Context: an optimization exercise on an open-source flow, tuned for small area. The choices shown serve that exercise and are no tape-out recipe.
Only simulation tests tie the RTL to the original design; equivalence was not proved.
The series may have gaps, and a smaller design here may also do less where the tests do not look.
Power is estimated from default activity; no workload was simulated.

==> flow/config.mk <==
export PLATFORM = sky130hd
export DESIGN_NAME = mlse_eq_top
export DESIGN_NICKNAME = mlse_eq_top
export VERILOG_FILES = /design/flow/design.v
export SDC_FILE = /design/flow/constraint.sdc
export NUM_CORES = 4
export LEC_CHECK = 0
export CAP_MARGIN = 20
export CORE_MARGIN = 2
export CORE_UTILIZATION = 40
export SLEW_MARGIN = 20
==> flow/constraint.sdc <==
create_clock -name core_clock -period 3.3 [get_ports {i_clk}]
set_input_delay 0.6600 -clock core_clock [delete_from_list [all_inputs] [get_ports {i_clk}]]
set_output_delay 0.6600 -clock core_clock [all_outputs]
set_load 0.01 [all_outputs]
==> flow/design.v <==
typedef struct packed {
  logic dpre;
  logic dpst;
  logic dcomp;
  logic dxp;
  logic dxn;
} ari_unit_t;
typedef struct packed {
  logic p1a;
  logic p1b;
  logic p2;
  logic p3o;
  logic p3a;
  logic p3b;
  logic p4p;
  logic p4m;
} flag_unit_t;
`timescale 1ns/1ps
`default_nettype none
module reset_sync #(
    parameter int ActiveLow = 0,
    parameter int SyncRegWidth = 2
) (
    i_rst,
    i_clk,
    o_rst
);
  input wire i_rst;
  input wire i_clk;
  output wire o_rst;
  reg [SyncRegWidth-1:0] sync_reg;
  assign o_rst = sync_reg[0];
  generate
    if (ActiveLow) begin : g_active_hilo
      always @(posedge i_clk or negedge i_rst) begin
        if (~i_rst) sync_reg <= {SyncRegWidth{1'b0}};
        else sync_reg <= {1'b1, sync_reg[SyncRegWidth-1:1]};
      end
    end
    else begin
      always @(posedge i_clk or posedge i_rst) begin
        if (i_rst) sync_reg <= {SyncRegWidth{1'b1}};
        else sync_reg <= {1'b0, sync_reg[SyncRegWidth-1:1]};
      end
    end
  endgenerate
endmodule
`default_nettype wire
`timescale 1ns/1ps
`default_nettype none
module dsp_be_mlse_alu_unit (
    input var logic [2:0][5:0] i_dat_unit_d0m1m2,
    input var logic [7:0] i_cfg_eq_hm1_unit,
    input var logic [7:0] i_cfg_eq_hp1_unit,
    input var logic [7:0] i_cfg_eq_hx_unit,
    output ari_unit_t o_ari_unit
);
  logic signed [5:0] sdat_d0_fxp6p0;
  logic signed [5:0] sdat_dm1_fxp6p0;
  logic signed [5:0] sdat_dm2_fxp6p0;
  logic signed [7:0] scfg_hm1_fxp6p2;
  logic signed [7:0] scfg_hp1_fxp6p2;
  logic signed [7:0] scfg_hx_fxp6p2;
  logic signed [7:0] sdat_d0_fxp6p2;
  logic signed [7:0] sdat_dm1_fxp6p2;
  logic signed [7:0] sdat_dm2_fxp6p2;
  logic signed [7:0] scfg_hm1plus_fxp6p2;
  logic signed [7:0] scfg_hp1plus_fxp6p2;
  logic signed [7:0] scfg_hxplus_fxp6p2;
  logic signed [7:0] scfg_hm1minus_fxp6p2;
  logic signed [7:0] scfg_hp1minus_fxp6p2;
  logic signed [7:0] scfg_hxminus_fxp6p2;
  ari_unit_t ari;
  logic [5:0] dat_d0;
  logic [5:0] dat_dm1;
  logic [5:0] dat_dm2;
  assign {dat_d0, dat_dm1, dat_dm2} = i_dat_unit_d0m1m2;
  assign sdat_d0_fxp6p0 = $signed(dat_d0);
  assign sdat_dm1_fxp6p0 = $signed(dat_dm1);
  assign sdat_dm2_fxp6p0 = $signed(dat_dm2);
  assign scfg_hm1_fxp6p2 = $signed(i_cfg_eq_hm1_unit);
  assign scfg_hp1_fxp6p2 = $signed(i_cfg_eq_hp1_unit);
  assign scfg_hx_fxp6p2 = $signed(i_cfg_eq_hx_unit);
  assign sdat_d0_fxp6p2 = $signed({sdat_d0_fxp6p0, 2'b00});
  assign sdat_dm1_fxp6p2 = $signed({sdat_dm1_fxp6p0, 2'b00});
  assign sdat_dm2_fxp6p2 = $signed({sdat_dm2_fxp6p0, 2'b00});
  assign scfg_hm1plus_fxp6p2 = scfg_hm1_fxp6p2;
  assign scfg_hp1plus_fxp6p2 = scfg_hp1_fxp6p2;
  assign scfg_hxplus_fxp6p2 = scfg_hx_fxp6p2;
  assign scfg_hm1minus_fxp6p2 = -scfg_hm1_fxp6p2;
  assign scfg_hp1minus_fxp6p2 = -scfg_hp1_fxp6p2;
  assign scfg_hxminus_fxp6p2 = -scfg_hx_fxp6p2;
  assign ari.dcomp = sdat_dm1_fxp6p2 > 0 ? 1'b1 : 1'b0;
  assign ari.dxp = sdat_dm1_fxp6p2 > scfg_hxplus_fxp6p2 ? 1'b1 : 1'b0;
  assign ari.dxn = sdat_dm1_fxp6p2 > scfg_hxminus_fxp6p2 ? 1'b1 : 1'b0;
  always_comb begin
    if (sdat_dm1_fxp6p2 > scfg_hp1plus_fxp6p2) begin
      ari.dpst = 1'b1;
    end
    else if (sdat_dm1_fxp6p2 < scfg_hp1minus_fxp6p2) begin
      ari.dpst = 1'b0;
    end
    else begin
      if (sdat_dm2_fxp6p2 > sdat_dm1_fxp6p2) begin
        ari.dpst = 1'b0;
      end
      else begin
        ari.dpst = 1'b1;
      end
    end
  end
  always_comb begin
    if (sdat_dm1_fxp6p2 > scfg_hm1plus_fxp6p2) begin
      ari.dpre = 1'b1;
    end
    else if (sdat_dm1_fxp6p2 < scfg_hm1minus_fxp6p2) begin
      ari.dpre = 1'b0;
    end
    else begin
      if (sdat_dm1_fxp6p2 > sdat_d0_fxp6p2) begin
        ari.dpre = 1'b1;
      end
      else begin
        ari.dpre = 1'b0;
      end
    end
  end
  assign o_ari_unit = ari;
endmodule
`default_nettype wire
`timescale 1ns/1ps
`default_nettype none
module dsp_be_mlse_alu #(
    parameter int PRLL_RANK = 64,
    parameter int PRE_PIPELINE_DEPTH = 3,
    parameter int PST_PIPELINE_DEPTH = 1
) (
    input var logic i_clk,
    input var logic [PRLL_RANK-1:0] i_rst,
    input var logic [PRLL_RANK-1:0] i_en,
    input var logic i_cfg_eq_in_inv,
    input var logic [PRLL_RANK-1:0][5:0] i_dat_be,
    input var logic [8*PRLL_RANK-1:0] i_cfg_eq_hm1,   
    input var logic [8*PRLL_RANK-1:0] i_cfg_eq_hp1,   
    input var logic [8*PRLL_RANK-1:0] i_cfg_eq_hx,    
    output logic [PRLL_RANK-1:0][4:0] o_ari
);
  logic [PRLL_RANK-1:0] rst_sync;
  logic [PRLL_RANK-1:0][5:0] dat_be;
  logic [PRLL_RANK-1:0][7:0] cfg_eq_hm1_unit;
  logic [PRLL_RANK-1:0][7:0] cfg_eq_hp1_unit;
  logic [PRLL_RANK-1:0][7:0] cfg_eq_hx_unit;
  logic [PRE_PIPELINE_DEPTH+1-1:0][PRLL_RANK-1:0][5:0] dat_pipe_pre;
  logic [PRE_PIPELINE_DEPTH+1-1:0][PRLL_RANK-1:0][5:0] dat_pipe_pre_dly;
  logic [PRLL_RANK-1:0][5:0] dat;
  logic [PRLL_RANK-1:0][5:0] dat_dly;
  logic [PRLL_RANK-1:0][2:0][5:0] dat_d0m1m2;
  logic [PRLL_RANK-1:0][4:0] ari;
  logic [PST_PIPELINE_DEPTH+1-1:0][PRLL_RANK-1:0][4:0] ari_pipe_pst;
  generate
    for (genvar k = 0; k < PRLL_RANK; k = k + 1) begin : g_rst_sync
      reset_sync #(
          .ActiveLow(0),
          .SyncRegWidth(2)
      ) reset_sync_alu (
          .i_rst(i_rst[k]),     
          .i_clk(i_clk),
          .o_rst(rst_sync[k])
      );
    end
  endgenerate
  generate
    for (genvar k = 0; k < PRLL_RANK; k = k + 1) begin : g_unpack_dat_be
      assign dat_be[k] = i_cfg_eq_in_inv ? ~i_dat_be[k] : i_dat_be[k];
    end
  endgenerate
  generate
    for (genvar k = 0; k < PRLL_RANK; k = k + 1) begin : g_unpack_cfg_eq
      assign cfg_eq_hm1_unit[k] = i_cfg_eq_hm1[8*k+:8];
      assign cfg_eq_hp1_unit[k] = i_cfg_eq_hp1[8*k+:8];
      assign cfg_eq_hx_unit[k]  = i_cfg_eq_hx[8*k+:8];
    end
  endgenerate
  assign dat_pipe_pre[0] = dat_be;
  generate
    for (genvar k = 0; k < PRLL_RANK; k = k + 1) begin : g_dat_pipe_pre_in_en
      always_ff @(posedge i_clk or posedge rst_sync[k]) begin
        if (rst_sync[k]) begin
          dat_pipe_pre_dly[0][k] <= '0;
        end
        else if (i_en[k]) begin
          dat_pipe_pre_dly[0][k] <= dat_be[k];
        end
      end
    end   
  endgenerate
  generate
    for (genvar k = 0; k < PRLL_RANK; k = k + 1) begin : g_dat_pipe_pre_en
      for (genvar i = 1; i < PRE_PIPELINE_DEPTH + 1; i = i + 1) begin : g_dat_pipe_pre
        always_ff @(posedge i_clk or posedge rst_sync[k]) begin
          if (rst_sync[k]) begin
            dat_pipe_pre[i][k] <= '0;
            dat_pipe_pre_dly[i][k] <= '0;
          end
          else if (i_en[k]) begin
            dat_pipe_pre[i][k] <= dat_pipe_pre[i-1][k];
            if (k == PRLL_RANK - 1 || k == PRLL_RANK - 2) begin
              dat_pipe_pre_dly[i][k] <= dat_pipe_pre_dly[i-1][k];
            end
            else begin
              dat_pipe_pre_dly[i][k] <= '0;
            end
          end
        end
      end   
    end   
  endgenerate
  assign dat = dat_pipe_pre[PRE_PIPELINE_DEPTH];
  assign dat_dly = dat_pipe_pre_dly[PRE_PIPELINE_DEPTH];
  generate
    for (genvar k = 0; k < PRLL_RANK; k = k + 1) begin : g_ari_unit
      if (k == 0) begin : g_assym_k_0
        assign dat_d0m1m2[k] = {dat[k], dat_dly[PRLL_RANK-1], dat_dly[PRLL_RANK-2]};
      end
      else if (k == 1) begin : g_assym_k_1
        assign dat_d0m1m2[k] = {dat[k], dat[k-1], dat_dly[PRLL_RANK-1]};
      end
      else begin : g_assym_k_2_63
        assign dat_d0m1m2[k] = {dat[k], dat[k-1], dat[k-2]};
      end
      dsp_be_mlse_alu_unit dsp_be_mlse_alu_unit (
          .i_dat_unit_d0m1m2(dat_d0m1m2[k]),
          .i_cfg_eq_hm1_unit(cfg_eq_hm1_unit[k]),
          .i_cfg_eq_hp1_unit(cfg_eq_hp1_unit[k]),
          .i_cfg_eq_hx_unit(cfg_eq_hx_unit[k]),
          .o_ari_unit(ari[k])
      );
    end   
  endgenerate
  assign ari_pipe_pst[0] = ari;
  generate
    for (genvar k = 0; k < PRLL_RANK; k = k + 1) begin : g_ari_pipe_pst_en
      for (genvar i = 1; i < PST_PIPELINE_DEPTH + 1; i = i + 1) begin : g_ari_pipe_pst
        always_ff @(posedge i_clk or posedge rst_sync[k]) begin
          if (rst_sync[k]) begin
            ari_pipe_pst[i][k] <= '0;
          end
          else if (i_en[k]) begin
            ari_pipe_pst[i][k] <= ari_pipe_pst[i-1][k];
          end
        end
      end   
    end   
  endgenerate
  assign o_ari = ari_pipe_pst[PST_PIPELINE_DEPTH];
endmodule
`default_nettype wire
`timescale 1ns/1ps
`default_nettype none
module dsp_be_patt_filt_unit (
    input var logic [2:0][4:0] i_ari_unit_d0m1m2,
    input var logic i_cfg_eq_p1a_en,
    input var logic i_cfg_eq_p1b_en,
    input var logic i_cfg_eq_p2_en,
    input var logic i_cfg_eq_p3o_en,
    input var logic i_cfg_eq_p3a_en,
    input var logic i_cfg_eq_p3b_en,
    input var logic i_cfg_eq_p4p_en,
    input var logic i_cfg_eq_p4m_en,
    output flag_unit_t o_flag_unit_d0
);
  ari_unit_t  ari_unit_d0;
  ari_unit_t  ari_unit_dm1;
  ari_unit_t  ari_unit_dm2;
  flag_unit_t flag_unit_d0;
  assign {ari_unit_d0, ari_unit_dm1, ari_unit_dm2} = i_ari_unit_d0m1m2;
  always_comb begin
    if ((ari_unit_dm2.dpre == ari_unit_dm1.dpre) &&
        (ari_unit_dm1.dpre == ari_unit_d0.dpre) &&
        (ari_unit_dm1.dpre != ari_unit_dm1.dpst)) begin
      flag_unit_d0.p1a = 1'b1;
    end
    else begin
      flag_unit_d0.p1a = 1'b0;
    end
  end
  always_comb begin
    if ((ari_unit_dm2.dpst == ari_unit_dm1.dpst) &&
            (ari_unit_dm1.dpst == ari_unit_d0.dpst) &&
            (ari_unit_dm1.dpre != ari_unit_dm1.dpst)) begin
      flag_unit_d0.p1b = 1'b1;
    end
    else begin
      flag_unit_d0.p1b = 1'b0;
    end
  end
  always_comb begin
    if ((ari_unit_dm2.dpre != ari_unit_dm2.dpst) && (ari_unit_d0.dpre != ari_unit_d0.dpst)) begin
      flag_unit_d0.p2 = 1'b1;
    end
    else begin
      flag_unit_d0.p2 = 1'b0;
    end
  end
  always_comb begin
    if (ari_unit_dm1.dpre != ari_unit_dm1.dpst) begin
      flag_unit_d0.p3o = 1'b1;
    end
    else begin
      flag_unit_d0.p3o = 1'b0;
    end
  end
  always_comb begin
    if ((ari_unit_dm1.dpre  != ari_unit_dm1.dpst    )   &&
          (ari_unit_dm2.dpre  == ari_unit_dm2.dpst    )   &&
          (ari_unit_d0.dpre    == ari_unit_d0.dpst  )   &&
          (ari_unit_dm1.dcomp == ari_unit_dm1.dpst    )   &&
          (ari_unit_d0.dxn == 1'b1     )   &&
          (ari_unit_d0.dxp == 1'b0     )   ) begin
      flag_unit_d0.p3a = 1'b1;
    end
    else begin
      flag_unit_d0.p3a = 1'b0;
    end
  end
  always_comb begin
    if (    (ari_unit_dm2.dpre  == ari_unit_dm2.dpst    )   &&
              (ari_unit_dm1.dpre  == ari_unit_dm1.dpst    )   &&
              (ari_unit_d0.dpre    == ari_unit_d0.dpst  )   &&
              (ari_unit_dm2.dpre  == ari_unit_d0.dpre  )   &&
              (ari_unit_dm1.dpre  == ari_unit_d0.dpre  )   &&
              (ari_unit_dm1.dpre  == 1'b1     )   &&
              (ari_unit_dm1.dxp   == 1'b0     )   )
          begin
      flag_unit_d0.p4m = 1'b1;
    end
    else begin
      flag_unit_d0.p4m = 1'b0;
    end
  end
  always_comb begin
    if (    (ari_unit_dm1.dpre  != ari_unit_dm1.dpst    )   &&
              (ari_unit_dm2.dpre  == ari_unit_dm2.dpst    )   &&
              (ari_unit_d0.dpre    == ari_unit_d0.dpst  )   &&
              (ari_unit_dm1.dcomp == ari_unit_dm1.dpre    )   &&
              (ari_unit_dm2.dxn   == 1'b1     )   &&
              (ari_unit_dm2.dxp   == 1'b0     )   )
          begin
      flag_unit_d0.p3b = 1'b1;
    end
    else begin
      flag_unit_d0.p3b = 1'b0;
    end
  end
  always_comb begin
    if (    (ari_unit_dm2.dpre  == ari_unit_dm2.dpst    )   &&
              (ari_unit_dm1.dpre  == ari_unit_dm1.dpst    )   &&
              (ari_unit_d0.dpre    == ari_unit_d0.dpst  )   &&
              (ari_unit_dm2.dpre  == ari_unit_d0.dpre  )   &&
              (ari_unit_dm1.dpre  == ari_unit_d0.dpre  )   &&
              (ari_unit_dm1.dpre  == 1'b0     )   &&
              (ari_unit_dm1.dxn   == 1'b1     )   )
          begin
      flag_unit_d0.p4p = 1'b1;
    end
    else begin
      flag_unit_d0.p4p = 1'b0;
    end
  end
  assign o_flag_unit_d0.p1a = flag_unit_d0.p1a & i_cfg_eq_p1a_en;
  assign o_flag_unit_d0.p1b = flag_unit_d0.p1b & i_cfg_eq_p1b_en;
  assign o_flag_unit_d0.p2  = flag_unit_d0.p2 & i_cfg_eq_p2_en;
  assign o_flag_unit_d0.p3o = flag_unit_d0.p3o & i_cfg_eq_p3o_en;
  assign o_flag_unit_d0.p3a = flag_unit_d0.p3a & i_cfg_eq_p3a_en;
  assign o_flag_unit_d0.p3b = flag_unit_d0.p3b & i_cfg_eq_p3b_en;
  assign o_flag_unit_d0.p4p = flag_unit_d0.p4p & i_cfg_eq_p4p_en;
  assign o_flag_unit_d0.p4m = flag_unit_d0.p4m & i_cfg_eq_p4m_en;
endmodule
`default_nettype wire
`timescale 1ns/1ps
`default_nettype none
module dsp_be_patt_filt #(
    parameter int PRLL_RANK = 64,
    parameter int PRE_PIPELINE_DEPTH = 3,
    parameter int PST_PIPELINE_DEPTH = 2
) (
    input var logic i_clk,
    input var logic [PRLL_RANK-1:0] i_rst,
    input var logic [PRLL_RANK-1:0] i_en,
    input var logic i_cfg_eq_p1a_en,
    input var logic i_cfg_eq_p1b_en,
    input var logic i_cfg_eq_p2_en,
    input var logic i_cfg_eq_p3o_en,
    input var logic i_cfg_eq_p3a_en,
    input var logic i_cfg_eq_p3b_en,
    input var logic i_cfg_eq_p4p_en,
    input var logic i_cfg_eq_p4m_en,
    input var logic [PRLL_RANK-1:0][4:0] i_ari,
    output logic [PRLL_RANK-1:0][4:0] o_ari,
    output logic [PRLL_RANK-1:0][7:0] o_flag
);
  logic [PRLL_RANK-1:0] rst_sync;
  logic [PRE_PIPELINE_DEPTH+1-1:0][PRLL_RANK-1:0][4:0] ari_pipe_pre;
  logic [PRE_PIPELINE_DEPTH+1-1:0][PRLL_RANK-1:0][4:0] ari_pipe_pre_dly;
  logic [PRLL_RANK-1:0][4:0] ari;
  logic [PRLL_RANK-1:0][4:0] ari_dly;
  logic [PRLL_RANK-1:0][2:0][4:0] ari_d0m1m2;
  logic [PRLL_RANK-1:0][7:0] flag_d0;
  logic [PST_PIPELINE_DEPTH+1-1:0][PRLL_RANK-1:0][7:0] flag_pipe_pst;
  logic [PST_PIPELINE_DEPTH+1-1:0][PRLL_RANK-1:0][4:0] ari_pipe_pst;
  generate
    for (genvar k = 0; k < PRLL_RANK; k = k + 1) begin : g_rst_sync
      reset_sync #(
          .ActiveLow(0),
          .SyncRegWidth(2)
      ) reset_sync_alu (
          .i_rst(i_rst[k]),     
          .i_clk(i_clk),
          .o_rst(rst_sync[k])
      );
    end
  endgenerate
  assign ari_pipe_pre[0] = i_ari;
  generate
    for (genvar k = 0; k < PRLL_RANK; k = k + 1) begin : g_ari_pipe_pre_in_en
      always_ff @(posedge i_clk or posedge rst_sync[k]) begin
        if (rst_sync[k]) begin
          ari_pipe_pre_dly[0][k] <= '0;
        end
        else if (i_en[k]) begin
          ari_pipe_pre_dly[0][k] <= i_ari[k];
        end
      end
    end   
  endgenerate
  generate
    for (genvar k = 0; k < PRLL_RANK; k = k + 1) begin : g_ari_pipe_pre_en
      for (genvar i = 1; i < PRE_PIPELINE_DEPTH + 1; i = i + 1) begin : g_ari_pipe_pre
        always_ff @(posedge i_clk or posedge rst_sync[k]) begin
          if (rst_sync[k]) begin
            ari_pipe_pre[i][k] <= '0;
            ari_pipe_pre_dly[i][k] <= '0;
          end
          else if (i_en[k]) begin
            ari_pipe_pre[i][k] <= ari_pipe_pre[i-1][k];
            if (k == PRLL_RANK - 1 || k == PRLL_RANK - 2) begin
              ari_pipe_pre_dly[i][k] <= ari_pipe_pre_dly[i-1][k];
            end
            else begin
              ari_pipe_pre_dly[i][k] <= '0;
            end
          end
        end
      end   
    end   
  endgenerate
  assign ari = ari_pipe_pre[PRE_PIPELINE_DEPTH];
  assign ari_dly = ari_pipe_pre_dly[PRE_PIPELINE_DEPTH];
  generate
    for (genvar k = 0; k < PRLL_RANK; k = k + 1) begin : g_patt_filt_unit
      if (k == 0) begin : g_assym_k_0
        assign ari_d0m1m2[k] = {ari[0], ari_dly[PRLL_RANK-1], ari_dly[PRLL_RANK-2]};
      end
      else if (k == 1) begin : g_assym_k_1
        assign ari_d0m1m2[k] = {ari[1], ari[0], ari_dly[PRLL_RANK-1]};
      end
      else begin : g_assym_k_2_63
        assign ari_d0m1m2[k] = {ari[k], ari[k-1], ari[k-2]};
      end
      dsp_be_patt_filt_unit dsp_be_patt_filt_unit (
          .i_ari_unit_d0m1m2(ari_d0m1m2[k]),
          .i_cfg_eq_p1a_en(i_cfg_eq_p1a_en),
          .i_cfg_eq_p1b_en(i_cfg_eq_p1b_en),
          .i_cfg_eq_p2_en (i_cfg_eq_p2_en),
          .i_cfg_eq_p3o_en(i_cfg_eq_p3o_en),
          .i_cfg_eq_p3a_en(i_cfg_eq_p3a_en),
          .i_cfg_eq_p3b_en(i_cfg_eq_p3b_en),
          .i_cfg_eq_p4p_en(i_cfg_eq_p4p_en),
          .i_cfg_eq_p4m_en(i_cfg_eq_p4m_en),
          .o_flag_unit_d0(flag_d0[k])
      );
    end
  endgenerate
  assign ari_pipe_pst[0] = ari;
  generate
    for (genvar k = 0; k < PRLL_RANK; k = k + 1) begin : g_ari_pipe_pst_en
      for (genvar i = 1; i < PST_PIPELINE_DEPTH + 1; i = i + 1) begin : g_ari_pipe_pst
        always_ff @(posedge i_clk or posedge rst_sync[k]) begin
          if (rst_sync[k]) begin
            ari_pipe_pst[i][k] <= '0;
          end
          else if (i_en[k]) begin
            ari_pipe_pst[i][k] <= ari_pipe_pst[i-1][k];
          end
        end
      end   
    end   
  endgenerate
  assign o_ari = ari_pipe_pst[PST_PIPELINE_DEPTH];
  assign flag_pipe_pst[0] = flag_d0;
  generate
    for (genvar k = 0; k < PRLL_RANK; k = k + 1) begin : g_flag_pipe_pst_en
      for (genvar i = 1; i < PST_PIPELINE_DEPTH + 1; i = i + 1) begin : g_flag_pipe_pst
        always_ff @(posedge i_clk or posedge rst_sync[k]) begin
          if (rst_sync[k]) begin
            flag_pipe_pst[i][k] <= '0;
          end
          else if (i_en[k]) begin
            flag_pipe_pst[i][k] <= flag_pipe_pst[i-1][k];
          end
        end
      end   
    end   
  endgenerate
  assign o_flag = flag_pipe_pst[PST_PIPELINE_DEPTH];
endmodule
`default_nettype wire
`timescale 1ns/1ps
`default_nettype none
module dsp_be_mlse_dec_unit (
    input var logic [2:0][7:0] i_flag_unit_d0m1m2,
    input var ari_unit_t i_ari_unit_dm2,
    output logic o_drx_unit_d0
);
  flag_unit_t flag_unit_d0;
  flag_unit_t flag_unit_dm1;
  flag_unit_t flag_unit_dm2;
  ari_unit_t  ari_unit_dm2;
  assign {flag_unit_d0, flag_unit_dm1, flag_unit_dm2} = i_flag_unit_d0m1m2;
  assign ari_unit_dm2 = i_ari_unit_dm2;
  always_comb begin
    if (flag_unit_d0.p3b == 1'b1) o_drx_unit_d0 = ~ari_unit_dm2.dpre;
    else if (flag_unit_d0.p2 == 1'b1) o_drx_unit_d0 = ari_unit_dm2.dpst;
    else if (flag_unit_dm1.p1a == 1'b1) o_drx_unit_d0 = ari_unit_dm2.dpst;
    else if (flag_unit_dm1.p1b == 1'b1) o_drx_unit_d0 = ari_unit_dm2.dpre;
    else if (flag_unit_dm1.p3o == 1'b1) o_drx_unit_d0 = ari_unit_dm2.dcomp;
    else if (flag_unit_dm1.p2 == 1'b1) o_drx_unit_d0 = ~ari_unit_dm2.dpre;
    else if (flag_unit_dm1.p4m == 1'b1) o_drx_unit_d0 = 1'b0;
    else if (flag_unit_dm1.p4p == 1'b1) o_drx_unit_d0 = 1'b1;
    else if (flag_unit_dm2.p3a == 1'b1) o_drx_unit_d0 = ~ari_unit_dm2.dpst;
    else if (flag_unit_dm2.p2 == 1'b1) o_drx_unit_d0 = ari_unit_dm2.dpre;
    else o_drx_unit_d0 = ari_unit_dm2.dpst;
  end
endmodule
`default_nettype wire
`timescale 1ns/1ps
`default_nettype none
module dsp_be_mlse_dec #(
    parameter int PRLL_RANK = 64,
    parameter int PRE_PIPELINE_DEPTH = 3,
    parameter int PST_PIPELINE_DEPTH = 1
) (
    input var logic i_clk,
    input var logic [PRLL_RANK-1:0] i_rst,
    input var logic [PRLL_RANK-1:0] i_en,
    input var logic i_cfg_eq_out_inv,
    input var logic i_cfg_eq_out_endian,
    input var logic [PRLL_RANK-1:0][4:0] i_ari,
    input var logic [PRLL_RANK-1:0][7:0] i_flag,
    output logic [PRLL_RANK-1:0] o_drx
);
  logic [PRLL_RANK-1:0] rst_sync;
  logic [PRE_PIPELINE_DEPTH+1-1:0][PRLL_RANK-1:0][4:0] ari_pipe_pre;
  logic [PRE_PIPELINE_DEPTH+1-1:0][PRLL_RANK-1:0][4:0] ari_pipe_pre_dly;
  logic [PRLL_RANK-1:0][4:0] ari;
  logic [PRLL_RANK-1:0][4:0] ari_dly;
  logic [PRE_PIPELINE_DEPTH+1-1:0][PRLL_RANK-1:0][7:0] flag_pipe_pre;
  logic [PRE_PIPELINE_DEPTH+1-1:0][PRLL_RANK-1:0][7:0] flag_pipe_pre_dly;
  logic [PRLL_RANK-1:0][7:0] flag;
  logic [PRLL_RANK-1:0][7:0] flag_dly;
  logic [PRLL_RANK-1:0][2:0][7:0] flag_d0m1m2;
  logic [PRLL_RANK-1:0][4:0] ari_dm2;
  logic [PRLL_RANK-1:0] drx_d0;
  logic [PST_PIPELINE_DEPTH+1-1:0][PRLL_RANK-1:0] drx_pipe_pst;
  logic [PRLL_RANK-1:0] drx_pipe_last;
  logic [PRLL_RANK-1:0] drx_chicken;
  generate
    for (genvar k = 0; k < PRLL_RANK; k = k + 1) begin : g_rst_sync
      reset_sync #(
          .ActiveLow(0),
          .SyncRegWidth(2)
      ) reset_sync_alu (
          .i_rst(i_rst[k]),     
          .i_clk(i_clk),
          .o_rst(rst_sync[k])
      );
    end
  endgenerate
  assign ari_pipe_pre[0] = i_ari;
  generate
    for (genvar k = 0; k < PRLL_RANK; k = k + 1) begin : g_ari_pipe_pre_in_en
      always_ff @(posedge i_clk or posedge rst_sync[k]) begin
        if (rst_sync[k]) begin
          ari_pipe_pre_dly[0][k] <= '0;
        end
        else if (i_en[k]) begin
          ari_pipe_pre_dly[0][k] <= i_ari[k];
        end
      end
    end   
  endgenerate
  generate
    for (genvar k = 0; k < PRLL_RANK; k = k + 1) begin : g_ari_pipe_pre_en
      for (genvar i = 1; i < PRE_PIPELINE_DEPTH + 1; i = i + 1) begin : g_ari_pipe_pre
        always_ff @(posedge i_clk or posedge rst_sync[k]) begin
          if (rst_sync[k]) begin
            ari_pipe_pre[i][k] <= '0;
            ari_pipe_pre_dly[i][k] <= '0;
          end
          else if (i_en[k]) begin
            ari_pipe_pre[i][k] <= ari_pipe_pre[i-1][k];
            if (k == PRLL_RANK - 1 || k == PRLL_RANK - 2) begin
              ari_pipe_pre_dly[i][k] <= ari_pipe_pre_dly[i-1][k];
            end
            else begin
              ari_pipe_pre_dly[i][k] <= '0;
            end
          end
        end
      end   
    end   
  endgenerate
  assign ari = ari_pipe_pre[PRE_PIPELINE_DEPTH];
  assign ari_dly = ari_pipe_pre_dly[PRE_PIPELINE_DEPTH];
  assign flag_pipe_pre[0] = i_flag;
  generate
    for (genvar k = 0; k < PRLL_RANK; k = k + 1) begin : g_flag_pipe_pre_in_en
      always_ff @(posedge i_clk or posedge rst_sync[k]) begin
        if (rst_sync[k]) begin
          flag_pipe_pre_dly[0][k] <= '0;
        end
        else if (i_en[k]) begin
          flag_pipe_pre_dly[0][k] <= i_flag[k];
        end
      end
    end   
  endgenerate
  generate
    for (genvar k = 0; k < PRLL_RANK; k = k + 1) begin : g_flag_pipe_pre_en
      for (genvar i = 1; i < PRE_PIPELINE_DEPTH + 1; i = i + 1) begin : g_flag_pipe_pre
        always_ff @(posedge i_clk or posedge rst_sync[k]) begin
          if (rst_sync[k]) begin
            flag_pipe_pre[i][k] <= '0;
            flag_pipe_pre_dly[i][k] <= '0;
          end
          else if (i_en[k]) begin
            flag_pipe_pre[i][k] <= flag_pipe_pre[i-1][k];
            if (k == PRLL_RANK - 1 || k == PRLL_RANK - 2) begin
              flag_pipe_pre_dly[i][k] <= flag_pipe_pre_dly[i-1][k];
            end
            else begin
              flag_pipe_pre_dly[i][k] <= '0;
            end
          end
        end
      end   
    end   
  endgenerate
  assign flag = flag_pipe_pre[PRE_PIPELINE_DEPTH];
  assign flag_dly = flag_pipe_pre_dly[PRE_PIPELINE_DEPTH];
  generate
    for (genvar k = 0; k < PRLL_RANK; k = k + 1) begin : g_dec_unit
      if (k == 0) begin : g_assym_k_0
        assign flag_d0m1m2[k] = {flag[k], flag_dly[PRLL_RANK-1], flag_dly[PRLL_RANK-2]};
        assign ari_dm2[k] = ari_dly[PRLL_RANK-2];
      end
      else if (k == 1) begin : g_assym_k_1
        assign flag_d0m1m2[k] = {flag[k], flag[k-1], flag_dly[PRLL_RANK-1]};
        assign ari_dm2[k] = ari_dly[PRLL_RANK-1];
      end
      else begin : g_assym_k_2_63
        assign flag_d0m1m2[k] = {flag[k], flag[k-1], flag[k-2]};
        assign ari_dm2[k] = ari[k-2];
      end
      dsp_be_mlse_dec_unit dsp_be_mlse_dec_unit (
          .i_flag_unit_d0m1m2(flag_d0m1m2[k]),
          .i_ari_unit_dm2(ari_dm2[k]),
          .o_drx_unit_d0(drx_d0[k])
      );
    end
  endgenerate
  assign drx_pipe_pst[0] = drx_d0;
  generate
    for (genvar k = 0; k < PRLL_RANK; k = k + 1) begin : g_drx_pipe_pst_en
      for (genvar i = 1; i < PST_PIPELINE_DEPTH + 1; i = i + 1) begin : g_drx_pipe_pst
        always_ff @(posedge i_clk or posedge rst_sync[k]) begin
          if (rst_sync[k]) begin
            drx_pipe_pst[i][k] <= '0;
          end
          else if (i_en[k]) begin
            drx_pipe_pst[i][k] <= drx_pipe_pst[i-1][k];
          end
        end
      end   
    end   
  endgenerate
  assign drx_pipe_last = drx_pipe_pst[PST_PIPELINE_DEPTH];
  assign drx_chicken   = i_cfg_eq_out_inv ? ~drx_pipe_last : drx_pipe_last;
  logic [PRLL_RANK-1:0] drx_chicken_rev;
  generate
    for (genvar k = 0; k < PRLL_RANK; k = k + 1) begin : g_drx_rev
      assign drx_chicken_rev[k] = drx_chicken[PRLL_RANK-1-k];
    end
  endgenerate
  always_comb begin
    if (i_cfg_eq_out_endian) begin
      o_drx = drx_chicken_rev;   
    end
    else begin
      o_drx = drx_chicken;   
    end
  end
endmodule
`default_nettype wire
`timescale 1ns/1ps
`default_nettype none
module dsp_be_eq #(
    parameter int PRLL_RANK = 64,
    parameter int ALU_PRE_PP_DEPTH = 3,
    parameter int ALU_PST_PP_DEPTH = 1,
    parameter int FILT_PRE_PP_DEPTH = 3,
    parameter int FILT_PST_PP_DEPTH = 2,
    parameter int DEC_PRE_PP_DEPTH = 3,
    parameter int DEC_PST_PP_DEPTH = 1
) (
    input var logic i_clk,
    input var logic [PRLL_RANK-1:0] i_rst_alu,
    input var logic [PRLL_RANK-1:0] i_rst_filt,
    input var logic [PRLL_RANK-1:0] i_rst_dec,
    input var logic [PRLL_RANK-1:0] i_en_alu,
    input var logic [PRLL_RANK-1:0] i_en_filt,
    input var logic [PRLL_RANK-1:0] i_en_dec,
    input var logic i_cfg_eq_in_inv,
    input var logic i_cfg_eq_out_inv,
    input var logic i_cfg_eq_out_endian,
    input var logic i_cfg_eq_p1a_en,
    input var logic i_cfg_eq_p1b_en,
    input var logic i_cfg_eq_p2_en,
    input var logic i_cfg_eq_p3o_en,
    input var logic i_cfg_eq_p3a_en,
    input var logic i_cfg_eq_p3b_en,
    input var logic i_cfg_eq_p4p_en,
    input var logic i_cfg_eq_p4m_en,
    input var logic [8*PRLL_RANK-1:0] i_cfg_eq_hm1,   
    input var logic [8*PRLL_RANK-1:0] i_cfg_eq_hp1,   
    input var logic [8*PRLL_RANK-1:0] i_cfg_eq_hx,    
    input var logic [PRLL_RANK-1:0][5:0] i_dat_be,   
    output var logic [PRLL_RANK-1:0] o_drx
);
  logic [PRLL_RANK-1:0][4:0] ari;
  logic [PRLL_RANK-1:0][4:0] ari_fwd;
  logic [PRLL_RANK-1:0][7:0] flag;
  dsp_be_mlse_alu #(
      .PRLL_RANK(PRLL_RANK),
      .PRE_PIPELINE_DEPTH(ALU_PRE_PP_DEPTH),
      .PST_PIPELINE_DEPTH(ALU_PST_PP_DEPTH)
  ) dsp_be_mlse_alu (
      .i_clk(i_clk),
      .i_rst(i_rst_alu),
      .i_en (i_en_alu),
      .i_cfg_eq_in_inv(i_cfg_eq_in_inv),
      .i_cfg_eq_hm1(i_cfg_eq_hm1),
      .i_cfg_eq_hp1(i_cfg_eq_hp1),
      .i_cfg_eq_hx(i_cfg_eq_hx),
      .i_dat_be(i_dat_be),
      .o_ari(ari)
  );
  dsp_be_patt_filt #(
      .PRLL_RANK(PRLL_RANK),
      .PRE_PIPELINE_DEPTH(FILT_PRE_PP_DEPTH),
      .PST_PIPELINE_DEPTH(FILT_PST_PP_DEPTH)
  ) dsp_be_patt_filt (
      .i_clk(i_clk),
      .i_rst(i_rst_filt),
      .i_en (i_en_filt),
      .i_cfg_eq_p1a_en(i_cfg_eq_p1a_en),
      .i_cfg_eq_p1b_en(i_cfg_eq_p1b_en),
      .i_cfg_eq_p2_en (i_cfg_eq_p2_en),
      .i_cfg_eq_p3o_en(i_cfg_eq_p3o_en),
      .i_cfg_eq_p3a_en(i_cfg_eq_p3a_en),
      .i_cfg_eq_p3b_en(i_cfg_eq_p3b_en),
      .i_cfg_eq_p4p_en(i_cfg_eq_p4p_en),
      .i_cfg_eq_p4m_en(i_cfg_eq_p4m_en),
      .i_ari (ari),
      .o_ari (ari_fwd),
      .o_flag(flag)
  );
  dsp_be_mlse_dec #(
      .PRLL_RANK(PRLL_RANK),
      .PRE_PIPELINE_DEPTH(DEC_PRE_PP_DEPTH),
      .PST_PIPELINE_DEPTH(DEC_PST_PP_DEPTH)
  ) dsp_be_mlse_dec (
      .i_clk(i_clk),
      .i_rst(i_rst_dec),
      .i_en (i_en_dec),
      .i_cfg_eq_out_inv(i_cfg_eq_out_inv),
      .i_cfg_eq_out_endian(i_cfg_eq_out_endian),
      .i_ari (ari_fwd),
      .i_flag(flag),
      .o_drx (o_drx)
  );
endmodule
`default_nettype wire
`timescale 1ns/1ps
`default_nettype none
module mlse_eq_top (
    input wire i_clk,
    input wire i_rst,
    input wire i_en,
    input wire i_cfg_eq_in_inv,
    input wire i_cfg_eq_out_inv,
    input wire i_cfg_eq_out_endian,
    input wire i_cfg_eq_p1a_en,
    input wire i_cfg_eq_p1b_en,
    input wire i_cfg_eq_p2_en,
    input wire i_cfg_eq_p3o_en,
    input wire i_cfg_eq_p3a_en,
    input wire i_cfg_eq_p3b_en,
    input wire i_cfg_eq_p4p_en,
    input wire i_cfg_eq_p4m_en,
    input wire [511:0] i_cfg_eq_hm1,   
    input wire [511:0] i_cfg_eq_hp1,   
    input wire [511:0] i_cfg_eq_hx,    
    input wire [383:0] i_dat_be,   
    output wire [63:0] o_drx
);
  localparam int N = 64;
  localparam int DEPTH = 13;
  logic [N-1:0][5:0] x;
  for (genvar k = 0; k < N; k++) begin : g_x
    assign x[k] = i_cfg_eq_in_inv ? ~i_dat_be[6*k+:6] : i_dat_be[6*k+:6];
  end
  logic [5:0] x63_q;      
  logic       c63_q;      
  logic [4:0] a63_q;      
  logic [3:0] a62_q;      
  logic [6:0] f63_q;      
  logic [1:0] f62_q;      
  logic [N-1:0] c;        
  logic [N-1:0] dpre, dpst, dcomp, dxp, dxn;
  for (genvar k = 0; k < N; k++) begin : g_alu
    logic signed [5:0] vm1, v0;
    logic signed [7:0] s, hm, hp, hx;
    logic cm1;
    assign v0 = x[k];
    if (k == 0) begin : g_k0
      assign vm1 = x63_q;
      assign cm1 = c63_q;
    end else begin : g_kn
      assign vm1 = x[k-1];
      assign cm1 = c[k-1];
    end
    assign c[k] = vm1 > v0;
    assign s  = {vm1, 2'b00};
    assign hm = i_cfg_eq_hm1[8*k+:8];
    assign hp = i_cfg_eq_hp1[8*k+:8];
    assign hx = i_cfg_eq_hx[8*k+:8];
    assign dcomp[k] = s > 0;
    assign dxp[k] = s > hx;
    assign dxn[k] = s > -hx;
    assign dpst[k] = (s > hp) ? 1'b1 : (s < -hp) ? 1'b0 : !cm1;
    assign dpre[k] = (s > hm) ? 1'b1 : (s < -hm) ? 1'b0 : c[k];
  end
  logic [N-1:0] m;
  assign m = dpre ^ dpst;
  logic [N-1:0] p1a, p1b, p2, p3o, p3a, p3b, p4p, p4m;
  for (genvar k = 0; k < N; k++) begin : g_flag
    logic pre0, pre1, pre2, pst0, pst1, pst2, m0, m1, m2;
    logic comp1, xp0, xn0, xp1, xn1, xw2;
    assign pre0 = dpre[k];
    assign pst0 = dpst[k];
    assign m0 = m[k];
    assign xp0 = dxp[k];
    assign xn0 = dxn[k];
    if (k == 0) begin : g_k0
      assign {pre1, pst1, comp1, xp1, xn1} = a63_q;
      assign pre2 = a62_q[3];
      assign pst2 = a62_q[2];
      assign xw2 = a62_q[0];
    end else if (k == 1) begin : g_k1
      assign pre1 = dpre[0];
      assign pst1 = dpst[0];
      assign comp1 = dcomp[0];
      assign xp1 = dxp[0];
      assign xn1 = dxn[0];
      assign pre2 = a63_q[4];
      assign pst2 = a63_q[3];
      assign xw2 = a63_q[0] & ~a63_q[1];
    end else begin : g_kn
      assign pre1 = dpre[k-1];
      assign pst1 = dpst[k-1];
      assign comp1 = dcomp[k-1];
      assign xp1 = dxp[k-1];
      assign xn1 = dxn[k-1];
      assign pre2 = dpre[k-2];
      assign pst2 = dpst[k-2];
      assign xw2 = dxn[k-2] & ~dxp[k-2];
    end
    assign m1 = pre1 ^ pst1;
    assign m2 = pre2 ^ pst2;
    assign p1a[k] = i_cfg_eq_p1a_en & (pre2 == pre1) & (pre1 == pre0) & m1;
    assign p1b[k] = i_cfg_eq_p1b_en & (pst2 == pst1) & (pst1 == pst0) & m1;
    assign p2[k]  = i_cfg_eq_p2_en & m2 & m0;
    assign p3o[k] = i_cfg_eq_p3o_en & m1;
    assign p3a[k] = i_cfg_eq_p3a_en & m1 & !m2 & !m0 & (comp1 == pst1) & xn0 & !xp0;
    assign p3b[k] = i_cfg_eq_p3b_en & m1 & !m2 & !m0 & (comp1 == pre1) & xw2;
    assign p4m[k] = i_cfg_eq_p4m_en & !m2 & !m1 & !m0 & (pre2 == pre0) & (pre1 == pre0) & pre1 & !xp1;
    assign p4p[k] = i_cfg_eq_p4p_en & !m2 & !m1 & !m0 & (pre2 == pre0) & (pre1 == pre0) & !pre1 & xn1;
  end
  logic [N-1:0] dec;
  for (genvar k = 0; k < N; k++) begin : g_dec
    logic f1_p1a, f1_p1b, f1_p3o, f1_p2, f1_p4m, f1_p4p, f2_p3a, f2_p2;
    logic a_pre, a_pst, a_comp;
    if (k == 0) begin : g_k0
      assign {f1_p1a, f1_p1b, f1_p2, f1_p3o, f2_p3a, f1_p4p, f1_p4m} = {f63_q[6:3], f62_q[1], f63_q[1:0]};
      assign f2_p2 = f62_q[0];
      assign {a_pre, a_pst, a_comp} = a62_q[3:1];
    end else if (k == 1) begin : g_k1
      assign f1_p1a = p1a[0];
      assign f1_p1b = p1b[0];
      assign f1_p2  = p2[0];
      assign f1_p3o = p3o[0];
      assign f1_p4p = p4p[0];
      assign f1_p4m = p4m[0];
      assign f2_p3a = f63_q[2];
      assign f2_p2  = f63_q[4];
      assign {a_pre, a_pst, a_comp} = a63_q[4:2];
    end else begin : g_kn
      assign f1_p1a = p1a[k-1];
      assign f1_p1b = p1b[k-1];
      assign f1_p2  = p2[k-1];
      assign f1_p3o = p3o[k-1];
      assign f1_p4p = p4p[k-1];
      assign f1_p4m = p4m[k-1];
      assign f2_p3a = p3a[k-2];
      assign f2_p2  = p2[k-2];
      assign a_pre  = dpre[k-2];
      assign a_pst  = dpst[k-2];
      assign a_comp = dcomp[k-2];
    end
    assign dec[k] = p3b[k] ? !a_pre :
                    p2[k]  ? a_pst :
                    f1_p1a ? a_pst :
                    f1_p1b ? a_pre :
                    f1_p3o ? a_comp :
                    f1_p2  ? !a_pre :
                    f1_p4m ? 1'b0 :
                    f1_p4p ? 1'b1 :
                    f2_p3a ? !a_pst :
                    f2_p2  ? a_pre : a_pst;
  end
  logic [DEPTH-1:0][N-1:0] dq;
  always_ff @(posedge i_clk) begin
    if (i_en) begin
      x63_q <= x[63];
      c63_q <= c[63];
      a63_q <= {dpre[63], dpst[63], dcomp[63], dxp[63], dxn[63]};
      a62_q <= {dpre[62], dpst[62], dcomp[62], dxn[62] & ~dxp[62]};
      f63_q <= {p1a[63], p1b[63], p2[63], p3o[63], p3a[63], p4p[63], p4m[63]};
      f62_q <= {p3a[62], p2[62]};
      dq <= {dq[DEPTH-2:0], dec};
    end
  end
  logic [N-1:0] drx, drx_rev;
  assign drx = dq[DEPTH-1] ^ {N{i_cfg_eq_out_inv}};
  for (genvar k = 0; k < N; k++) begin : g_rev
    assign drx_rev[k] = drx[N-1-k];
  end
  assign o_drx = i_cfg_eq_out_endian ? drx_rev : drx;
  logic unused_rst;
  assign unused_rst = i_rst;
endmodule
`default_nettype wire
==> flow/run.sh <==
#!/bin/bash
# synth_recipe.tcl (not shown) runs the flow's synth.tcl, then flattens the netlist and writes it again
# the make line also repeats each setting of config.mk as NAME=value (left out here)
make -C /OpenROAD-flow-scripts/flow DESIGN_CONFIG=/design/flow/config.mk WORK_HOME=/design/flow/orfs CLKGATE_MAP_FILE= SYNTH_SCRIPT=/design/flow/synth_recipe.tcl finish
Figure 1. PDN straps and rails (run 1).
Pins as bars on the die edge.
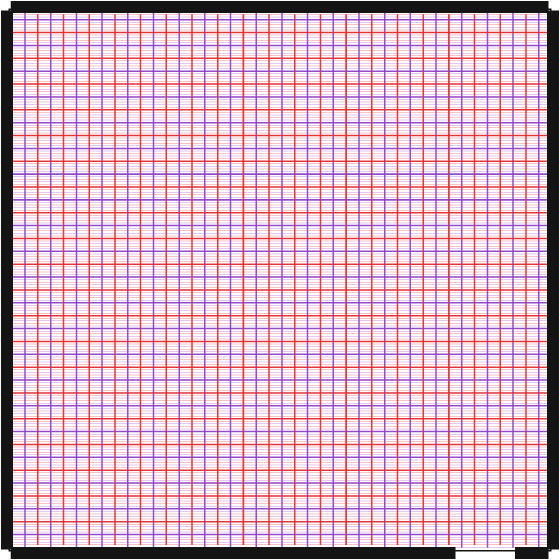
Key: VDD = red; VSS = purple
41 straps on met4. 41 straps on met5.
placeable core area: 320,100 um^2
die width: 570.5 um
die height: 570.5 um
worst voltage drop across the vdd grid: 0.5060 mV

Figure 2. Cell classes on the final placement (run 1).
Scale bar: 200 um.
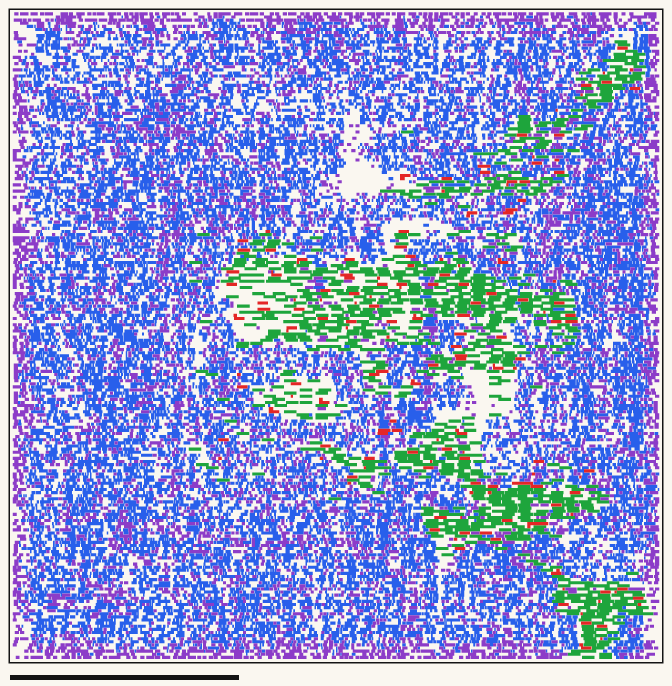
Key: remaining buffers and delay cells = purple [cells 6,651, share of their area 29%]; sequential cells = green [cells 857, share of their area 13%]; clock drivers and dummy loads = red [cells 172, share of their area 1.6%]; combinational and other logic = blue [cells 14,209, share of their area 56%]

Figure 3. Routed clock nets over the placement (run 1).
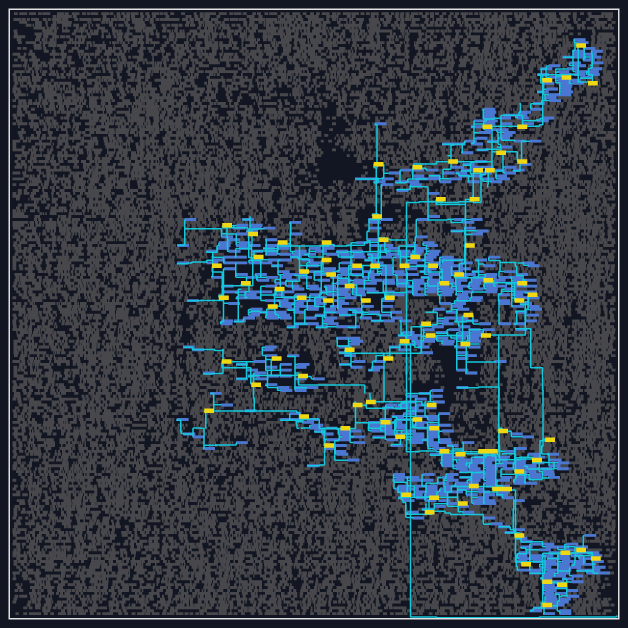
Key: clock wires = cyan [length 11,700 um]; clock drivers = yellow [count 93]; flip-flops = blue [count 857]
There are 94 routed clock nets.
clock insertion delay at the later pin of the skew report: 0.71 ns
Clock Power Share: 14.0%
clock distribution power: 0.0112 W

==> run 1: placed cells by master, fill, tap and decap left out, drive strengths merged, types with 486 or more instances in the layout <==
cell           netlist  layout
nor3               486     486
edfxtp             857     857
a21o               574     574
xnor2              982     982
nor2               907     907
nand3              711     711
nand2              949     949
inv               1774    1796
clkdlybuf4s50        0    1908
buf                 92    4676
ha                2688    2688
a21oi              688     688
o21ai              875     875
==> run 1: power by group through the flow <==
stage	sequential [W]	combinational [W]	clock [W]
3_5_place_dp	0.0148	0.0469	0
4_1_cts	0.0145	0.0501	0.0113
6_report	0.0146	0.0539	0.0112
2_1_floorplan	0.0143	0.0230	0
5_1_grt	0.0147	0.0577	0.0117
3_3_place_gp	0.0147	0.0465	0
==> run 1: area by class of cell <==
type | count | area, um^2
Sequential cell | 857 | 25730
Tap cell | 4200 | 5255
Clock buffer | 98 | 2346
Clock inverter | 74 | 910.9
Inverter | 1777 | 6693
Multi-Input combinational cell | 12430 | 106500
Antenna cell | 362 | 905.9
Fill cell | 27570 | 112900
Timing Repair Buffer | 6651 | 58880
==> run 1: metrics by stage <==
stage | cells | hold slack (ns) | total power (W) | util (%) | worst slack [ns]
after floorplan | 15380 | 0.4003 | 0.03732 | - | -1.436
after global placement | 25550 | 0.4003 | 0.06124 | 59.36 | -2.377
after detailed placement | 25550 | 0.4045 | 0.06172 | 59.36 | -2.435
after CTS | 25920 | 0.3604 | 0.07601 | 62.67 | -0.7820
after global routing | 26350 | 0.3672 | 0.08412 | 64.66 | -0.9831
final | 26450 | 0.3779 | 0.07964 | 64.74 | -0.9518
==> run 1: state kept, by name, summed over array words and instances (netlist names) <==
| register | flops |
|---|---|
| f62_q | 2 |
| c63_q | 1 |
| f63_q | 7 |
| a63_q | 5 |
| dq | 832 |
| x63_q | 6 |
| a62_q | 4 |
==> run 1: kinds of logic (layout without fill, tap and decap cells) <==
group / after synthesis / in the layout / share of synthesized area (%)
XOR/XNOR: 1295 / 1295 / 8.846
AND/OR/NAND/NOR: 4551 / 4551 / 17.76
buffers and inverters: 2094 / 8600 / 6.278
AO/OA/AOI/OAI: 3729 / 3729 / 19.53
adder cells (fa/ha/maj): 2688 / 2688 / 26.20
other: 0 / 362 / 0
multiplexers: 169 / 169 / 1.347
flip-flops: 857 / 857 / 20.05
==> run 1: metal layers <==
layer | vias up | global-route usage [%] | part of all wire, %
met5 | - | 1.499 | 0.13
met1 | 69730 | 47.63 | 39
met4 | 132 | 27.00 | 7.5
met2 | 6085 | 60.37 | 44
li1 | 69990 | - | -
met3 | 1581 | 11.26 | 9.8
==> run 1: cells in the mapped netlist, types with 184 or more instances <==
master,n
a31oi_1,216
nor2_1,906
nand3_1,711
nor3_1,484
nor4_1,202
nand2_1,949
xnor2_1,980
o21ai_0,832
nand2b_1,296
nand4_1,259
edfxtp_1,857
ha_1,2688
nor2b_1,199
a21oi_1,683
clkbuf_1,224
a211oi_1,184
inv_1,1774
xor2_1,313
a21o_1,574
==> run 1: worst paths after layout <==
check	endpoint	slack [ns]	cells after the start
worst max-delay path	dq[40]$_DFFE_PP_	-0.95	19
worst min-delay path	dq[80]$_DFFE_PP_	0.38	0
worst max register to register	dq[4]$_DFFE_PP_	-0.20	12
worst min register to register	dq[80]$_DFFE_PP_	0.38	0
==> run 1: repair_timing <==
action                                  4_1_cts  5_1_grt
endpoints found under the hold margin         0        0
resized for setup                          1098      844
cloned                                        9        6
setup buffers                               202      177
hold buffers                                  0        0
endpoints found under the setup margin       77       75
pin swaps                                   410      346
==> notes.md, run 1 <==
- The relative contribution of combinational cells to total power is about 68%.
- For this run, the leading register cell type out of synthesis is edfxtp_1.
- The run finished, with violations left.
- Cells with a size suffix above 1 make up between 20% and 30% of the layout.
- The share of the yosys chip area belonging to registers is 20.05%.
- After routing the design area is 207,300 um^2.
- The number of buffers and inverters on the critical path is 6.
- CTS built an H-tree with a depth of 3.
- The initial utilization of the core area, before any placement, comes to between 40% and 50%.
- The reasons given for failing layout checks are setup timing.
- The share of synthesized area in the top cell type comes to 26.20%.
- Data on the critical path is required at its endpoint by about 3.7 ns.
- Once detailed placement completed, the half-perimeter wirelength came to 578,700 um.
- The max-slew violation count was 0.
- The arrival time reported for the critical path endpoint is between 4 and 5 ns.
- The post-synthesis cell count is ~15k.
- The number of clock buffers inserted by TritonCTS is between 90 and 100.
- The leakage power figure is between 90 and 100 nW.
- Summing every instance area after synthesis gives 128,400 um^2.
- The maximum fanout along the worst path is 9.
- The worst-path cell with the longest stage delay is or4_1.
- The post-detailed-route DRC marker count is 0.
- The die covers ~330,000 um^2.
- The startpoint identified for the worst register-to-register timing path is x63_q[5]$_DFFE_PP_.
- The first global-routing pass estimated around 940,000 um of wire.
- The worst setup path startpoint is i_cfg_eq_in_inv.
- Across the run, the number of max-cap violations was 0.
- The number of optimization iterations in the first detailed-route pass is 6.
- The via count of the first global-routing pass is between 100k and 150k.
- The aggregate negative setup slack is -51.25 ns.
- TritonCTS built the clock tree.
- Among the stages of the critical path, the cell type that occurs most often is buf_6.
- The placer congestion estimate is 1.057.
- Measured against its own limit, the worst slew margin works out to around 44%.
- The internal power of the cells totals around 0.047 W.
- Between clock sinks in the finished design, the worst skew comes to approximately 0.054 ns.
- The final net count is between 20k and 30k.
- In the synthesized netlist the async set-or-reset flop fraction comes to 0%.
- The maximum clock insertion buffer count is 3.
- The biggest area contributor in the post-synthesis netlist is ha_1.
- Ranked by total cell area, the synthesized netlist is headed by ha_1 26%, edfxtp_1 20%, xnor2_1 6.7%.
- After clock tree synthesis, the clock-pin slew on the worst setup and hold paths is approximately 0.07 ns.
- The maximum number of pins on one net before global-route repair is 83.
- The worst setup path is launched from an input pin.
- The detailed-route via count is approximately 150k.
- The category of the critical setup timing path is in2reg.
- Setup repair after global routing could not meet its margin everywhere.
- 1,998 I/O pins were placed.
- Traced cell by cell, the critical path runs through buf_16, buf_6, buf_12, xnor2_1, inv_1, buf_4, ha_1, a2111o_1, a41oi_2, a21oi_2, a221o_1, buf_6, nor3_4, nand3_2, o31ai_2, a32oi_1, or4_1, a31oi_1, o31ai_1.
- The cell family contributing the most delay on the critical path is compound AO/OA/AOI/OAI gates.
- In this run the most critical hold path is launched from dq[16]$_DFFE_PP_.
- The count of buffers added on input and output ports is 1,996.
- The initialized floorplan defines around 210 standard-cell rows.
- The average wire length per cell after detail routing is between 20 and 30 um.
- Wires add up to 676,800 um.
- The number of endpoints with negative hold slack in the final report is 0.
- The aggregate global routing overflow is 0.
- The ratio of routed vias to standard cells is around 5.6.
- The transition time at the pin with the least slew margin is approximately 0.84 ns.
- Summing all placed instances gives a cell area of approximately 190,000 um^2.
- Setup violations remaining at the end of the flow were counted as 73.
- Counting every net in the synthesized netlist gives ~20k.
- For this run, the total global-route usage over all layers was measured as 39.43%.
- The minimum clock period after layout is 4.252 ns.
- Synthesis instantiated between 100 and 150 different standard cells from the library.
- In this run, flip-flops and latches consume about 18% of the power.
- The count of yosys warnings during synthesis is 1.
- The timing-limited maximum frequency is roughly 240 MHz.
- In the post-route analysis, the smallest setup slack over all paths is -0.9518 ns.
- For this design the total switching power over the nets is approximately 0.033 W.
- The clock root buffer is clkbuf_16.
- The count of routing violations after the opening detailed-route iteration is ~12k.
- Power spread over the standard cell area amounts to slightly below 400 nW/um^2.
- For this design, the sink count on the clock tree is between 800 and 900.
- The initial antenna violation count came to about 450.
- The flop and latch count out of synthesis is ~860.
- The largest single stage delay on the critical path is 0.54 ns.
- The tightest min-delay check is of the reg2reg type.
- The area added between synthesis and finish is 61.43%.
- The post-route clock period utilization is 128.8%.
- Net switching is between 40% and 50% of the power.
- The worst setup path is captured at a flop.
- In this run, synthesis inferred about 860 flip-flops with an integrated enable.
- The detail route stage leaves a number of antenna-violating nets equal to 0.
- A synthesized cell averages ~8.3 um^2.
==> inputs of run 2 (changes only) <==
--- a/flow/design.v
+++ b/flow/design.v
@@ -825,22 +825,20 @@
     output wire [63:0] o_drx
 );
   localparam int N = 64;
-  localparam int DEPTH = 13;
+  localparam int DEPTH = 12;
   logic [N-1:0][5:0] x;
   for (genvar k = 0; k < N; k++) begin : g_x
     assign x[k] = i_cfg_eq_in_inv ? ~i_dat_be[6*k+:6] : i_dat_be[6*k+:6];
   end
   logic [5:0] x63_q;      
   logic       c63_q;      
-  logic [4:0] a63_q;      
-  logic [3:0] a62_q;      
-  logic [6:0] f63_q;      
-  logic [1:0] f62_q;      
+  logic [3:0][4:0] at_q;  
+  logic [N-1:0] qpre, qpst, qcomp, qxp, qxn;
   logic [N-1:0] c;        
   logic [N-1:0] dpre, dpst, dcomp, dxp, dxn;
   for (genvar k = 0; k < N; k++) begin : g_alu
-    logic signed [5:0] vm1, v0;
-    logic signed [7:0] s, hm, hp, hx;
+    logic [5:0] vm1, v0;
+    logic [7:0] hm, hp, hx;
     logic cm1;
     assign v0 = x[k];
     if (k == 0) begin : g_k0
@@ -850,114 +848,73 @@
       assign vm1 = x[k-1];
       assign cm1 = c[k-1];
     end
-    assign c[k] = vm1 > v0;
-    assign s  = {vm1, 2'b00};
     assign hm = i_cfg_eq_hm1[8*k+:8];
     assign hp = i_cfg_eq_hp1[8*k+:8];
     assign hx = i_cfg_eq_hx[8*k+:8];
-    assign dcomp[k] = s > 0;
-    assign dxp[k] = s > hx;
-    assign dxn[k] = s > -hx;
-    assign dpst[k] = (s > hp) ? 1'b1 : (s < -hp) ? 1'b0 : !cm1;
-    assign dpre[k] = (s > hm) ? 1'b1 : (s < -hm) ? 1'b0 : c[k];
-  end
-  logic [N-1:0] m;
-  assign m = dpre ^ dpst;
-  logic [N-1:0] p1a, p1b, p2, p3o, p3a, p3b, p4p, p4m;
-  for (genvar k = 0; k < N; k++) begin : g_flag
-    logic pre0, pre1, pre2, pst0, pst1, pst2, m0, m1, m2;
-    logic comp1, xp0, xn0, xp1, xn1, xw2;
-    assign pre0 = dpre[k];
-    assign pst0 = dpst[k];
-    assign m0 = m[k];
-    assign xp0 = dxp[k];
-    assign xn0 = dxn[k];
-    if (k == 0) begin : g_k0
-      assign {pre1, pst1, comp1, xp1, xn1} = a63_q;
-      assign pre2 = a62_q[3];
-      assign pst2 = a62_q[2];
-      assign xw2 = a62_q[0];
-    end else if (k == 1) begin : g_k1
-      assign pre1 = dpre[0];
-      assign pst1 = dpst[0];
-      assign comp1 = dcomp[0];
-      assign xp1 = dxp[0];
-      assign xn1 = dxn[0];
-      assign pre2 = a63_q[4];
-      assign pst2 = a63_q[3];
-      assign xw2 = a63_q[0] & ~a63_q[1];
-    end else begin : g_kn
-      assign pre1 = dpre[k-1];
-      assign pst1 = dpst[k-1];
-      assign comp1 = dcomp[k-1];
-      assign xp1 = dxp[k-1];
-      assign xn1 = dxn[k-1];
-      assign pre2 = dpre[k-2];
-      assign pst2 = dpst[k-2];
-      assign xw2 = dxn[k-2] & ~dxp[k-2];
-    end
-    assign m1 = pre1 ^ pst1;
-    assign m2 = pre2 ^ pst2;
-    assign p1a[k] = i_cfg_eq_p1a_en & (pre2 == pre1) & (pre1 == pre0) & m1;
-    assign p1b[k] = i_cfg_eq_p1b_en & (pst2 == pst1) & (pst1 == pst0) & m1;
-    assign p2[k]  = i_cfg_eq_p2_en & m2 & m0;
-    assign p3o[k] = i_cfg_eq_p3o_en & m1;
-    assign p3a[k] = i_cfg_eq_p3a_en & m1 & !m2 & !m0 & (comp1 == pst1) & xn0 & !xp0;
-    assign p3b[k] = i_cfg_eq_p3b_en & m1 & !m2 & !m0 & (comp1 == pre1) & xw2;
-    assign p4m[k] = i_cfg_eq_p4m_en & !m2 & !m1 & !m0 & (pre2 == pre0) & (pre1 == pre0) & pre1 & !xp1;
-    assign p4p[k] = i_cfg_eq_p4p_en & !m2 & !m1 & !m0 & (pre2 == pre0) & (pre1 == pre0) & !pre1 & xn1;
-  end
+    gts #(6) u_c (.a(vm1), .b(v0), .g0(1'b0), .gt(c[k]));
+    logic [5:0] nv;
+    logic [6:0] u;
+    logic em, ep, ex, hi_m, lo_m, hi_p, lo_p, lo_m0, lo_p0, dxn0;
+    assign nv = ~vm1;
+    assign u = {nv[5], nv} + 7'd1;
+    assign em = hm == 8'h80;
+    assign ep = hp == 8'h80;
+    assign ex = hx == 8'h80;
+    gts #(6) u_him (.a(vm1), .b(hm[7:2]), .g0(1'b0), .gt(hi_m));
+    gts #(6) u_lom (.a(nv), .b(hm[7:2]), .g0(1'b1), .gt(lo_m0));
+    gts #(6) u_hip (.a(vm1), .b(hp[7:2]), .g0(1'b0), .gt(hi_p));
+    gts #(6) u_lop (.a(nv), .b(hp[7:2]), .g0(1'b1), .gt(lo_p0));
+    gts #(6) u_xp (.a(vm1), .b(hx[7:2]), .g0(1'b0), .gt(dxp[k]));
+    gts #(7) u_xn (.a({hx[7], hx[7:2]}), .b(u), .g0(hx[1:0] != 2'b00), .gt(dxn0));
+    assign lo_m = lo_m0 & ~em;
+    assign lo_p = lo_p0 & ~ep;
+    assign dcomp[k] = !vm1[5] && (vm1 != 6'd0);
+    assign dxn[k] = dxn0 | (ex & (vm1 != 6'h20));
+    assign dpst[k] = hi_p ? 1'b1 : lo_p ? 1'b0 : !cm1;
+    assign dpre[k] = hi_m ? 1'b1 : lo_m ? 1'b0 : c[k];
+  end
+  logic [N+3:0] ep, es, ec, exp_, exn;
+  assign ep = {qpre, at_q[3][4], at_q[2][4], at_q[1][4], at_q[0][4]};
+  assign es = {qpst, at_q[3][3], at_q[2][3], at_q[1][3], at_q[0][3]};
+  assign ec = {qcomp, at_q[3][2], at_q[2][2], at_q[1][2], at_q[0][2]};
+  assign exp_ = {qxp, at_q[3][1], at_q[2][1], at_q[1][1], at_q[0][1]};
+  assign exn = {qxn, at_q[3][0], at_q[2][0], at_q[1][0], at_q[0][0]};
+  logic [N+3:0] em;
+  assign em = ep ^ es;
   logic [N-1:0] dec;
   for (genvar k = 0; k < N; k++) begin : g_dec
-    logic f1_p1a, f1_p1b, f1_p3o, f1_p2, f1_p4m, f1_p4p, f2_p3a, f2_p2;
-    logic a_pre, a_pst, a_comp;
-    if (k == 0) begin : g_k0
-      assign {f1_p1a, f1_p1b, f1_p2, f1_p3o, f2_p3a, f1_p4p, f1_p4m} = {f63_q[6:3], f62_q[1], f63_q[1:0]};
-      assign f2_p2 = f62_q[0];
-      assign {a_pre, a_pst, a_comp} = a62_q[3:1];
-    end else if (k == 1) begin : g_k1
-      assign f1_p1a = p1a[0];
-      assign f1_p1b = p1b[0];
-      assign f1_p2  = p2[0];
-      assign f1_p3o = p3o[0];
-      assign f1_p4p = p4p[0];
-      assign f1_p4m = p4m[0];
-      assign f2_p3a = f63_q[2];
-      assign f2_p2  = f63_q[4];
-      assign {a_pre, a_pst, a_comp} = a63_q[4:2];
-    end else begin : g_kn
-      assign f1_p1a = p1a[k-1];
-      assign f1_p1b = p1b[k-1];
-      assign f1_p2  = p2[k-1];
-      assign f1_p3o = p3o[k-1];
-      assign f1_p4p = p4p[k-1];
-      assign f1_p4m = p4m[k-1];
-      assign f2_p3a = p3a[k-2];
-      assign f2_p2  = p2[k-2];
-      assign a_pre  = dpre[k-2];
-      assign a_pst  = dpst[k-2];
-      assign a_comp = dcomp[k-2];
-    end
-    assign dec[k] = p3b[k] ? !a_pre :
-                    p2[k]  ? a_pst :
-                    f1_p1a ? a_pst :
-                    f1_p1b ? a_pre :
-                    f1_p3o ? a_comp :
-                    f1_p2  ? !a_pre :
-                    f1_p4m ? 1'b0 :
-                    f1_p4p ? 1'b1 :
-                    f2_p3a ? !a_pst :
-                    f2_p2  ? a_pre : a_pst;
+    localparam int J = k + 4;
+    logic m0, m1, m2, m3, m4, p1, p2, p3, s1, s2, s3, c1, c2, c3, xp2, xn2;
+    logic t0, r1, r2, r3, r4, r5, r8, d0, d1;
+    assign {m0, m1, m2, m3, m4} = {em[J], em[J-1], em[J-2], em[J-3], em[J-4]};
+    assign {p1, p2, p3} = {ep[J-1], ep[J-2], ep[J-3]};
+    assign {s1, s2, s3} = {es[J-1], es[J-2], es[J-3]};
+    assign {c1, c2, c3} = {ec[J-1], ec[J-2], ec[J-3]};
+    assign xp2 = exp_[J-2];
+    assign xn2 = exn[J-2];
+    assign t0 = (i_cfg_eq_p3b_en & m1 & !m0 & (c1 == p1) & xn2 & !xp2)             
+              | (i_cfg_eq_p2_en & m3 & m1)                                         
+              | (!m3 & !m1 & (p3 == p2) & (p1 == p2) &
+                 (p2 ? (i_cfg_eq_p4m_en & !xp2) : (i_cfg_eq_p4p_en & xn2)))         
+              | (i_cfg_eq_p3a_en & m3 & !m4 & (c3 == s3) & xn2 & !xp2);            
+    assign d0 = s2 ^ t0;
+    assign r1 = i_cfg_eq_p2_en & m0;                                               
+    assign r2 = i_cfg_eq_p1a_en & (p3 == p2) & (p2 == p1);                         
+    assign r3 = i_cfg_eq_p1b_en & (s3 == s2) & (s2 == s1);                         
+    assign r4 = i_cfg_eq_p3o_en;                                                   
+    assign r5 = i_cfg_eq_p2_en & m3 & m1;                                          
+    assign r8 = i_cfg_eq_p2_en & m4;                                               
+    assign d1 = (r1 | r2) ? s2 : r3 ? !s2 : r4 ? c2 : r5 ? s2 : r8 ? !s2 : s2;
+    assign dec[k] = m2 ? d1 : d0;
   end
   logic [DEPTH-1:0][N-1:0] dq;
   always_ff @(posedge i_clk) begin
     if (i_en) begin
       x63_q <= x[63];
       c63_q <= c[63];
-      a63_q <= {dpre[63], dpst[63], dcomp[63], dxp[63], dxn[63]};
-      a62_q <= {dpre[62], dpst[62], dcomp[62], dxn[62] & ~dxp[62]};
-      f63_q <= {p1a[63], p1b[63], p2[63], p3o[63], p3a[63], p4p[63], p4m[63]};
-      f62_q <= {p3a[62], p2[62]};
+      for (int i = 0; i < 4; i++)
+        at_q[i] <= {qpre[N-4+i], qpst[N-4+i], qcomp[N-4+i], qxp[N-4+i], qxn[N-4+i]};
+      {qpre, qpst, qcomp, qxp, qxn} <= {dpre, dpst, dcomp, dxp, dxn};
       dq <= {dq[DEPTH-2:0], dec};
     end
   end
@@ -970,4 +927,20 @@
   logic unused_rst;
   assign unused_rst = i_rst;
 endmodule
+module gts #(
+    parameter int W = 6
+) (
+    input  wire [W-1:0] a,
+    input  wire [W-1:0] b,
+    input  wire         g0,
+    output wire         gt
+);
+  wire [W:0] g;
+  assign g[0] = g0;
+  for (genvar i = 0; i < W - 1; i++) begin : g_bit
+    assign g[i+1] = (a[i] ^ b[i]) ? a[i] : g[i];
+  end
+  assign g[W] = (a[W-1] ^ b[W-1]) ? b[W-1] : g[W-1];
+  assign gt = g[W];
+endmodule
 `default_nettype wire
--- a/flow/config.mk
+++ b/flow/config.mk
@@ -5,6 +5,7 @@
 export SDC_FILE = /design/flow/constraint.sdc
 export NUM_CORES = 4
 export LEC_CHECK = 0
+export ABC_AREA = 1
 export CAP_MARGIN = 20
 export CORE_MARGIN = 2
 export CORE_UTILIZATION = 40
==> run 2 against run 1 <==
The run now fails in I/O pin placement; area after synthesis decreased by 19%; synthesized cell count is 6.8% higher.
==> notes.md, run 2 <==
- The run ended at I/O pin placement.
- The post-synthesis instance area was 103,900 um^2 (-19%).
- The leading cell type by number of instances after synthesis is nand2_1.
- The flop and latch count out of synthesis is 1,110 (+30%).
- The number of flops mapped to enable cells by yosys is 1,110 (+30%).
- The y dimension of the die is 513.8 um (-9.9%).
- The share of the yosys chip area belonging to registers is 32.07% (+12 points).
- The post-synthesis net count came to 18.49k (-7.6%).
- The number of distinct library cell variants in the gate-level netlist after synthesis was 56 (-50%).
- The number of rows in the core area is 187 (-10%).
- The count of yosys warnings during synthesis is 1 (unchanged).
- After synthesis, the cell types taking the most area are edfxtp_1 32%, nand2_1 24%, inv_1 7.9%.
- The area share of the leading cell type in the synthesized netlist came to 32.07% (+5.9 points).
- The initial cell density of the core was 40.13% (about the same).
- The tool reported: "[ERROR PPL-0024] Number of IO pins (1998) exceeds maximum number of available positions (1862). Increase the die perimeter from 2055.08um to 2717.28um".
- The post-synthesis cell type with the largest combined area is edfxtp_1.
- The flow did not finish.
- The share of synthesized registers carrying an async set or reset is 0% (unchanged).
- The leading register cell type out of synthesis is edfxtp_1.
- In the synthesized netlist, the cells that appear most often are 6,606 x nand2_1, 2,195 x inv_1, 1,358 x nand3_1.
- The average instance area after synthesis came to 6.326 um^2 (-24%).
- The die width is 513.8 um (-9.9%).
- The post-synthesis cell count is 16.43k (+6.8%).
-- run 2: cell types whose count changed after synthesis, moves of 572 or more --
cell / previous run / this run
ha_1: 2688 / 128
nand3_1: 711 / 1358
xnor2_1: 980 / 130
nand2_1: 949 / 6606
a21o_1: 574 / 2
-- run 2: kinds of logic after synthesis --
logic type | count (synthesis) | share of synthesized area [%]
XOR/XNOR | 509 | 4.592
buffers and inverters | 2641 | 10.08
multiplexers | 3 | 0.03250
flip-flops | 1110 | 32.07
AO/OA/AOI/OAI | 2160 | 11.84
AND/OR/NAND/NOR | 9881 | 39.85
adder cells (fa/ha/maj) | 128 | 1.541
==> inputs of run 3 (changes only) <==
--- a/flow/config.mk
+++ b/flow/config.mk
@@ -7,6 +7,6 @@
 export LEC_CHECK = 0
 export ABC_AREA = 1
 export CAP_MARGIN = 20
-export CORE_MARGIN = 2
-export CORE_UTILIZATION = 40
+export CORE_AREA = 10 10 690 690
+export DIE_AREA = 0 0 700 700
 export SLEW_MARGIN = 20
Figure 4. Signal wires by layer (run 3).
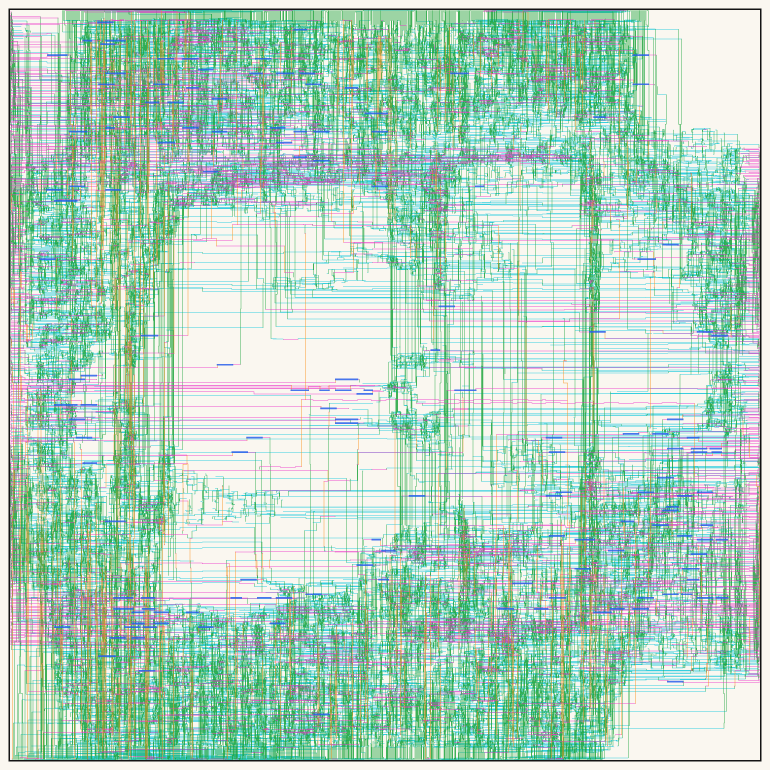
Key: metal 1 = cyan [wire length 266 mm]; metal 5 = blue [wire length 2,010 um]; metal 2 = green [wire length 290 mm]; metal 4 = orange [wire length 31.3 mm]; metal 3 = magenta [wire length 71.9 mm]
overall routing resource usage: 25.47%
total number of vias: 124.6k
detailed-route wire length per cell: 25.81 um

==> run 3 against run 2 <==
Now clean on timing, DRC and antenna; area after synthesis is the same; synthesized cell count is the same.
==> notes.md, run 3 <==
- Data on the critical path is required at its endpoint by between 2 and 3 ns.
- Setup repair after global routing left no endpoint under its margin.
- The count of yosys warnings during synthesis came to 1 (unchanged).
- The flop and latch count out of synthesis is 1,110 (unchanged).
- The critical path goes through xor2_1, nor2_1, a21oi_1, clkdlybuf4s50_1.
- The kind of start point of the critical path is a flop.
- In the post-synthesis netlist, the biggest area contributors are edfxtp_1 32%, nand2_1 24%, inv_1 7.9%.
- Headroom to the max-slew limit came out at 33.76%.
- TritonCTS built the clock tree.
- TritonCTS created 137 clock buffers.
- The number of gates resized after CTS is 0.
- Across the VDD grid, the largest voltage drop is a little under 0.4 mV.
- The final net count is between 20k and 25k.
- edfxtp_1 takes more of the synthesized area than any other cell.
- The share of the yosys chip area belonging to registers was 32.07% (unchanged).
- For this block, the initial DRC count from the detailed router was between 10k and 15k.
- The clock network fraction of total power is between 20% and 30%.
- The detailed route wirelength on metal2 is approximately 290,000 um.
- The most common cell in the synthesized netlist is nand2_1.
- The number of rows in the core area is 249 (+33%).
- The arrival time reported for the critical path endpoint is around 2.3 ns.
- The area added between synthesis and finish is 37.17%.
- The worst path in the final design needs a cycle of 2.994 ns, including I/O delays and setup.
- By count the netlist is led by 6,606 x nand2_1, 2,195 x inv_1, 1,358 x nand3_1.
- The run finished with no timing, DRC or antenna violations.
- In the layout the commonest cells are 6,606 x nand2_1, 2,193 x inv_1, 1,965 x clkdlybuf4s50_1.
- The initial cell density of the core is 22.57% (-18 points).
- The placer congestion estimate is 1.024.
- The number of endpoints with negative hold slack in the final report was 0.
- After clock tree synthesis, the clock-pin slew on the worst setup and hold paths is about 0.060 ns.
- For this run the aggregate overflow at the end of global routing stands at 0.
- The number of distinct library cell variants in the gate-level netlist after synthesis is 56 (unchanged).
- Setup slack on the critical path of the routed design comes to roughly 0.31 ns.
- The tool flagged a number of max-cap violations equal to 0.
- The number of buffers inserted by hold repair at cts is 0.
- The share of post-route cells with drive strength above 1 is between 8 and 9%.
- The post-synthesis net count is 18.49k (unchanged).
- Once the clock tree was built, the setup fixing pass inserted 0 buffers.
- The y dimension of the die is 700 um (+36%).
- Detailed placement ended at an HPWL of about 570,000 um.
- The max-slew violation count is 0.
- The post-detailed-route DRC marker count is 0.
- The timing-limited maximum frequency is 334.0 MHz.
- The leakage power figure is roughly 68 nW.
- The area occupied by registers is 33,330 um^2.
- The post-synthesis cell count is 16.43k (unchanged).
- The area enclosed by the die boundary is slightly below 500,000 um^2.
- The relative contribution of combinational cells to total power is ~38%.
- Wires add up to roughly 660,000 um.
- The share of synthesized registers carrying an async set or reset was 0% (unchanged).
- The leading cell type in the layout, fill and taps excluded is nand2_1.
- In this run, flip-flops and latches consume around a third of the power.
- The worst setup timing slack at the placement stage is 0.02791 ns.
- The number of nets with antenna violations after detailed routing is 0.
- The top layer used by detailed routing is met5.
- The post-synthesis instance area is 103,900 um^2 (unchanged).
- The aggregate negative setup slack is 0 ns.
- The met1 layer wirelength in the final routing is roughly 270,000 um.
- The maximum clock insertion buffer count is 4.
- The filler cells instantiated in the layout total 50.44k.
- The worst clock skew on the final layout is about 0.097 ns.
- The ratio of routed vias to standard cells is between 4 and 5.
- The area share of the leading cell type in the synthesized netlist is 32.07% (unchanged).
- The category of the critical setup timing path is reg2out.
- At the pin with the least slew margin, the transition time is ~1 ns.
- The leading register cell type out of synthesis is edfxtp_1.
- The count of buffers added on input and output ports is around 2k.
- The number of flops mapped to enable cells by yosys is 1,110 (unchanged).
- The die width came to 700 um (+36%).
- The first global-routing pass estimated 888,500 um of wire.
- The average instance area after synthesis is 6.326 um^2 (unchanged).
Figure 5. Supply voltage drop heat map (run 3).
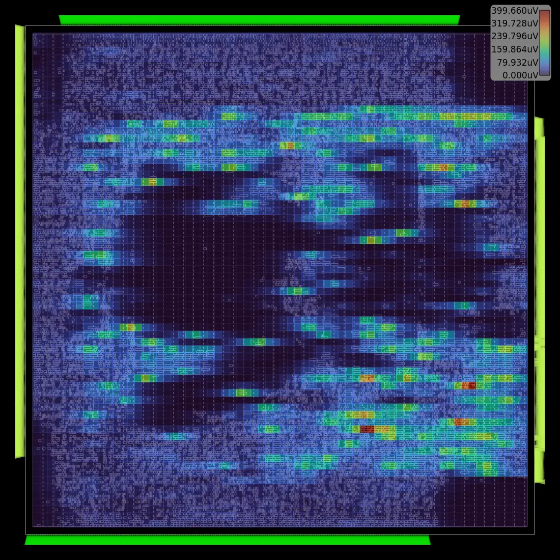
power density over the cells: 385.5 nW/um^2
power dissipated by switching net loads: 0.02070 W
Final Power: 0.05497 W
internal power consumption: 0.03427 W

[run 3: per-layer routing]
layer / global-route usage (%) / vias up
met5: 0 / -
met4: 11.34 / 302
met3: 9.124 / 1360
met2: 39.75 / 5701
met1: 31.45 / 57860
li1: - / 59410
[run 3: power by group through the flow]
stage,logic (W),clock network [W],registers [W]
after CTS,0.0206,0.0159,0.0187
after floorplan,0.0113,0,0.0181
after global routing,0.0229,0.0164,0.0189
final,0.0208,0.0154,0.0187
after global placement,0.0203,0,0.0190
after detailed placement,0.0205,0,0.0190
[run 3: layout make-up]
| cell class | instances | area share, % |
|---|---|---|
| inverter | 2333 | 6.169 |
| tap | 6149 | 5.396 |
| sequential | 1110 | 23.38 |
| antenna | 233 | 0.4089 |
| multi-input combinational | 12680 | 42.21 |
| clock inverter | 88 | 0.6327 |
| timing repair buffer | 2877 | 19.34 |
| clock buffer | 152 | 2.474 |
[run 3: stage by stage]
stage               util, %  power, W  std cells  area [um^2]  hold WS (ns)
CTS                   30.84   0.05525      25390       142000        0.1747
finish                30.97   0.05497      25620       142600        0.2199
global placement      29.88   0.03933      25150       137600        0.4005
detailed placement    29.88   0.03950      25150       137600        0.4045
floorplan                 -   0.02940      16430       103900        0.4003
global route          30.91   0.05820      25530       142300        0.2008
[run 3: path summary, 6_finish.rpt]
| kind | start | end | slack, ns | cells past startpoint |
|---|---|---|---|---|
| min | i_en | dq[723]$_DFFE_PP_ | 0.22 | 1 |
| max | dq[765]$_DFFE_PP_ | o_drx[61] | 0.31 | 4 |
| min reg2reg | dq[511]$_DFFE_PP_ | dq[575]$_DFFE_PP_ | 0.35 | 0 |
| max reg2reg | qpst[12]$_SDFFCE_PP1P_ | dq[13]$_DFFE_PP_ | 0.57 | 12 |
[run 3: cells by family after synthesis]
family / share of synthesized area (%)
simple gates: 39.85
buf+inv: 10.08
compound gates: 11.84
flops: 32.07
xor+xnor: 4.592
fa+ha+maj: 1.541
mux: 0.03250
[run 3: critical path, delay by kind of cell, from the launching register on]
family | cells | cell delay (ns)
DFF | 1 | 0.48
buffers and inverters | 1 | 0.58
and+or+nand+nor | 1 | 0.06
AOI/OAI and AO/OA | 1 | 0.13
xor gates and xnor gates | 1 | 0.22
==> inputs of run 4 (changes only) <==
==> flow/flow/run.sh (new file) <==
#!/bin/bash
# Layout flow: the standard synthesis, then its combinational logic mapped
# again by ABC with an area-oriented script (registers, their names and cell
# types are kept), then the standard flow from floorplan to finish.
set -euo pipefail
W=$PWD
R=$W/orfs/results/$FLOW_PLATFORM/mlse_eq_top/base
F=$W/flow

bash standard.sh synth > $W/log_1_standard_synth.log 2>&1
cp $R/1_2_yosys.v $W/std_1_2_yosys.v

LIB=$FLOW_HOME/platforms/$FLOW_PLATFORM/lib/sky130_fd_sc_hd__tt_025C_1v80.lib
DU=""
for c in $(sed -n '/DONT_USE_CELLS += /,/^#/p' $FLOW_HOME/platforms/$FLOW_PLATFORM/config.mk | grep -o 'sky130_fd_sc_hd__[a-z0-9_]*'); do
  DU="$DU -dont_use $c"
done
FFS=$(grep -o 'sky130_fd_sc_hd__[a-z0-9_]*' $W/std_1_2_yosys.v | sort -u | grep -E 'df|dl' | tr '\n' ' ')
BB=""
for c in $FFS; do BB="$BB blackbox $c;"; done

yosys -l $W/log_2_reopt.log -p "read_verilog $W/std_1_2_yosys.v; read_liberty -ignore_miss_func $LIB; $BB hierarchy -top $FLOW_TOP; flatten; hierarchy -top $FLOW_TOP; opt_clean; abc -script $F/area.abc -liberty $LIB $DU; opt_clean -purge; read_liberty -lib -ignore_redef $LIB; setundef -zero; hilomap -singleton -hicell sky130_fd_sc_hd__conb_1 HI -locell sky130_fd_sc_hd__conb_1 LO; insbuf -buf sky130_fd_sc_hd__buf_4 A X; opt_clean -purge; tee -o $W/reopt_stat.txt stat -liberty $LIB; check -assert -mapped; write_verilog -noattr -nohex -nodec $W/reopt.v" > /dev/null 2>&1

cp $W/reopt.v $R/1_2_yosys.v
touch $R/1_2_yosys.v
bash standard.sh > $W/log_3_standard_finish.log 2>&1
==> flow/flow/area.abc (new file) <==
strash
balance -l
resub -K 6 -l
rewrite -l
resub -K 6 -N 2 -l
refactor -l
resub -K 8 -l
balance -l
resub -K 8 -N 2 -l
rewrite -l
resub -K 10 -l
rewrite -z -l
resub -K 10 -N 2 -l
balance -l
resub -K 12 -l
refactor -z -l
resub -K 12 -N 2 -l
rewrite -z -l
balance -l
balance -l
resub -K 6 -l
rewrite -l
resub -K 6 -N 2 -l
refactor -l
resub -K 8 -l
balance -l
resub -K 8 -N 2 -l
rewrite -l
resub -K 10 -l
rewrite -z -l
resub -K 10 -N 2 -l
balance -l
resub -K 12 -l
refactor -z -l
resub -K 12 -N 2 -l
rewrite -z -l
balance -l
dch -f
amap
topo
==> flow/standard.sh (new file) <==
#!/bin/bash
# synth_recipe.tcl (not shown) runs the flow's synth.tcl, then flattens the netlist and writes it again
# the make line also repeats each setting of config.mk as NAME=value (left out here)
make -C /OpenROAD-flow-scripts/flow DESIGN_CONFIG=/design/flow/config.mk WORK_HOME=/design/flow/orfs CLKGATE_MAP_FILE= SYNTH_SCRIPT=/design/flow/synth_recipe.tcl "${@:-finish}"
removed: flow/run.sh
Figure 6. Cell classes on the final placement (run 4).
Scale bar: 200 um.
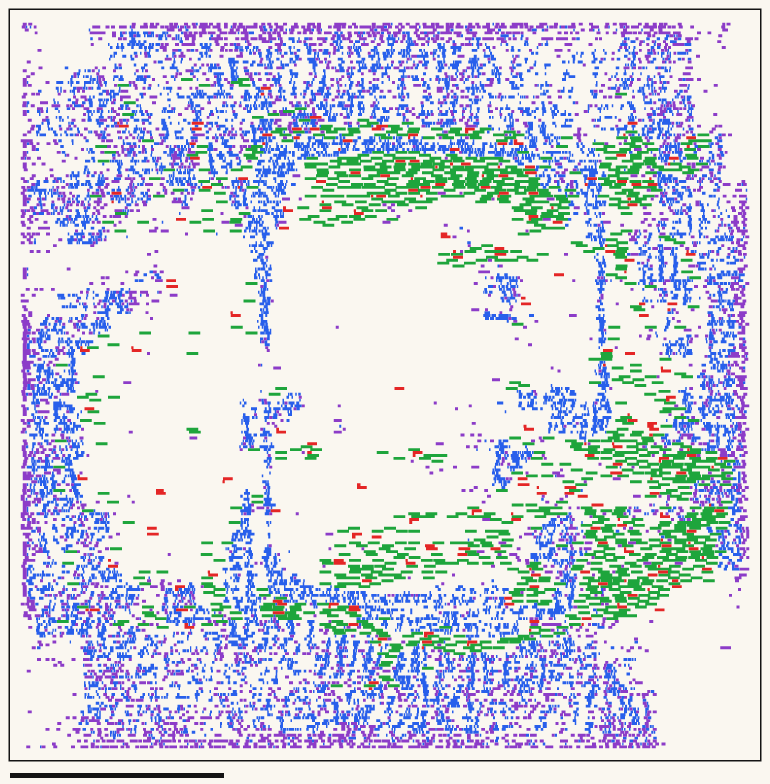
Key: clock drivers and dummy loads = red [cells 254, share of their area 3.7%]; combinational and other logic = blue [cells 10,036, share of their area 42%]; sequential cells = green [cells 1,110, share of their area 27%]; remaining buffers and delay cells = purple [cells 3,853, share of their area 28%]

==> run 4 against run 3 <==
Critical path depth increased by 4; still clean; via count decreased by 11%; total power decreased by 0.49%; critical endpoint is now dq[55]$_DFFE_PP_; clock skew decreased by 0.011 ns; clock power increased by 4%; synthesized cell count decreased by 32%; critical path type is now reg2reg; die area unchanged; hold slack improved by 0.032 ns; cell area decreased by 6.4%; sequential power about the same; utilization decreased by 2.0 points; largest cell class unchanged; non-clock buffer count increased by 976.
==> notes.md, run 4 <==
- The flow ran to the end and the layout has no timing, DRC or antenna violations.
- Setup repair after global routing left no endpoint under its margin.
- The area of all placed cells without fillers is 133,500 um^2 (-6.4%).
- The average instance area after synthesis is 7.684 um^2 (+21%).
- The area enclosed by the die boundary is 490,000 um^2 (unchanged).
- TritonCTS built the clock tree.
- The clock input transition at the sequential cells of the worst setup and hold paths is 0.06 ns (about the same).
- The clock network fraction of total power is 29.3% (+1.3 points).
- The y dimension of the die was 700 um (unchanged).
- The number of rows in the core area is 249 (unchanged).
- The final net count is 17.08k (-19%).
- The global routing's busiest layer is met2.
- The total length of routed wires is 637,700 um (-3.6%).
- The number of maximum-capacitance constraint violations came to 0 (unchanged).
- The arrival time reported for the critical path endpoint is 3.73 ns (+1.40 ns).
- The die width came to 700 um (unchanged).
- The max-slew violation count came to 0 (unchanged).
- The library cell used most frequently in the layout, excluding fill and tap cells, is clkdlybuf4s50_1.
- The count of routing violations after the opening detailed-route iteration came to 13.07k (+0.81%).
- Leaving out fill and tap cells, the most frequent cells in the layout are 1,962 x clkdlybuf4s50_1, 1,938 x nor2_1, 1,804 x buf_4.
- The count of yosys warnings during synthesis is 1 (unchanged).
- The timing-limited maximum frequency came to 309.0 MHz (-7.5%).
- The post-synthesis instance area is 85,640 um^2 (-18%).
- The remaining max-slew budget at the tightest pin was 24.17% (-9.6 points).
- The number of nets with antenna violations after detailed routing is 0 (unchanged).
- The placed cell count is 21.14k (-16%).
- The number of endpoints with negative hold slack in the final report was 0 (unchanged).
- The post-detailed-route DRC marker count is 0 (unchanged).
- The relative contribution of combinational cells to total power is 36.8% (-1.1 points).
- The placer congestion estimate is 1.031 (+0.74%).
- The detailed-route via count was 110.9k (-11%).
- The ratio of total power to cell area was 409.7 nW/um^2 (+6.3%).
- The number of stages on the worst hold path was 1 (unchanged).
- The aggregate negative setup slack is 0 ns (unchanged).
- The post-synthesis net count is 13.08k (-29%).
- The area added between synthesis and finish is 55.90%.
- The leakage power figure is 46.61 nW (-31%).
- The post-place instance area came to 128,400 um^2 (-6.7%).
- The critical path in this run is classified as reg2reg.
- The wire length of the first global-routing pass is 854,100 um (-3.9%).
- The maximum vdd ir drop is 0.3158 mV (-20%).
- The number of port buffers is 1,996 (unchanged).
- The worst clock skew on the final layout is 0.08682 ns (-0.01057 ns).
- The global routing met3 resource utilization is 6.680% (-2.4 points).
- The minimum clock period after layout is 3.236 ns (+0.2423 ns).
- The final standard cell utilization of the core is 29.00% (-2.0 points).
- The aggregate global routing overflow is 0 (unchanged).
- The internal power contribution is 0.03502 W (+2.2%).
- The transition time at the pin with the least slew margin came to 1.125 ns (+0.1387 ns).
- The number of non-filler instances in the completed layout was 21.57k (-16%).
- The worst setup timing slack at the placement stage is -0.9710 ns (-0.9989 ns).
- The post-synthesis cell count is 11.15k (-32%).
- STA classifies the critical path startpoint as a flop.
Figure 7. Signal wires by layer (run 4).
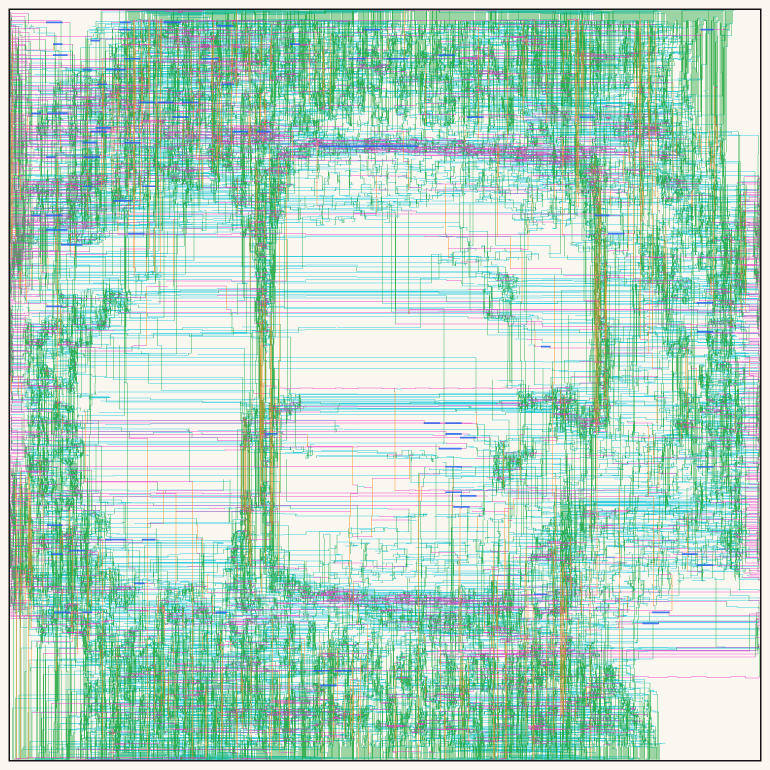
Key: metal 1 = cyan [wire length 278 mm]; metal 3 = magenta [wire length 58.9 mm]; metal 2 = green [wire length 275 mm]; metal 5 = blue [wire length 1,080 um]; metal 4 = orange [wire length 25.2 mm]

[run 4: layer usage]
| metal | vias up | wire [um] | part of all wire, % |
|---|---|---|---|
| met5 | - | 1075 | 0.17 |
| li1 | 51460 | - | - |
| met2 | 5479 | 274900 | 43 |
| met3 | 1159 | 58950 | 9.2 |
| met1 | 52650 | 277700 | 44 |
| met4 | 158 | 25150 | 3.9 |
[run 4: area by class of cell]
type	count	area, um^2
flip-flops and latches	1110	33330
clock buffers	157	3631
diodes	165	412.9
fillers	49800	327000
multi-input cells	8381	46220
well taps	6149	7694
repair buffers	3853	34930
clock inverters	97	1054
inverters	1655	6252
[run 4: power groups by stage]
stage / registers (W) / clock network, W / logic [W]
3_3_place_gp: 0.0189 / 0 / 0.0197
5_1_grt: 0.0187 / 0.0172 / 0.0217
2_1_floorplan: 0.0181 / 0 / 0.00856
4_1_cts: 0.0186 / 0.0167 / 0.0198
3_5_place_dp: 0.0189 / 0 / 0.0197
6_report: 0.0186 / 0.0160 / 0.0201
[run 4: final timing paths]
kind                          start           endpoint  slack (ns)
min                            i_en  dq[645]$_DFFE_PP_        0.25
max reg2reg  qpst[51]$_SDFFCE_PP1P_   dq[55]$_DFFE_PP_        0.06
max          qpst[51]$_SDFFCE_PP1P_   dq[55]$_DFFE_PP_        0.06
min reg2reg       dq[252]$_DFFE_PP_  dq[316]$_DFFE_PP_        0.34
[run 4: stage by stage]
step           hold slack, ns  power (W)
2_1_floorplan          0.4003    0.02668
3_3_place_gp           0.4005    0.03853
3_5_place_dp           0.4045    0.03857
4_1_cts                0.2048    0.05507
5_1_grt                0.2236    0.05754
6_report               0.2515    0.05470
[run 4: repair_timing]
item,in CTS,in global routing
resized for setup,1,7
hold endpoints to repair,0,0
buffers inserted,2,2
setup endpoints to repair,2,7
[run 4: worst max-delay path, cell delays in order, from the launching register on]
cell	delay, ns
edfxtp_1	0.57
clkinv_1	0.19
nand2_1	0.08
nand2_1	0.20
clkinv_1	0.31
o41ai_2	1.07
a221oi_1	0.24
clkinv_1	0.10
o221ai_1	0.15
==> inputs of run 5 (changes only) <==
--- a/flow/design.v
+++ b/flow/design.v
@@ -832,15 +832,12 @@
   end
   logic [5:0] x63_q;      
   logic       c63_q;      
-  logic [3:0][4:0] at_q;  
-  logic [N-1:0] qpre, qpst, qcomp, qxp, qxn;
   logic [N-1:0] c;        
-  logic [N-1:0] dpre, dpst, dcomp, dxp, dxn;
+  logic [N-1:0] am, as, ay, az;
   for (genvar k = 0; k < N; k++) begin : g_alu
-    logic [5:0] vm1, v0;
+    logic [5:0] vm1, qx;
     logic [7:0] hm, hp, hx;
-    logic cm1;
-    assign v0 = x[k];
+    logic cm1, ep, hi_m, lo_m, hi_p, lo_p, dpre, dpst, dcomp, dxp, dxn;
     if (k == 0) begin : g_k0
       assign vm1 = x63_q;
       assign cm1 = c63_q;
@@ -851,70 +848,55 @@
     assign hm = i_cfg_eq_hm1[8*k+:8];
     assign hp = i_cfg_eq_hp1[8*k+:8];
     assign hx = i_cfg_eq_hx[8*k+:8];
-    gts #(6) u_c (.a(vm1), .b(v0), .g0(1'b0), .gt(c[k]));
-    logic [5:0] nv;
-    logic [6:0] u;
-    logic em, ep, ex, hi_m, lo_m, hi_p, lo_p, lo_m0, lo_p0, dxn0;
-    assign nv = ~vm1;
-    assign u = {nv[5], nv} + 7'd1;
-    assign em = hm == 8'h80;
+    gts #(6) u_c (.a(vm1), .b(x[k]), .g0(1'b0), .gt(c[k]));
+    hilo u_m (.a(vm1), .b(hm[7:2]), .hi(hi_m), .lo(lo_m));
+    hilo u_p (.a(vm1), .b(hp[7:2]), .hi(hi_p), .lo(lo_p));
     assign ep = hp == 8'h80;
-    assign ex = hx == 8'h80;
-    gts #(6) u_him (.a(vm1), .b(hm[7:2]), .g0(1'b0), .gt(hi_m));
-    gts #(6) u_lom (.a(nv), .b(hm[7:2]), .g0(1'b1), .gt(lo_m0));
-    gts #(6) u_hip (.a(vm1), .b(hp[7:2]), .g0(1'b0), .gt(hi_p));
-    gts #(6) u_lop (.a(nv), .b(hp[7:2]), .g0(1'b1), .gt(lo_p0));
-    gts #(6) u_xp (.a(vm1), .b(hx[7:2]), .g0(1'b0), .gt(dxp[k]));
-    gts #(7) u_xn (.a({hx[7], hx[7:2]}), .b(u), .g0(hx[1:0] != 2'b00), .gt(dxn0));
-    assign lo_m = lo_m0 & ~em;
-    assign lo_p = lo_p0 & ~ep;
-    assign dcomp[k] = !vm1[5] && (vm1 != 6'd0);
-    assign dxn[k] = dxn0 | (ex & (vm1 != 6'h20));
-    assign dpst[k] = hi_p ? 1'b1 : lo_p ? 1'b0 : !cm1;
-    assign dpre[k] = hi_m ? 1'b1 : lo_m ? 1'b0 : c[k];
-  end
-  logic [N+3:0] ep, es, ec, exp_, exn;
-  assign ep = {qpre, at_q[3][4], at_q[2][4], at_q[1][4], at_q[0][4]};
-  assign es = {qpst, at_q[3][3], at_q[2][3], at_q[1][3], at_q[0][3]};
-  assign ec = {qcomp, at_q[3][2], at_q[2][2], at_q[1][2], at_q[0][2]};
-  assign exp_ = {qxp, at_q[3][1], at_q[2][1], at_q[1][1], at_q[0][1]};
-  assign exn = {qxn, at_q[3][0], at_q[2][0], at_q[1][0], at_q[0][0]};
-  logic [N+3:0] em;
-  assign em = ep ^ es;
+    assign qx = ~hx[7:2] + {5'd0, hx[1:0] == 2'b00};
+    gts #(6) u_xp (.a(vm1), .b(hx[7:2]), .g0(1'b0), .gt(dxp));
+    gts #(6) u_xn (.a(vm1), .b(qx), .g0(1'b0), .gt(dxn));
+    assign dcomp = !vm1[5] && (vm1 != 6'd0);
+    assign dpst = hi_p ? 1'b1 : (lo_p & ~ep) ? 1'b0 : !cm1;
+    assign dpre = hi_m ? 1'b1 : lo_m ? 1'b0 : c[k];
+    assign am[k] = dpre ^ dpst;
+    assign as[k] = dpst;
+    assign ay[k] = am[k] ? dcomp : (dxn & !dxp);
+    assign az[k] = dpre ? (i_cfg_eq_p4m_en & !dxp) : (i_cfg_eq_p4p_en & dxn);
+  end
+  logic [N-1:0] qm, qs, qy, qz;       
+  logic [3:0] tm, ts, ty, tz;         
+  logic [N+3:0] m, s, p, y, z, m2e, eqp, eqs;
+  assign m = {qm, tm};
+  assign s = {qs, ts};
+  assign y = {qy, ty};
+  assign z = {qz, tz};
+  assign p = s ^ m;
+  assign m2e = m & {(N + 4){i_cfg_eq_p2_en}};
+  assign eqp = {~(p[N+3:1] ^ p[N+2:0]), 1'b0};
+  assign eqs = {~(s[N+3:1] ^ s[N+2:0]), 1'b0};
   logic [N-1:0] dec;
   for (genvar k = 0; k < N; k++) begin : g_dec
     localparam int J = k + 4;
-    logic m0, m1, m2, m3, m4, p1, p2, p3, s1, s2, s3, c1, c2, c3, xp2, xn2;
-    logic t0, r1, r2, r3, r4, r5, r8, d0, d1;
-    assign {m0, m1, m2, m3, m4} = {em[J], em[J-1], em[J-2], em[J-3], em[J-4]};
-    assign {p1, p2, p3} = {ep[J-1], ep[J-2], ep[J-3]};
-    assign {s1, s2, s3} = {es[J-1], es[J-2], es[J-3]};
-    assign {c1, c2, c3} = {ec[J-1], ec[J-2], ec[J-3]};
-    assign xp2 = exp_[J-2];
-    assign xn2 = exn[J-2];
-    assign t0 = (i_cfg_eq_p3b_en & m1 & !m0 & (c1 == p1) & xn2 & !xp2)             
-              | (i_cfg_eq_p2_en & m3 & m1)                                         
-              | (!m3 & !m1 & (p3 == p2) & (p1 == p2) &
-                 (p2 ? (i_cfg_eq_p4m_en & !xp2) : (i_cfg_eq_p4p_en & xn2)))         
-              | (i_cfg_eq_p3a_en & m3 & !m4 & (c3 == s3) & xn2 & !xp2);            
-    assign d0 = s2 ^ t0;
-    assign r1 = i_cfg_eq_p2_en & m0;                                               
-    assign r2 = i_cfg_eq_p1a_en & (p3 == p2) & (p2 == p1);                         
-    assign r3 = i_cfg_eq_p1b_en & (s3 == s2) & (s2 == s1);                         
-    assign r4 = i_cfg_eq_p3o_en;                                                   
-    assign r5 = i_cfg_eq_p2_en & m3 & m1;                                          
-    assign r8 = i_cfg_eq_p2_en & m4;                                               
-    assign d1 = (r1 | r2) ? s2 : r3 ? !s2 : r4 ? c2 : r5 ? s2 : r8 ? !s2 : s2;
-    assign dec[k] = m2 ? d1 : d0;
+    logic t0, d0, d1, r12, r3, r5;
+    assign t0 = (y[J-2] & ((i_cfg_eq_p3b_en & m[J-1] & !m[J] & (y[J-1] == p[J-1])) |   
+                           (i_cfg_eq_p3a_en & m[J-3] & !m[J-4] & (y[J-3] == s[J-3]))))  
+              | (m2e[J-3] & m[J-1])                                                     
+              | (!m[J-3] & !m[J-1] & eqp[J-2] & eqp[J-1] & z[J-2]);                     
+    assign d0 = s[J-2] ^ t0;
+    assign r12 = m2e[J] | (i_cfg_eq_p1a_en & eqp[J-2] & eqp[J-1]);                     
+    assign r3 = i_cfg_eq_p1b_en & eqs[J-2] & eqs[J-1];                                 
+    assign r5 = m2e[J-3] & m[J-1];                                                     
+    assign d1 = r12 ? s[J-2] : r3 ? !s[J-2] : i_cfg_eq_p3o_en ? y[J-2] :
+                r5 ? s[J-2] : m2e[J-4] ? !s[J-2] : s[J-2];
+    assign dec[k] = m[J-2] ? d1 : d0;
   end
   logic [DEPTH-1:0][N-1:0] dq;
   always_ff @(posedge i_clk) begin
     if (i_en) begin
-      x63_q <= x[63];
-      c63_q <= c[63];
-      for (int i = 0; i < 4; i++)
-        at_q[i] <= {qpre[N-4+i], qpst[N-4+i], qcomp[N-4+i], qxp[N-4+i], qxn[N-4+i]};
-      {qpre, qpst, qcomp, qxp, qxn} <= {dpre, dpst, dcomp, dxp, dxn};
+      x63_q <= x[N-1];
+      c63_q <= c[N-1];
+      {qm, qs, qy, qz} <= {am, as, ay, az};
+      {tm, ts, ty, tz} <= {qm[N-1:N-4], qs[N-1:N-4], qy[N-1:N-4], qz[N-1:N-4]};
       dq <= {dq[DEPTH-2:0], dec};
     end
   end
@@ -943,4 +925,26 @@
   assign g[W] = (a[W-1] ^ b[W-1]) ? b[W-1] : g[W-1];
   assign gt = g[W];
 endmodule
+module hilo #(
+    parameter int W = 6
+) (
+    input  wire [W-1:0] a,
+    input  wire [W-1:0] b,
+    output wire         hi,
+    output wire         lo
+);
+  wire [W:0] g, l;
+  wire [W-1:0] e;
+  assign e = a ^ b;
+  assign g[0] = 1'b0;
+  assign l[0] = 1'b1;
+  for (genvar i = 0; i < W - 1; i++) begin : g_bit
+    assign g[i+1] = e[i] ? a[i] : g[i];
+    assign l[i+1] = e[i] ? l[i] : ~a[i];
+  end
+  assign g[W] = e[W-1] ? b[W-1] : g[W-1];
+  assign l[W] = e[W-1] ? l[W-1] : b[W-1];
+  assign hi = g[W];
+  assign lo = l[W];
+endmodule
 `default_nettype wire
--- a/flow/flow/run.sh
+++ b/flow/flow/run.sh
@@ -1,7 +1,9 @@
 #!/bin/bash
 # Layout flow: the standard synthesis, then its combinational logic mapped
 # again by ABC with an area-oriented script (registers, their names and cell
-# types are kept), then the standard flow from floorplan to finish.
+# types are kept), then the standard flow from floorplan to finish, with
+# the smallest buffer on the ports, and the pins of each lane placed so that
+# the 64 lanes lie in a folded ring along the long, low die (flow/pins.tcl).
 set -euo pipefail
 W=$PWD
 R=$W/orfs/results/$FLOW_PLATFORM/mlse_eq_top/base
@@ -23,4 +25,4 @@
 
 cp $W/reopt.v $R/1_2_yosys.v
 touch $R/1_2_yosys.v
-bash standard.sh > $W/log_3_standard_finish.log 2>&1
+bash standard.sh "BUFFER_PORTS_ARGS=-buffer_cell sky130_fd_sc_hd__buf_1" PRE_IO_PLACEMENT_TCL=$F/pins.tcl finish > $W/log_3_standard_finish.log 2>&1
==> flow/flow/pins.tcl (new file) <==
# Pin regions for a long, low die: lane k (0..31) on the top edge and lane
# 63-k below it on the bottom edge, in 32 equal segments from left to right,
# so that the lanes form a folded ring (lane 63 next to lane 0, 31 next to 32).
# Global control and configuration pins go on the left edge.
set die_area [ord::get_die_area]
set die_w [expr {[lindex $die_area 2] - [lindex $die_area 0]}]
set seg [expr {($die_w - 20.0) / 32.0}]
proc lane_pins {k} {
  set names {}
  for {set i 0} {$i < 6} {incr i} { lappend names "i_dat_be\[[expr {6 * $k + $i}]\]" }
  foreach bus {i_cfg_eq_hm1 i_cfg_eq_hp1 i_cfg_eq_hx} {
    for {set i 0} {$i < 8} {incr i} { lappend names "$bus\[[expr {8 * $k + $i}]\]" }
  }
  # o_drx is left to the pin placer
  return $names
}
for {set k 0} {$k < 32} {incr k} {
  set a [expr {10.0 + $k * $seg}]
  set b [expr {10.0 + ($k + 1) * $seg}]
  set_io_pin_constraint -pin_names [lane_pins $k] -region "top:$a-$b"
  set_io_pin_constraint -pin_names [lane_pins [expr {63 - $k}]] -region "bottom:$a-$b"
}
set_io_pin_constraint -pin_names {i_clk i_rst i_en i_cfg_eq_in_inv i_cfg_eq_out_inv i_cfg_eq_out_endian i_cfg_eq_p1a_en i_cfg_eq_p1b_en i_cfg_eq_p2_en i_cfg_eq_p3o_en i_cfg_eq_p3a_en i_cfg_eq_p3b_en i_cfg_eq_p4p_en i_cfg_eq_p4m_en} -region "left:*"
--- a/flow/config.mk
+++ b/flow/config.mk
@@ -7,6 +7,6 @@
 export LEC_CHECK = 0
 export ABC_AREA = 1
 export CAP_MARGIN = 20
-export CORE_AREA = 10 10 690 690
-export DIE_AREA = 0 0 700 700
+export CORE_AREA = 5 5 1245 195
+export DIE_AREA = 0 0 1250 200
 export SLEW_MARGIN = 20
Figure 8. PDN straps and rails (run 5).
Pins as bars on the die edge.
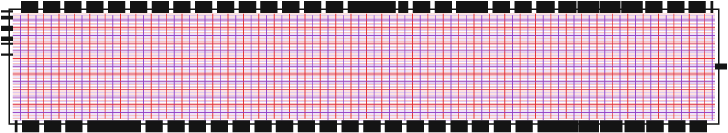
Key: VDD = red; VSS = purple
91 straps on met4. The core has 69 rows.

==> run 5 against run 4 <==
Still clean on timing, DRC and antenna; sequential cell count down 67; area after synthesis shrank 4.4%; critical path depth grew 13; synthesized cell count fell by 6.6%; hold slack improved by 0.045 ns; combinational power fell by 13%; maximum frequency grew 2.1%; cell area down 19%; total power is 18% lower; sequential share of layout area up 3.8 points; critical path type is now in2reg; largest power group is now registers; highest routed layer unchanged.
==> notes.md, run 5 <==
- The remaining max-slew budget at the tightest pin is 26.00% (+1.8 points).
- The post-synthesis net count is 12.35k (-5.6%).
- The run finished with no timing, DRC or antenna violations.
- The sum of buffers and inverters on the critical path came to 7 (+4).
- The number of maximum-capacitance constraint violations was 0 (unchanged).
- The y dimension of the die came to 200 um (-71%).
- The leakage power figure is 37.57 nW (-19%).
- The number of nets with antenna violations after detailed routing is 0 (unchanged).
- The final standard cell utilization of the core came to 46.73% (+18 points).
- The number of endpoints with negative hold slack in the final report came to 0 (unchanged).
- Tracing the worst setup path back leads to its startpoint at i_cfg_eq_in_inv.
- The count of routing violations after the opening detailed-route iteration is 10.14k (-22%).
- The setup slack of the worst register-to-register path is 0.28 ns (+0.22 ns).
- Traced cell by cell, the critical path runs through clkbuf_4, buf_12, clkinv_16, buf_12, buf_4, nor2_1, a21oi_1, clkinv_1, o22ai_1, o221ai_1, o221ai_1, o221ai_1, o21ai_0, a21oi_1, a21oi_1, buf_4, nor3_1, a221o_1, nor2_1, a21oi_2, o32ai_1.
- The aggregate global routing overflow is 0 (unchanged).
- The number of gates resized after CTS is 0 (-1).
- The post-CTS setup repair buffer count is 0 (-2).
- The leading cell type in the layout, fill and taps excluded is buf_1.
- The post-synthesis instance area is 81,860 um^2 (-4.4%).
- The power consumption came to 0.04498 W (-18%).
- The maximum vdd ir drop is 0.5154 mV (+63%).
- Compared with the post-synthesis result, the final layout area differs by 32.82%.
- The origin of the critical flop-to-flop path is qs[8]$_DFFE_PP_.
- The max-slew violation count came to 0 (unchanged).
- The category of the critical setup timing path is in2reg.
- Setup repair after global routing could not meet its margin everywhere.
- The number of cells on the critical path came to 21 (+13).
- The number of rows in the core area was 69 (-72%).
- The filler cell count is 23.35k (-53%).
- The final net count is 15.93k (-6.7%).
- The CTS tree is built.
- The area enclosed by the die boundary is 250,000 um^2 (-49%).
- The number of port buffers was 1,868 (-6.4%).
- The detailed-route via count is 98.19k (-11%).
- In this run the worst setup path terminates at qy[25]$_DFFE_PP_.
- The timing-limited maximum frequency is 315.6 MHz (+2.1%).
- The transition time at the pin with the least slew margin is 1.110 ns (-0.01518 ns).
- The largest individual stage delay along the critical path comes from the cell a221o_1.
- The arrival time reported for the critical path endpoint is 3.79 ns (+0.06 ns).
- The ratio of total power to cell area is 413.7 nW/um^2 (+0.99%).
- The highest cell delay on the worst timing path is 0.32 ns (-0.75 ns).
- The endpoint of the worst register-to-register path is dq[11]$_DFFE_PP_.
- The post-synthesis cell count is 10.41k (-6.6%).
- The average instance area after synthesis was 7.861 um^2 (+2.3%).
- The post-detailed-route DRC marker count is 0 (unchanged).
- The worst clock skew on the final layout came to 0.08990 ns (+0.003086 ns).
- Grouping stages by cell kind, the critical path spends the most delay in compound AO/OA/AOI/OAI gates.
- STA classifies the critical path startpoint as an input pin.
- The area of the multi-input gates is 46,040 um^2 (-0.39%).
- The total length of routed wires came to 344,200 um (-46%).
- The placer congestion estimate came to 0.9524 (-7.7%).
- The count of yosys warnings during synthesis is 1 (unchanged).
- The wire length of the first global-routing pass is 499,600 um (-42%).
- The worst slack on hold paths came to 0.2969 ns (+0.04543 ns).
- The minimum clock period after layout is 3.168 ns (-0.06748 ns).
- The top cell types in the final layout, fill and taps aside, are 1,838 x buf_1, 1,604 x buf_4, 1,455 x nor2_1.
- The worst setup timing slack at the placement stage was -0.6785 ns (+0.2925 ns).
Figure 9. Cell classes on the final placement (run 5).
Scale bar: 500 um.
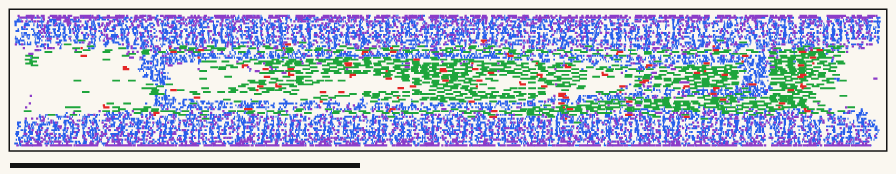
Key: sequential cells = green [cells 1,043, share of their area 30%]; clock drivers and dummy loads = red [cells 124, share of their area 2.2%]; combinational and other logic = blue [cells 9,370, share of their area 49%]; remaining buffers and delay cells = purple [cells 3,508, share of their area 19%]

run 5: cell type report:
| type | instances | area share (%) |
|---|---|---|
| multi-input combinational | 8069 | 42.34 |
| sequential | 1043 | 28.81 |
| timing repair buffer | 3508 | 18.49 |
| inverter | 1301 | 4.536 |
| tap | 3159 | 3.635 |
| clock buffer | 81 | 1.708 |
| clock inverter | 43 | 0.3924 |
| antenna | 41 | 0.09436 |
run 5: metal layers:
layer	wire length, um	GRT usage, %	vias up
li1	-	-	48370
met1	169100	40.32	45870
met2	133200	34.39	3650
met3	38130	7.933	292
met4	3366	2.275	12
met5	423	0.1613	-
run 5: worst min-delay path by stage:
stage                 startpoint                 to  slack (ns)  depth (start not counted)
3_5_place_dp    dq[45]$_DFFE_PP_  dq[109]$_DFFE_PP_        0.40                          0
4_1_cts        i_cfg_eq_hp1[327]   qs[40]$_DFFE_PP_        0.21                          3
5_1_grt         i_cfg_eq_hp1[63]    qs[7]$_DFFE_PP_        0.26                          2
6_report       i_cfg_eq_hp1[327]   qs[40]$_DFFE_PP_        0.30                          3
3_3_place_gp   dq[229]$_DFFE_PP_  dq[293]$_DFFE_PP_        0.40                          0
2_1_floorplan   dq[36]$_DFFE_PP_  dq[100]$_DFFE_PP_        0.40                          0
run 5: report_power, final:
group          switching (W)  internal, W
combinational         0.0102      0.00721
sequential           0.00114       0.0164
clock                0.00540      0.00458
total                 0.0168       0.0282
run 5: worst reg2reg max path, delay by kind of cell (launching register included):
kind | cells | cell delay [ns]
AND/OR/NAND/NOR | 1 | 0.13
buffers and inverters | 3 | 0.67
AO/OA/AOI/OAI | 5 | 1.44
flip-flops | 1 | 0.54
run 5: through the flow:
stage	instances	area, um^2	setup TNS, ns
floorplan	10410	82130	-47.15
global placement	17080	106200	-81.11
detailed placement	17080	106200	-89.27
CTS	17200	108400	0
global route	17210	108600	-0.1287
finish	17250	108700	0
==> inputs of run 6 (changes only) <==
--- a/flow/flow/run.sh
+++ b/flow/flow/run.sh
@@ -4,6 +4,8 @@
 # types are kept), then the standard flow from floorplan to finish, with
 # the smallest buffer on the ports, and the pins of each lane placed so that
 # the 64 lanes lie in a folded ring along the long, low die (flow/pins.tcl).
+# The timing-driven global placement keeps its buffering only once its overflow
+# is below 0.3, so that it buffers for a placement close to the final one.
 set -euo pipefail
 W=$PWD
 R=$W/orfs/results/$FLOW_PLATFORM/mlse_eq_top/base
@@ -25,4 +27,4 @@
 
 cp $W/reopt.v $R/1_2_yosys.v
 touch $R/1_2_yosys.v
-bash standard.sh "BUFFER_PORTS_ARGS=-buffer_cell sky130_fd_sc_hd__buf_1" PRE_IO_PLACEMENT_TCL=$F/pins.tcl finish > $W/log_3_standard_finish.log 2>&1
+bash standard.sh "BUFFER_PORTS_ARGS=-buffer_cell sky130_fd_sc_hd__buf_1" PRE_IO_PLACEMENT_TCL=$F/pins.tcl GPL_KEEP_OVERFLOW=0.3 finish > $W/log_3_standard_finish.log 2>&1
Figure 10. Routed clock nets over the placement (run 6).
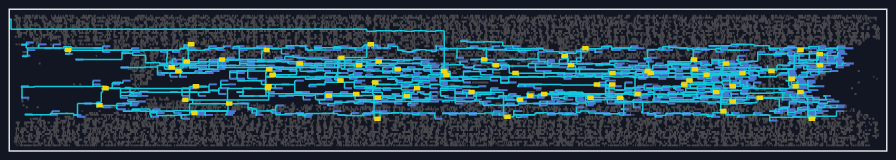
Key: flip-flops = blue [count 1,043]; clock wires = cyan [length 17,700 um]; clock drivers = yellow [count 72]
There are 73 routed clock nets.
clock insertion delay at the later pin of the skew report: 0.82 ns
clock distribution power: 0.0104 W
worst setup skew after layout: 0.08875 ns
Clock Power Share: 22.8%

==> run 6 against run 5 <==
Now fails the layout checks on setup timing; sequential cell count unchanged; sequential share of layout area shrank 0.11 points; wire length is 0.32% lower; die area is the same; via count rose by 0.42%; utilization rose by 0.19 points; sequential power barely moved; maximum frequency shrank 4.9%; cell count is 0.13% lower; total power increased by 1.1%.
==> notes.md, run 6 <==
- The run finished, with violations left.
- In this run the layout check failures are setup timing.
- The hold-critical path endpoint is qs[18]$_DFFE_PP_.
- The arrival time reported for the critical path endpoint was 3.90 ns (+0.11 ns).
- The detailed-route via count is 98.61k (+0.42%).
- The worst register-to-register path begins at qs[55]$_DFFE_PP_.
- The y dimension of the die was 200 um (unchanged).
- The kind of start point of the critical path is an input pin.
- The ratio of total power to cell area is 416.6 nW/um^2 (+0.70%).
- The count of yosys warnings during synthesis is 1 (unchanged).
- The post-detailed-route DRC marker count was 0 (unchanged).
- The area enclosed by the die boundary is 250,000 um^2 (unchanged).
- The number of maximum-capacitance constraint violations is 0 (unchanged).
- Leaving out fill and tap cells, the most frequent cell in the layout is buf_1.
- The total length of routed wires came to 343,100 um (-0.32%).
- The transition time at the pin with the least slew margin is 0.8181 ns (-0.2919 ns).
- The max-slew violation count is 0 (unchanged).
- In the layout the commonest cells are 1,826 x buf_1, 1,602 x buf_4, 1,455 x nor2_1.
- The post-synthesis cell count was 10.41k (unchanged).
- The final standard cell utilization of the core is 46.92% (+0.19 points).
- The final setup violation count is 4.
- The wire length of the first global-routing pass came to 493,400 um (-1.2%).
- The setup slack of the worst register-to-register path is 0.27 ns (about the same).
- TritonCTS built the clock tree.
- The minimum clock period after layout is 3.332 ns (+0.1637 ns).
- In this run the most critical hold path is launched from i_cfg_eq_hp1[151].
- The placer congestion estimate is 0.9868 (+3.6%).
- Setup slack on the critical path of the routed design comes to -0.03217 ns.
- The leakage power figure came to 37.83 nW (+0.69%).
- The average instance area after synthesis is 7.861 um^2 (unchanged).
- The number of endpoints with negative hold slack in the final report is 0 (unchanged).
- The number of port buffers came to 1,868 (unchanged).
- The number of rows in the core area is 69 (unchanged).
- The final net count is 15.94k (+0.050%).
- The power consumption is 0.04548 W (+1.1%).
- The number of nets with antenna violations after detailed routing came to 0 (unchanged).
- Setup repair after global routing could not meet its margin everywhere.
- The category of the critical setup timing path is in2reg.
- The number of stages on the worst hold path was 3 (unchanged).
- The area added between synthesis and finish is 33.35%.
- The remaining max-slew budget at the tightest pin was 45.46% (+19 points).
- The count of routing violations after the opening detailed-route iteration came to 10.46k (+3.1%).
- The maximum vdd ir drop is 0.3380 mV (-34%).
- The filler cell count is 23.16k (-0.80%).
Figure 11. Cell classes on the final placement (run 6).
Scale bar: 500 um.
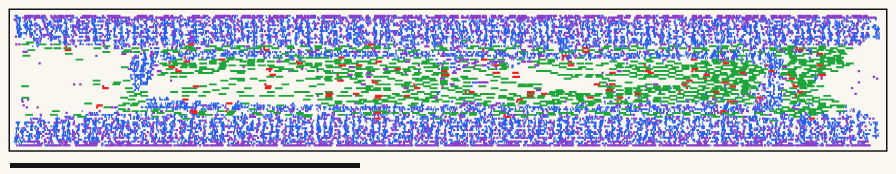
Key: remaining buffers and delay cells = purple [cells 3,517, share of their area 19%]; clock drivers and dummy loads = red [cells 125, share of their area 2.3%]; combinational and other logic = blue [cells 9,370, share of their area 48%]; sequential cells = green [cells 1,043, share of their area 30%]

-- run 6: cell types whose count changed in the layout (fill, tap and decap cells not counted), moves of 4 or more --
cell	before	now
buf_1	1838	1826
buf_12	49	67
inv_8	5	0
a21oi_2	60	50
inv_2	13	6
diode_2	41	8
clkinv_1	1285	1289
a21oi_1	1043	1053
bufinv_16	5	12
-- run 6: worst max-delay path by stage --
stage | from | to | cells after the start
after floorplan | i_cfg_eq_in_inv | qy[57]$_DFFE_PP_ | 14
after global placement | i_cfg_eq_in_inv | qy[40]$_DFFE_PP_ | 19
after detailed placement | i_cfg_eq_in_inv | qy[40]$_DFFE_PP_ | 19
after CTS | i_cfg_eq_in_inv | qy[40]$_DFFE_PP_ | 19
after global routing | i_cfg_eq_in_inv | qy[29]$_DFFE_PP_ | 21
final | i_cfg_eq_in_inv | qy[40]$_DFFE_PP_ | 19
-- run 6: repair_timing --
action / 4_1_cts / 5_1_grt
resized for setup: 1 / 51
buffers inserted: 0 / 2
pin swaps: 0 / 1
gates cloned: 0 / 2
endpoints found under the setup margin: 2 / 32
-- run 6: routing by layer --
metal  wire length, um  GRT usage [%]
met2            132500          33.44
met1            169100          39.76
met4              3674          2.602
met3             37690          8.228
met5               146         0.1971
-- run 6: metrics by stage --
| step | setup TNS (ns) | hold WS (ns) | std cells | cell area, um^2 | setup slack (ns) |
|---|---|---|---|---|---|
| after floorplan | -47.15 | 0.4003 | 10410 | 82130 | -0.4511 |
| after global placement | -107.56 | 0.4002 | 17090 | 106500 | -0.9729 |
| after detailed placement | -116.69 | 0.4045 | 17090 | 106500 | -0.9695 |
| after CTS | 0 | 0.2219 | 17210 | 108900 | 0.03483 |
| after global routing | -0.1687 | 0.2171 | 17210 | 109100 | -0.06791 |
| final | -0.09202 | 0.3062 | 17220 | 109200 | -0.03217 |
-- run 6: cell type report --
type,instances,area (um^2),share of cell area [%]
clock inverters,46,591.8,0.5421
inverters,1301,4932,4.518
repair buffers,3517,20500,18.78
flip-flops and latches,1043,31320,28.69
clock buffers,79,1828,1.675
multi-input cells,8069,46020,42.16
diodes,8,20.02,0.01834
well taps,3159,3953,3.621
-- run 6: worst max-delay path, cell delays in order --
cell and delay (ns):
clkbuf_8 0.21, clkinv_16 0.14, buf_4 0.39, a21oi_4 0.13, clkinv_1 0.13, o211ai_1 0.10
o211ai_1 0.10, o21ai_0 0.08, o21ai_0 0.10, o221ai_1 0.07, a21boi_2 0.20, o221a_1 0.18
a21oi_1 0.04, a222oi_1 0.28, clkinv_1 0.14, buf_4 0.16, a21oi_2 0.19, nor2_1 0.06
a32o_1 0.22
-- run 6: report_power, final --
group          internal [W]  switching [W]  total (W)  leakage [nW]
Combinational       0.00728         0.0104     0.0177          26.5
Sequential           0.0164       0.000988     0.0174          10.2
Clock               0.00505        0.00533     0.0104          1.16
Total                0.0287         0.0167     0.0455          37.8

==> screenshots <==
Routed clock nets over the placement.
shot_01.png
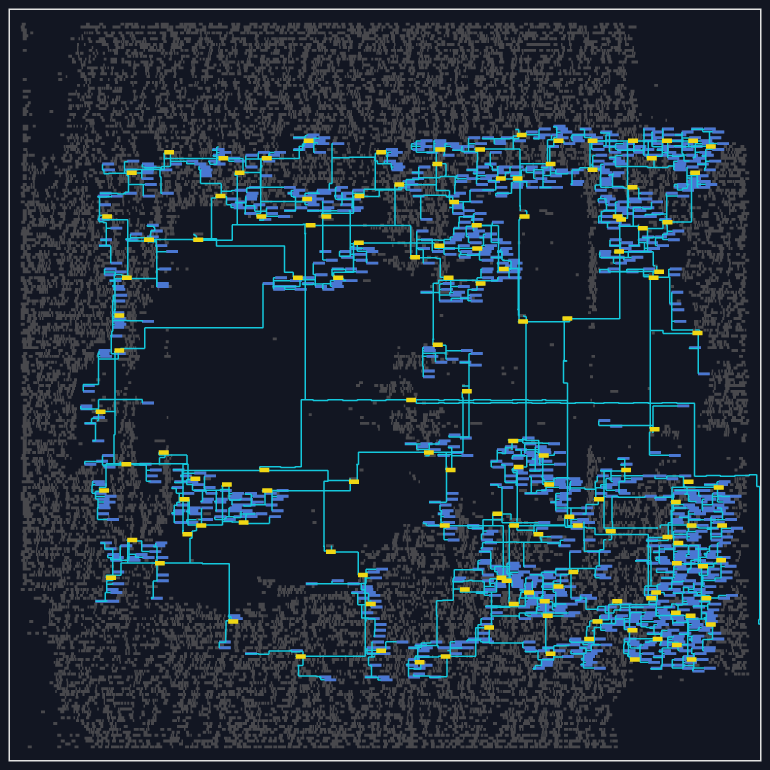
shot_02.png
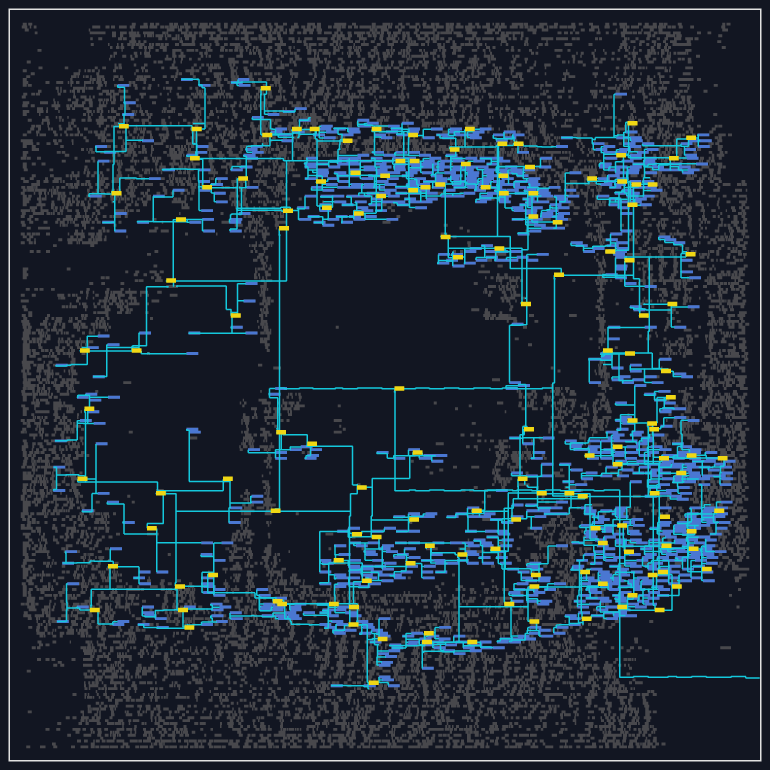
shot_03.png
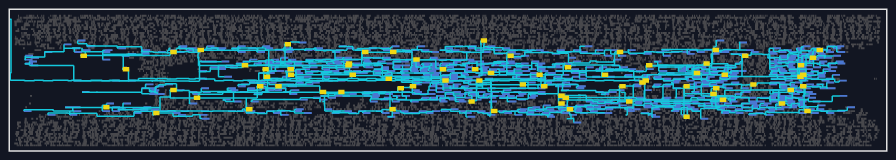
shot_03.png: run 5
shot_02.png: run 4
shot_01.png: run 3


==> screenshots <==
Placed standard cells.
(a)
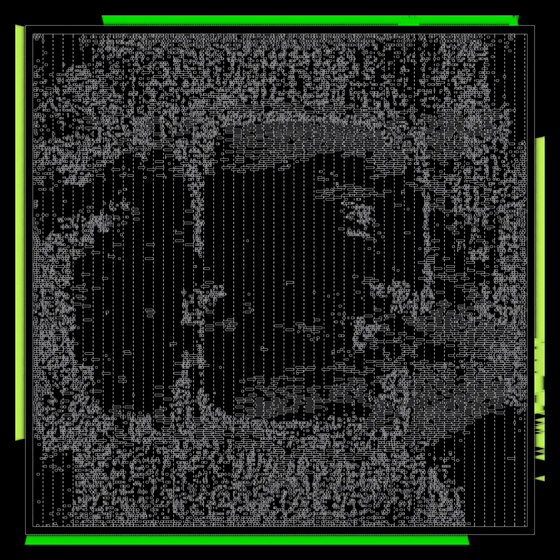
(b)
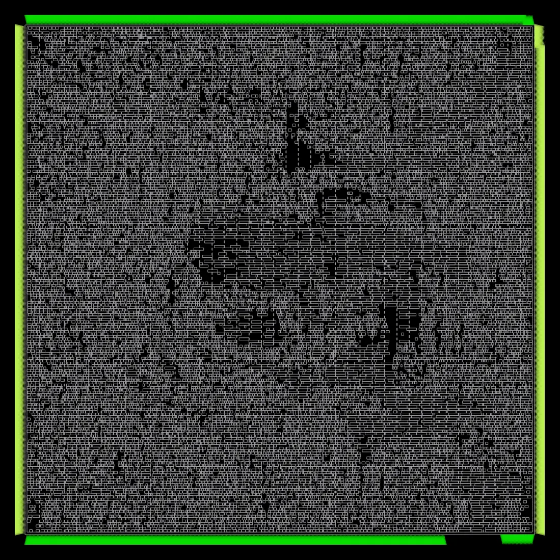
(c)
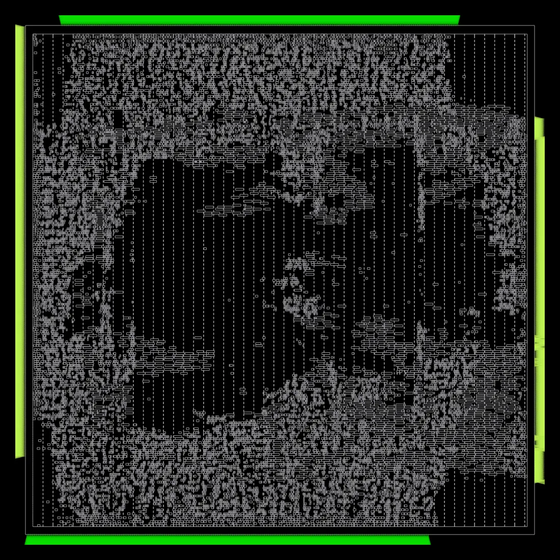
(b): run 1
(a): run 4
(c): run 3

==> what the ideal ports hide <==
Ports are ideal in the flow. The routed layouts listed here were re-timed in OpenROAD.
Step 1 assumes that a clkbuf_16 drives the clock port and a buf_2 every other input.
Step 2 times the ports against the registers' clock, not the clock port: input delays grow and output delays shrink by t, the midpoint of the rising clock arrivals with the driver on.
Slacks: no drivers / after step 1 / after step 2; pairs: no drivers / after step 1.
| run | t (ns) | setup WS [ns] | hold WS [ns] | latest minus earliest clock arrival (ns) | worst data-port slew with drivers (ns) |
|---|---|---|---|---|---|
| run 1 | 0.782 | -0.952 / -1.143 / -1.924 | 0.378 / 0.335 / 0.378 | 0.057 / 0.057 | 0.53 |
| run 3 | 0.917 | 0.306 / 0.204 / -0.105 | 0.220 / 0.196 / 0.353 | 0.108 / 0.109 | 0.66 |
| run 4 | 0.943 | 0.064 / 0.064 / -0.661 | 0.251 / 0.228 / 0.338 | 0.097 / 0.098 | 0.63 |
| run 5 | 0.899 | 0.132 / -0.391 / -0.718 | 0.297 / 0.213 / 0.344 | 0.115 / 0.114 | 0.93 |
| run 6 | 0.920 | -0.032 / -0.070 / -0.850 | 0.306 / 0.196 / 0.372 | 0.109 / 0.109 | 0.53 |
With both steps, setup timing fails in run 3, run 4 and run 5, where it was met with ideal ports. For run 1, which loses most, drivers alone change the setup slack by -0.191 ns; drivers and shift together by -0.972 ns.
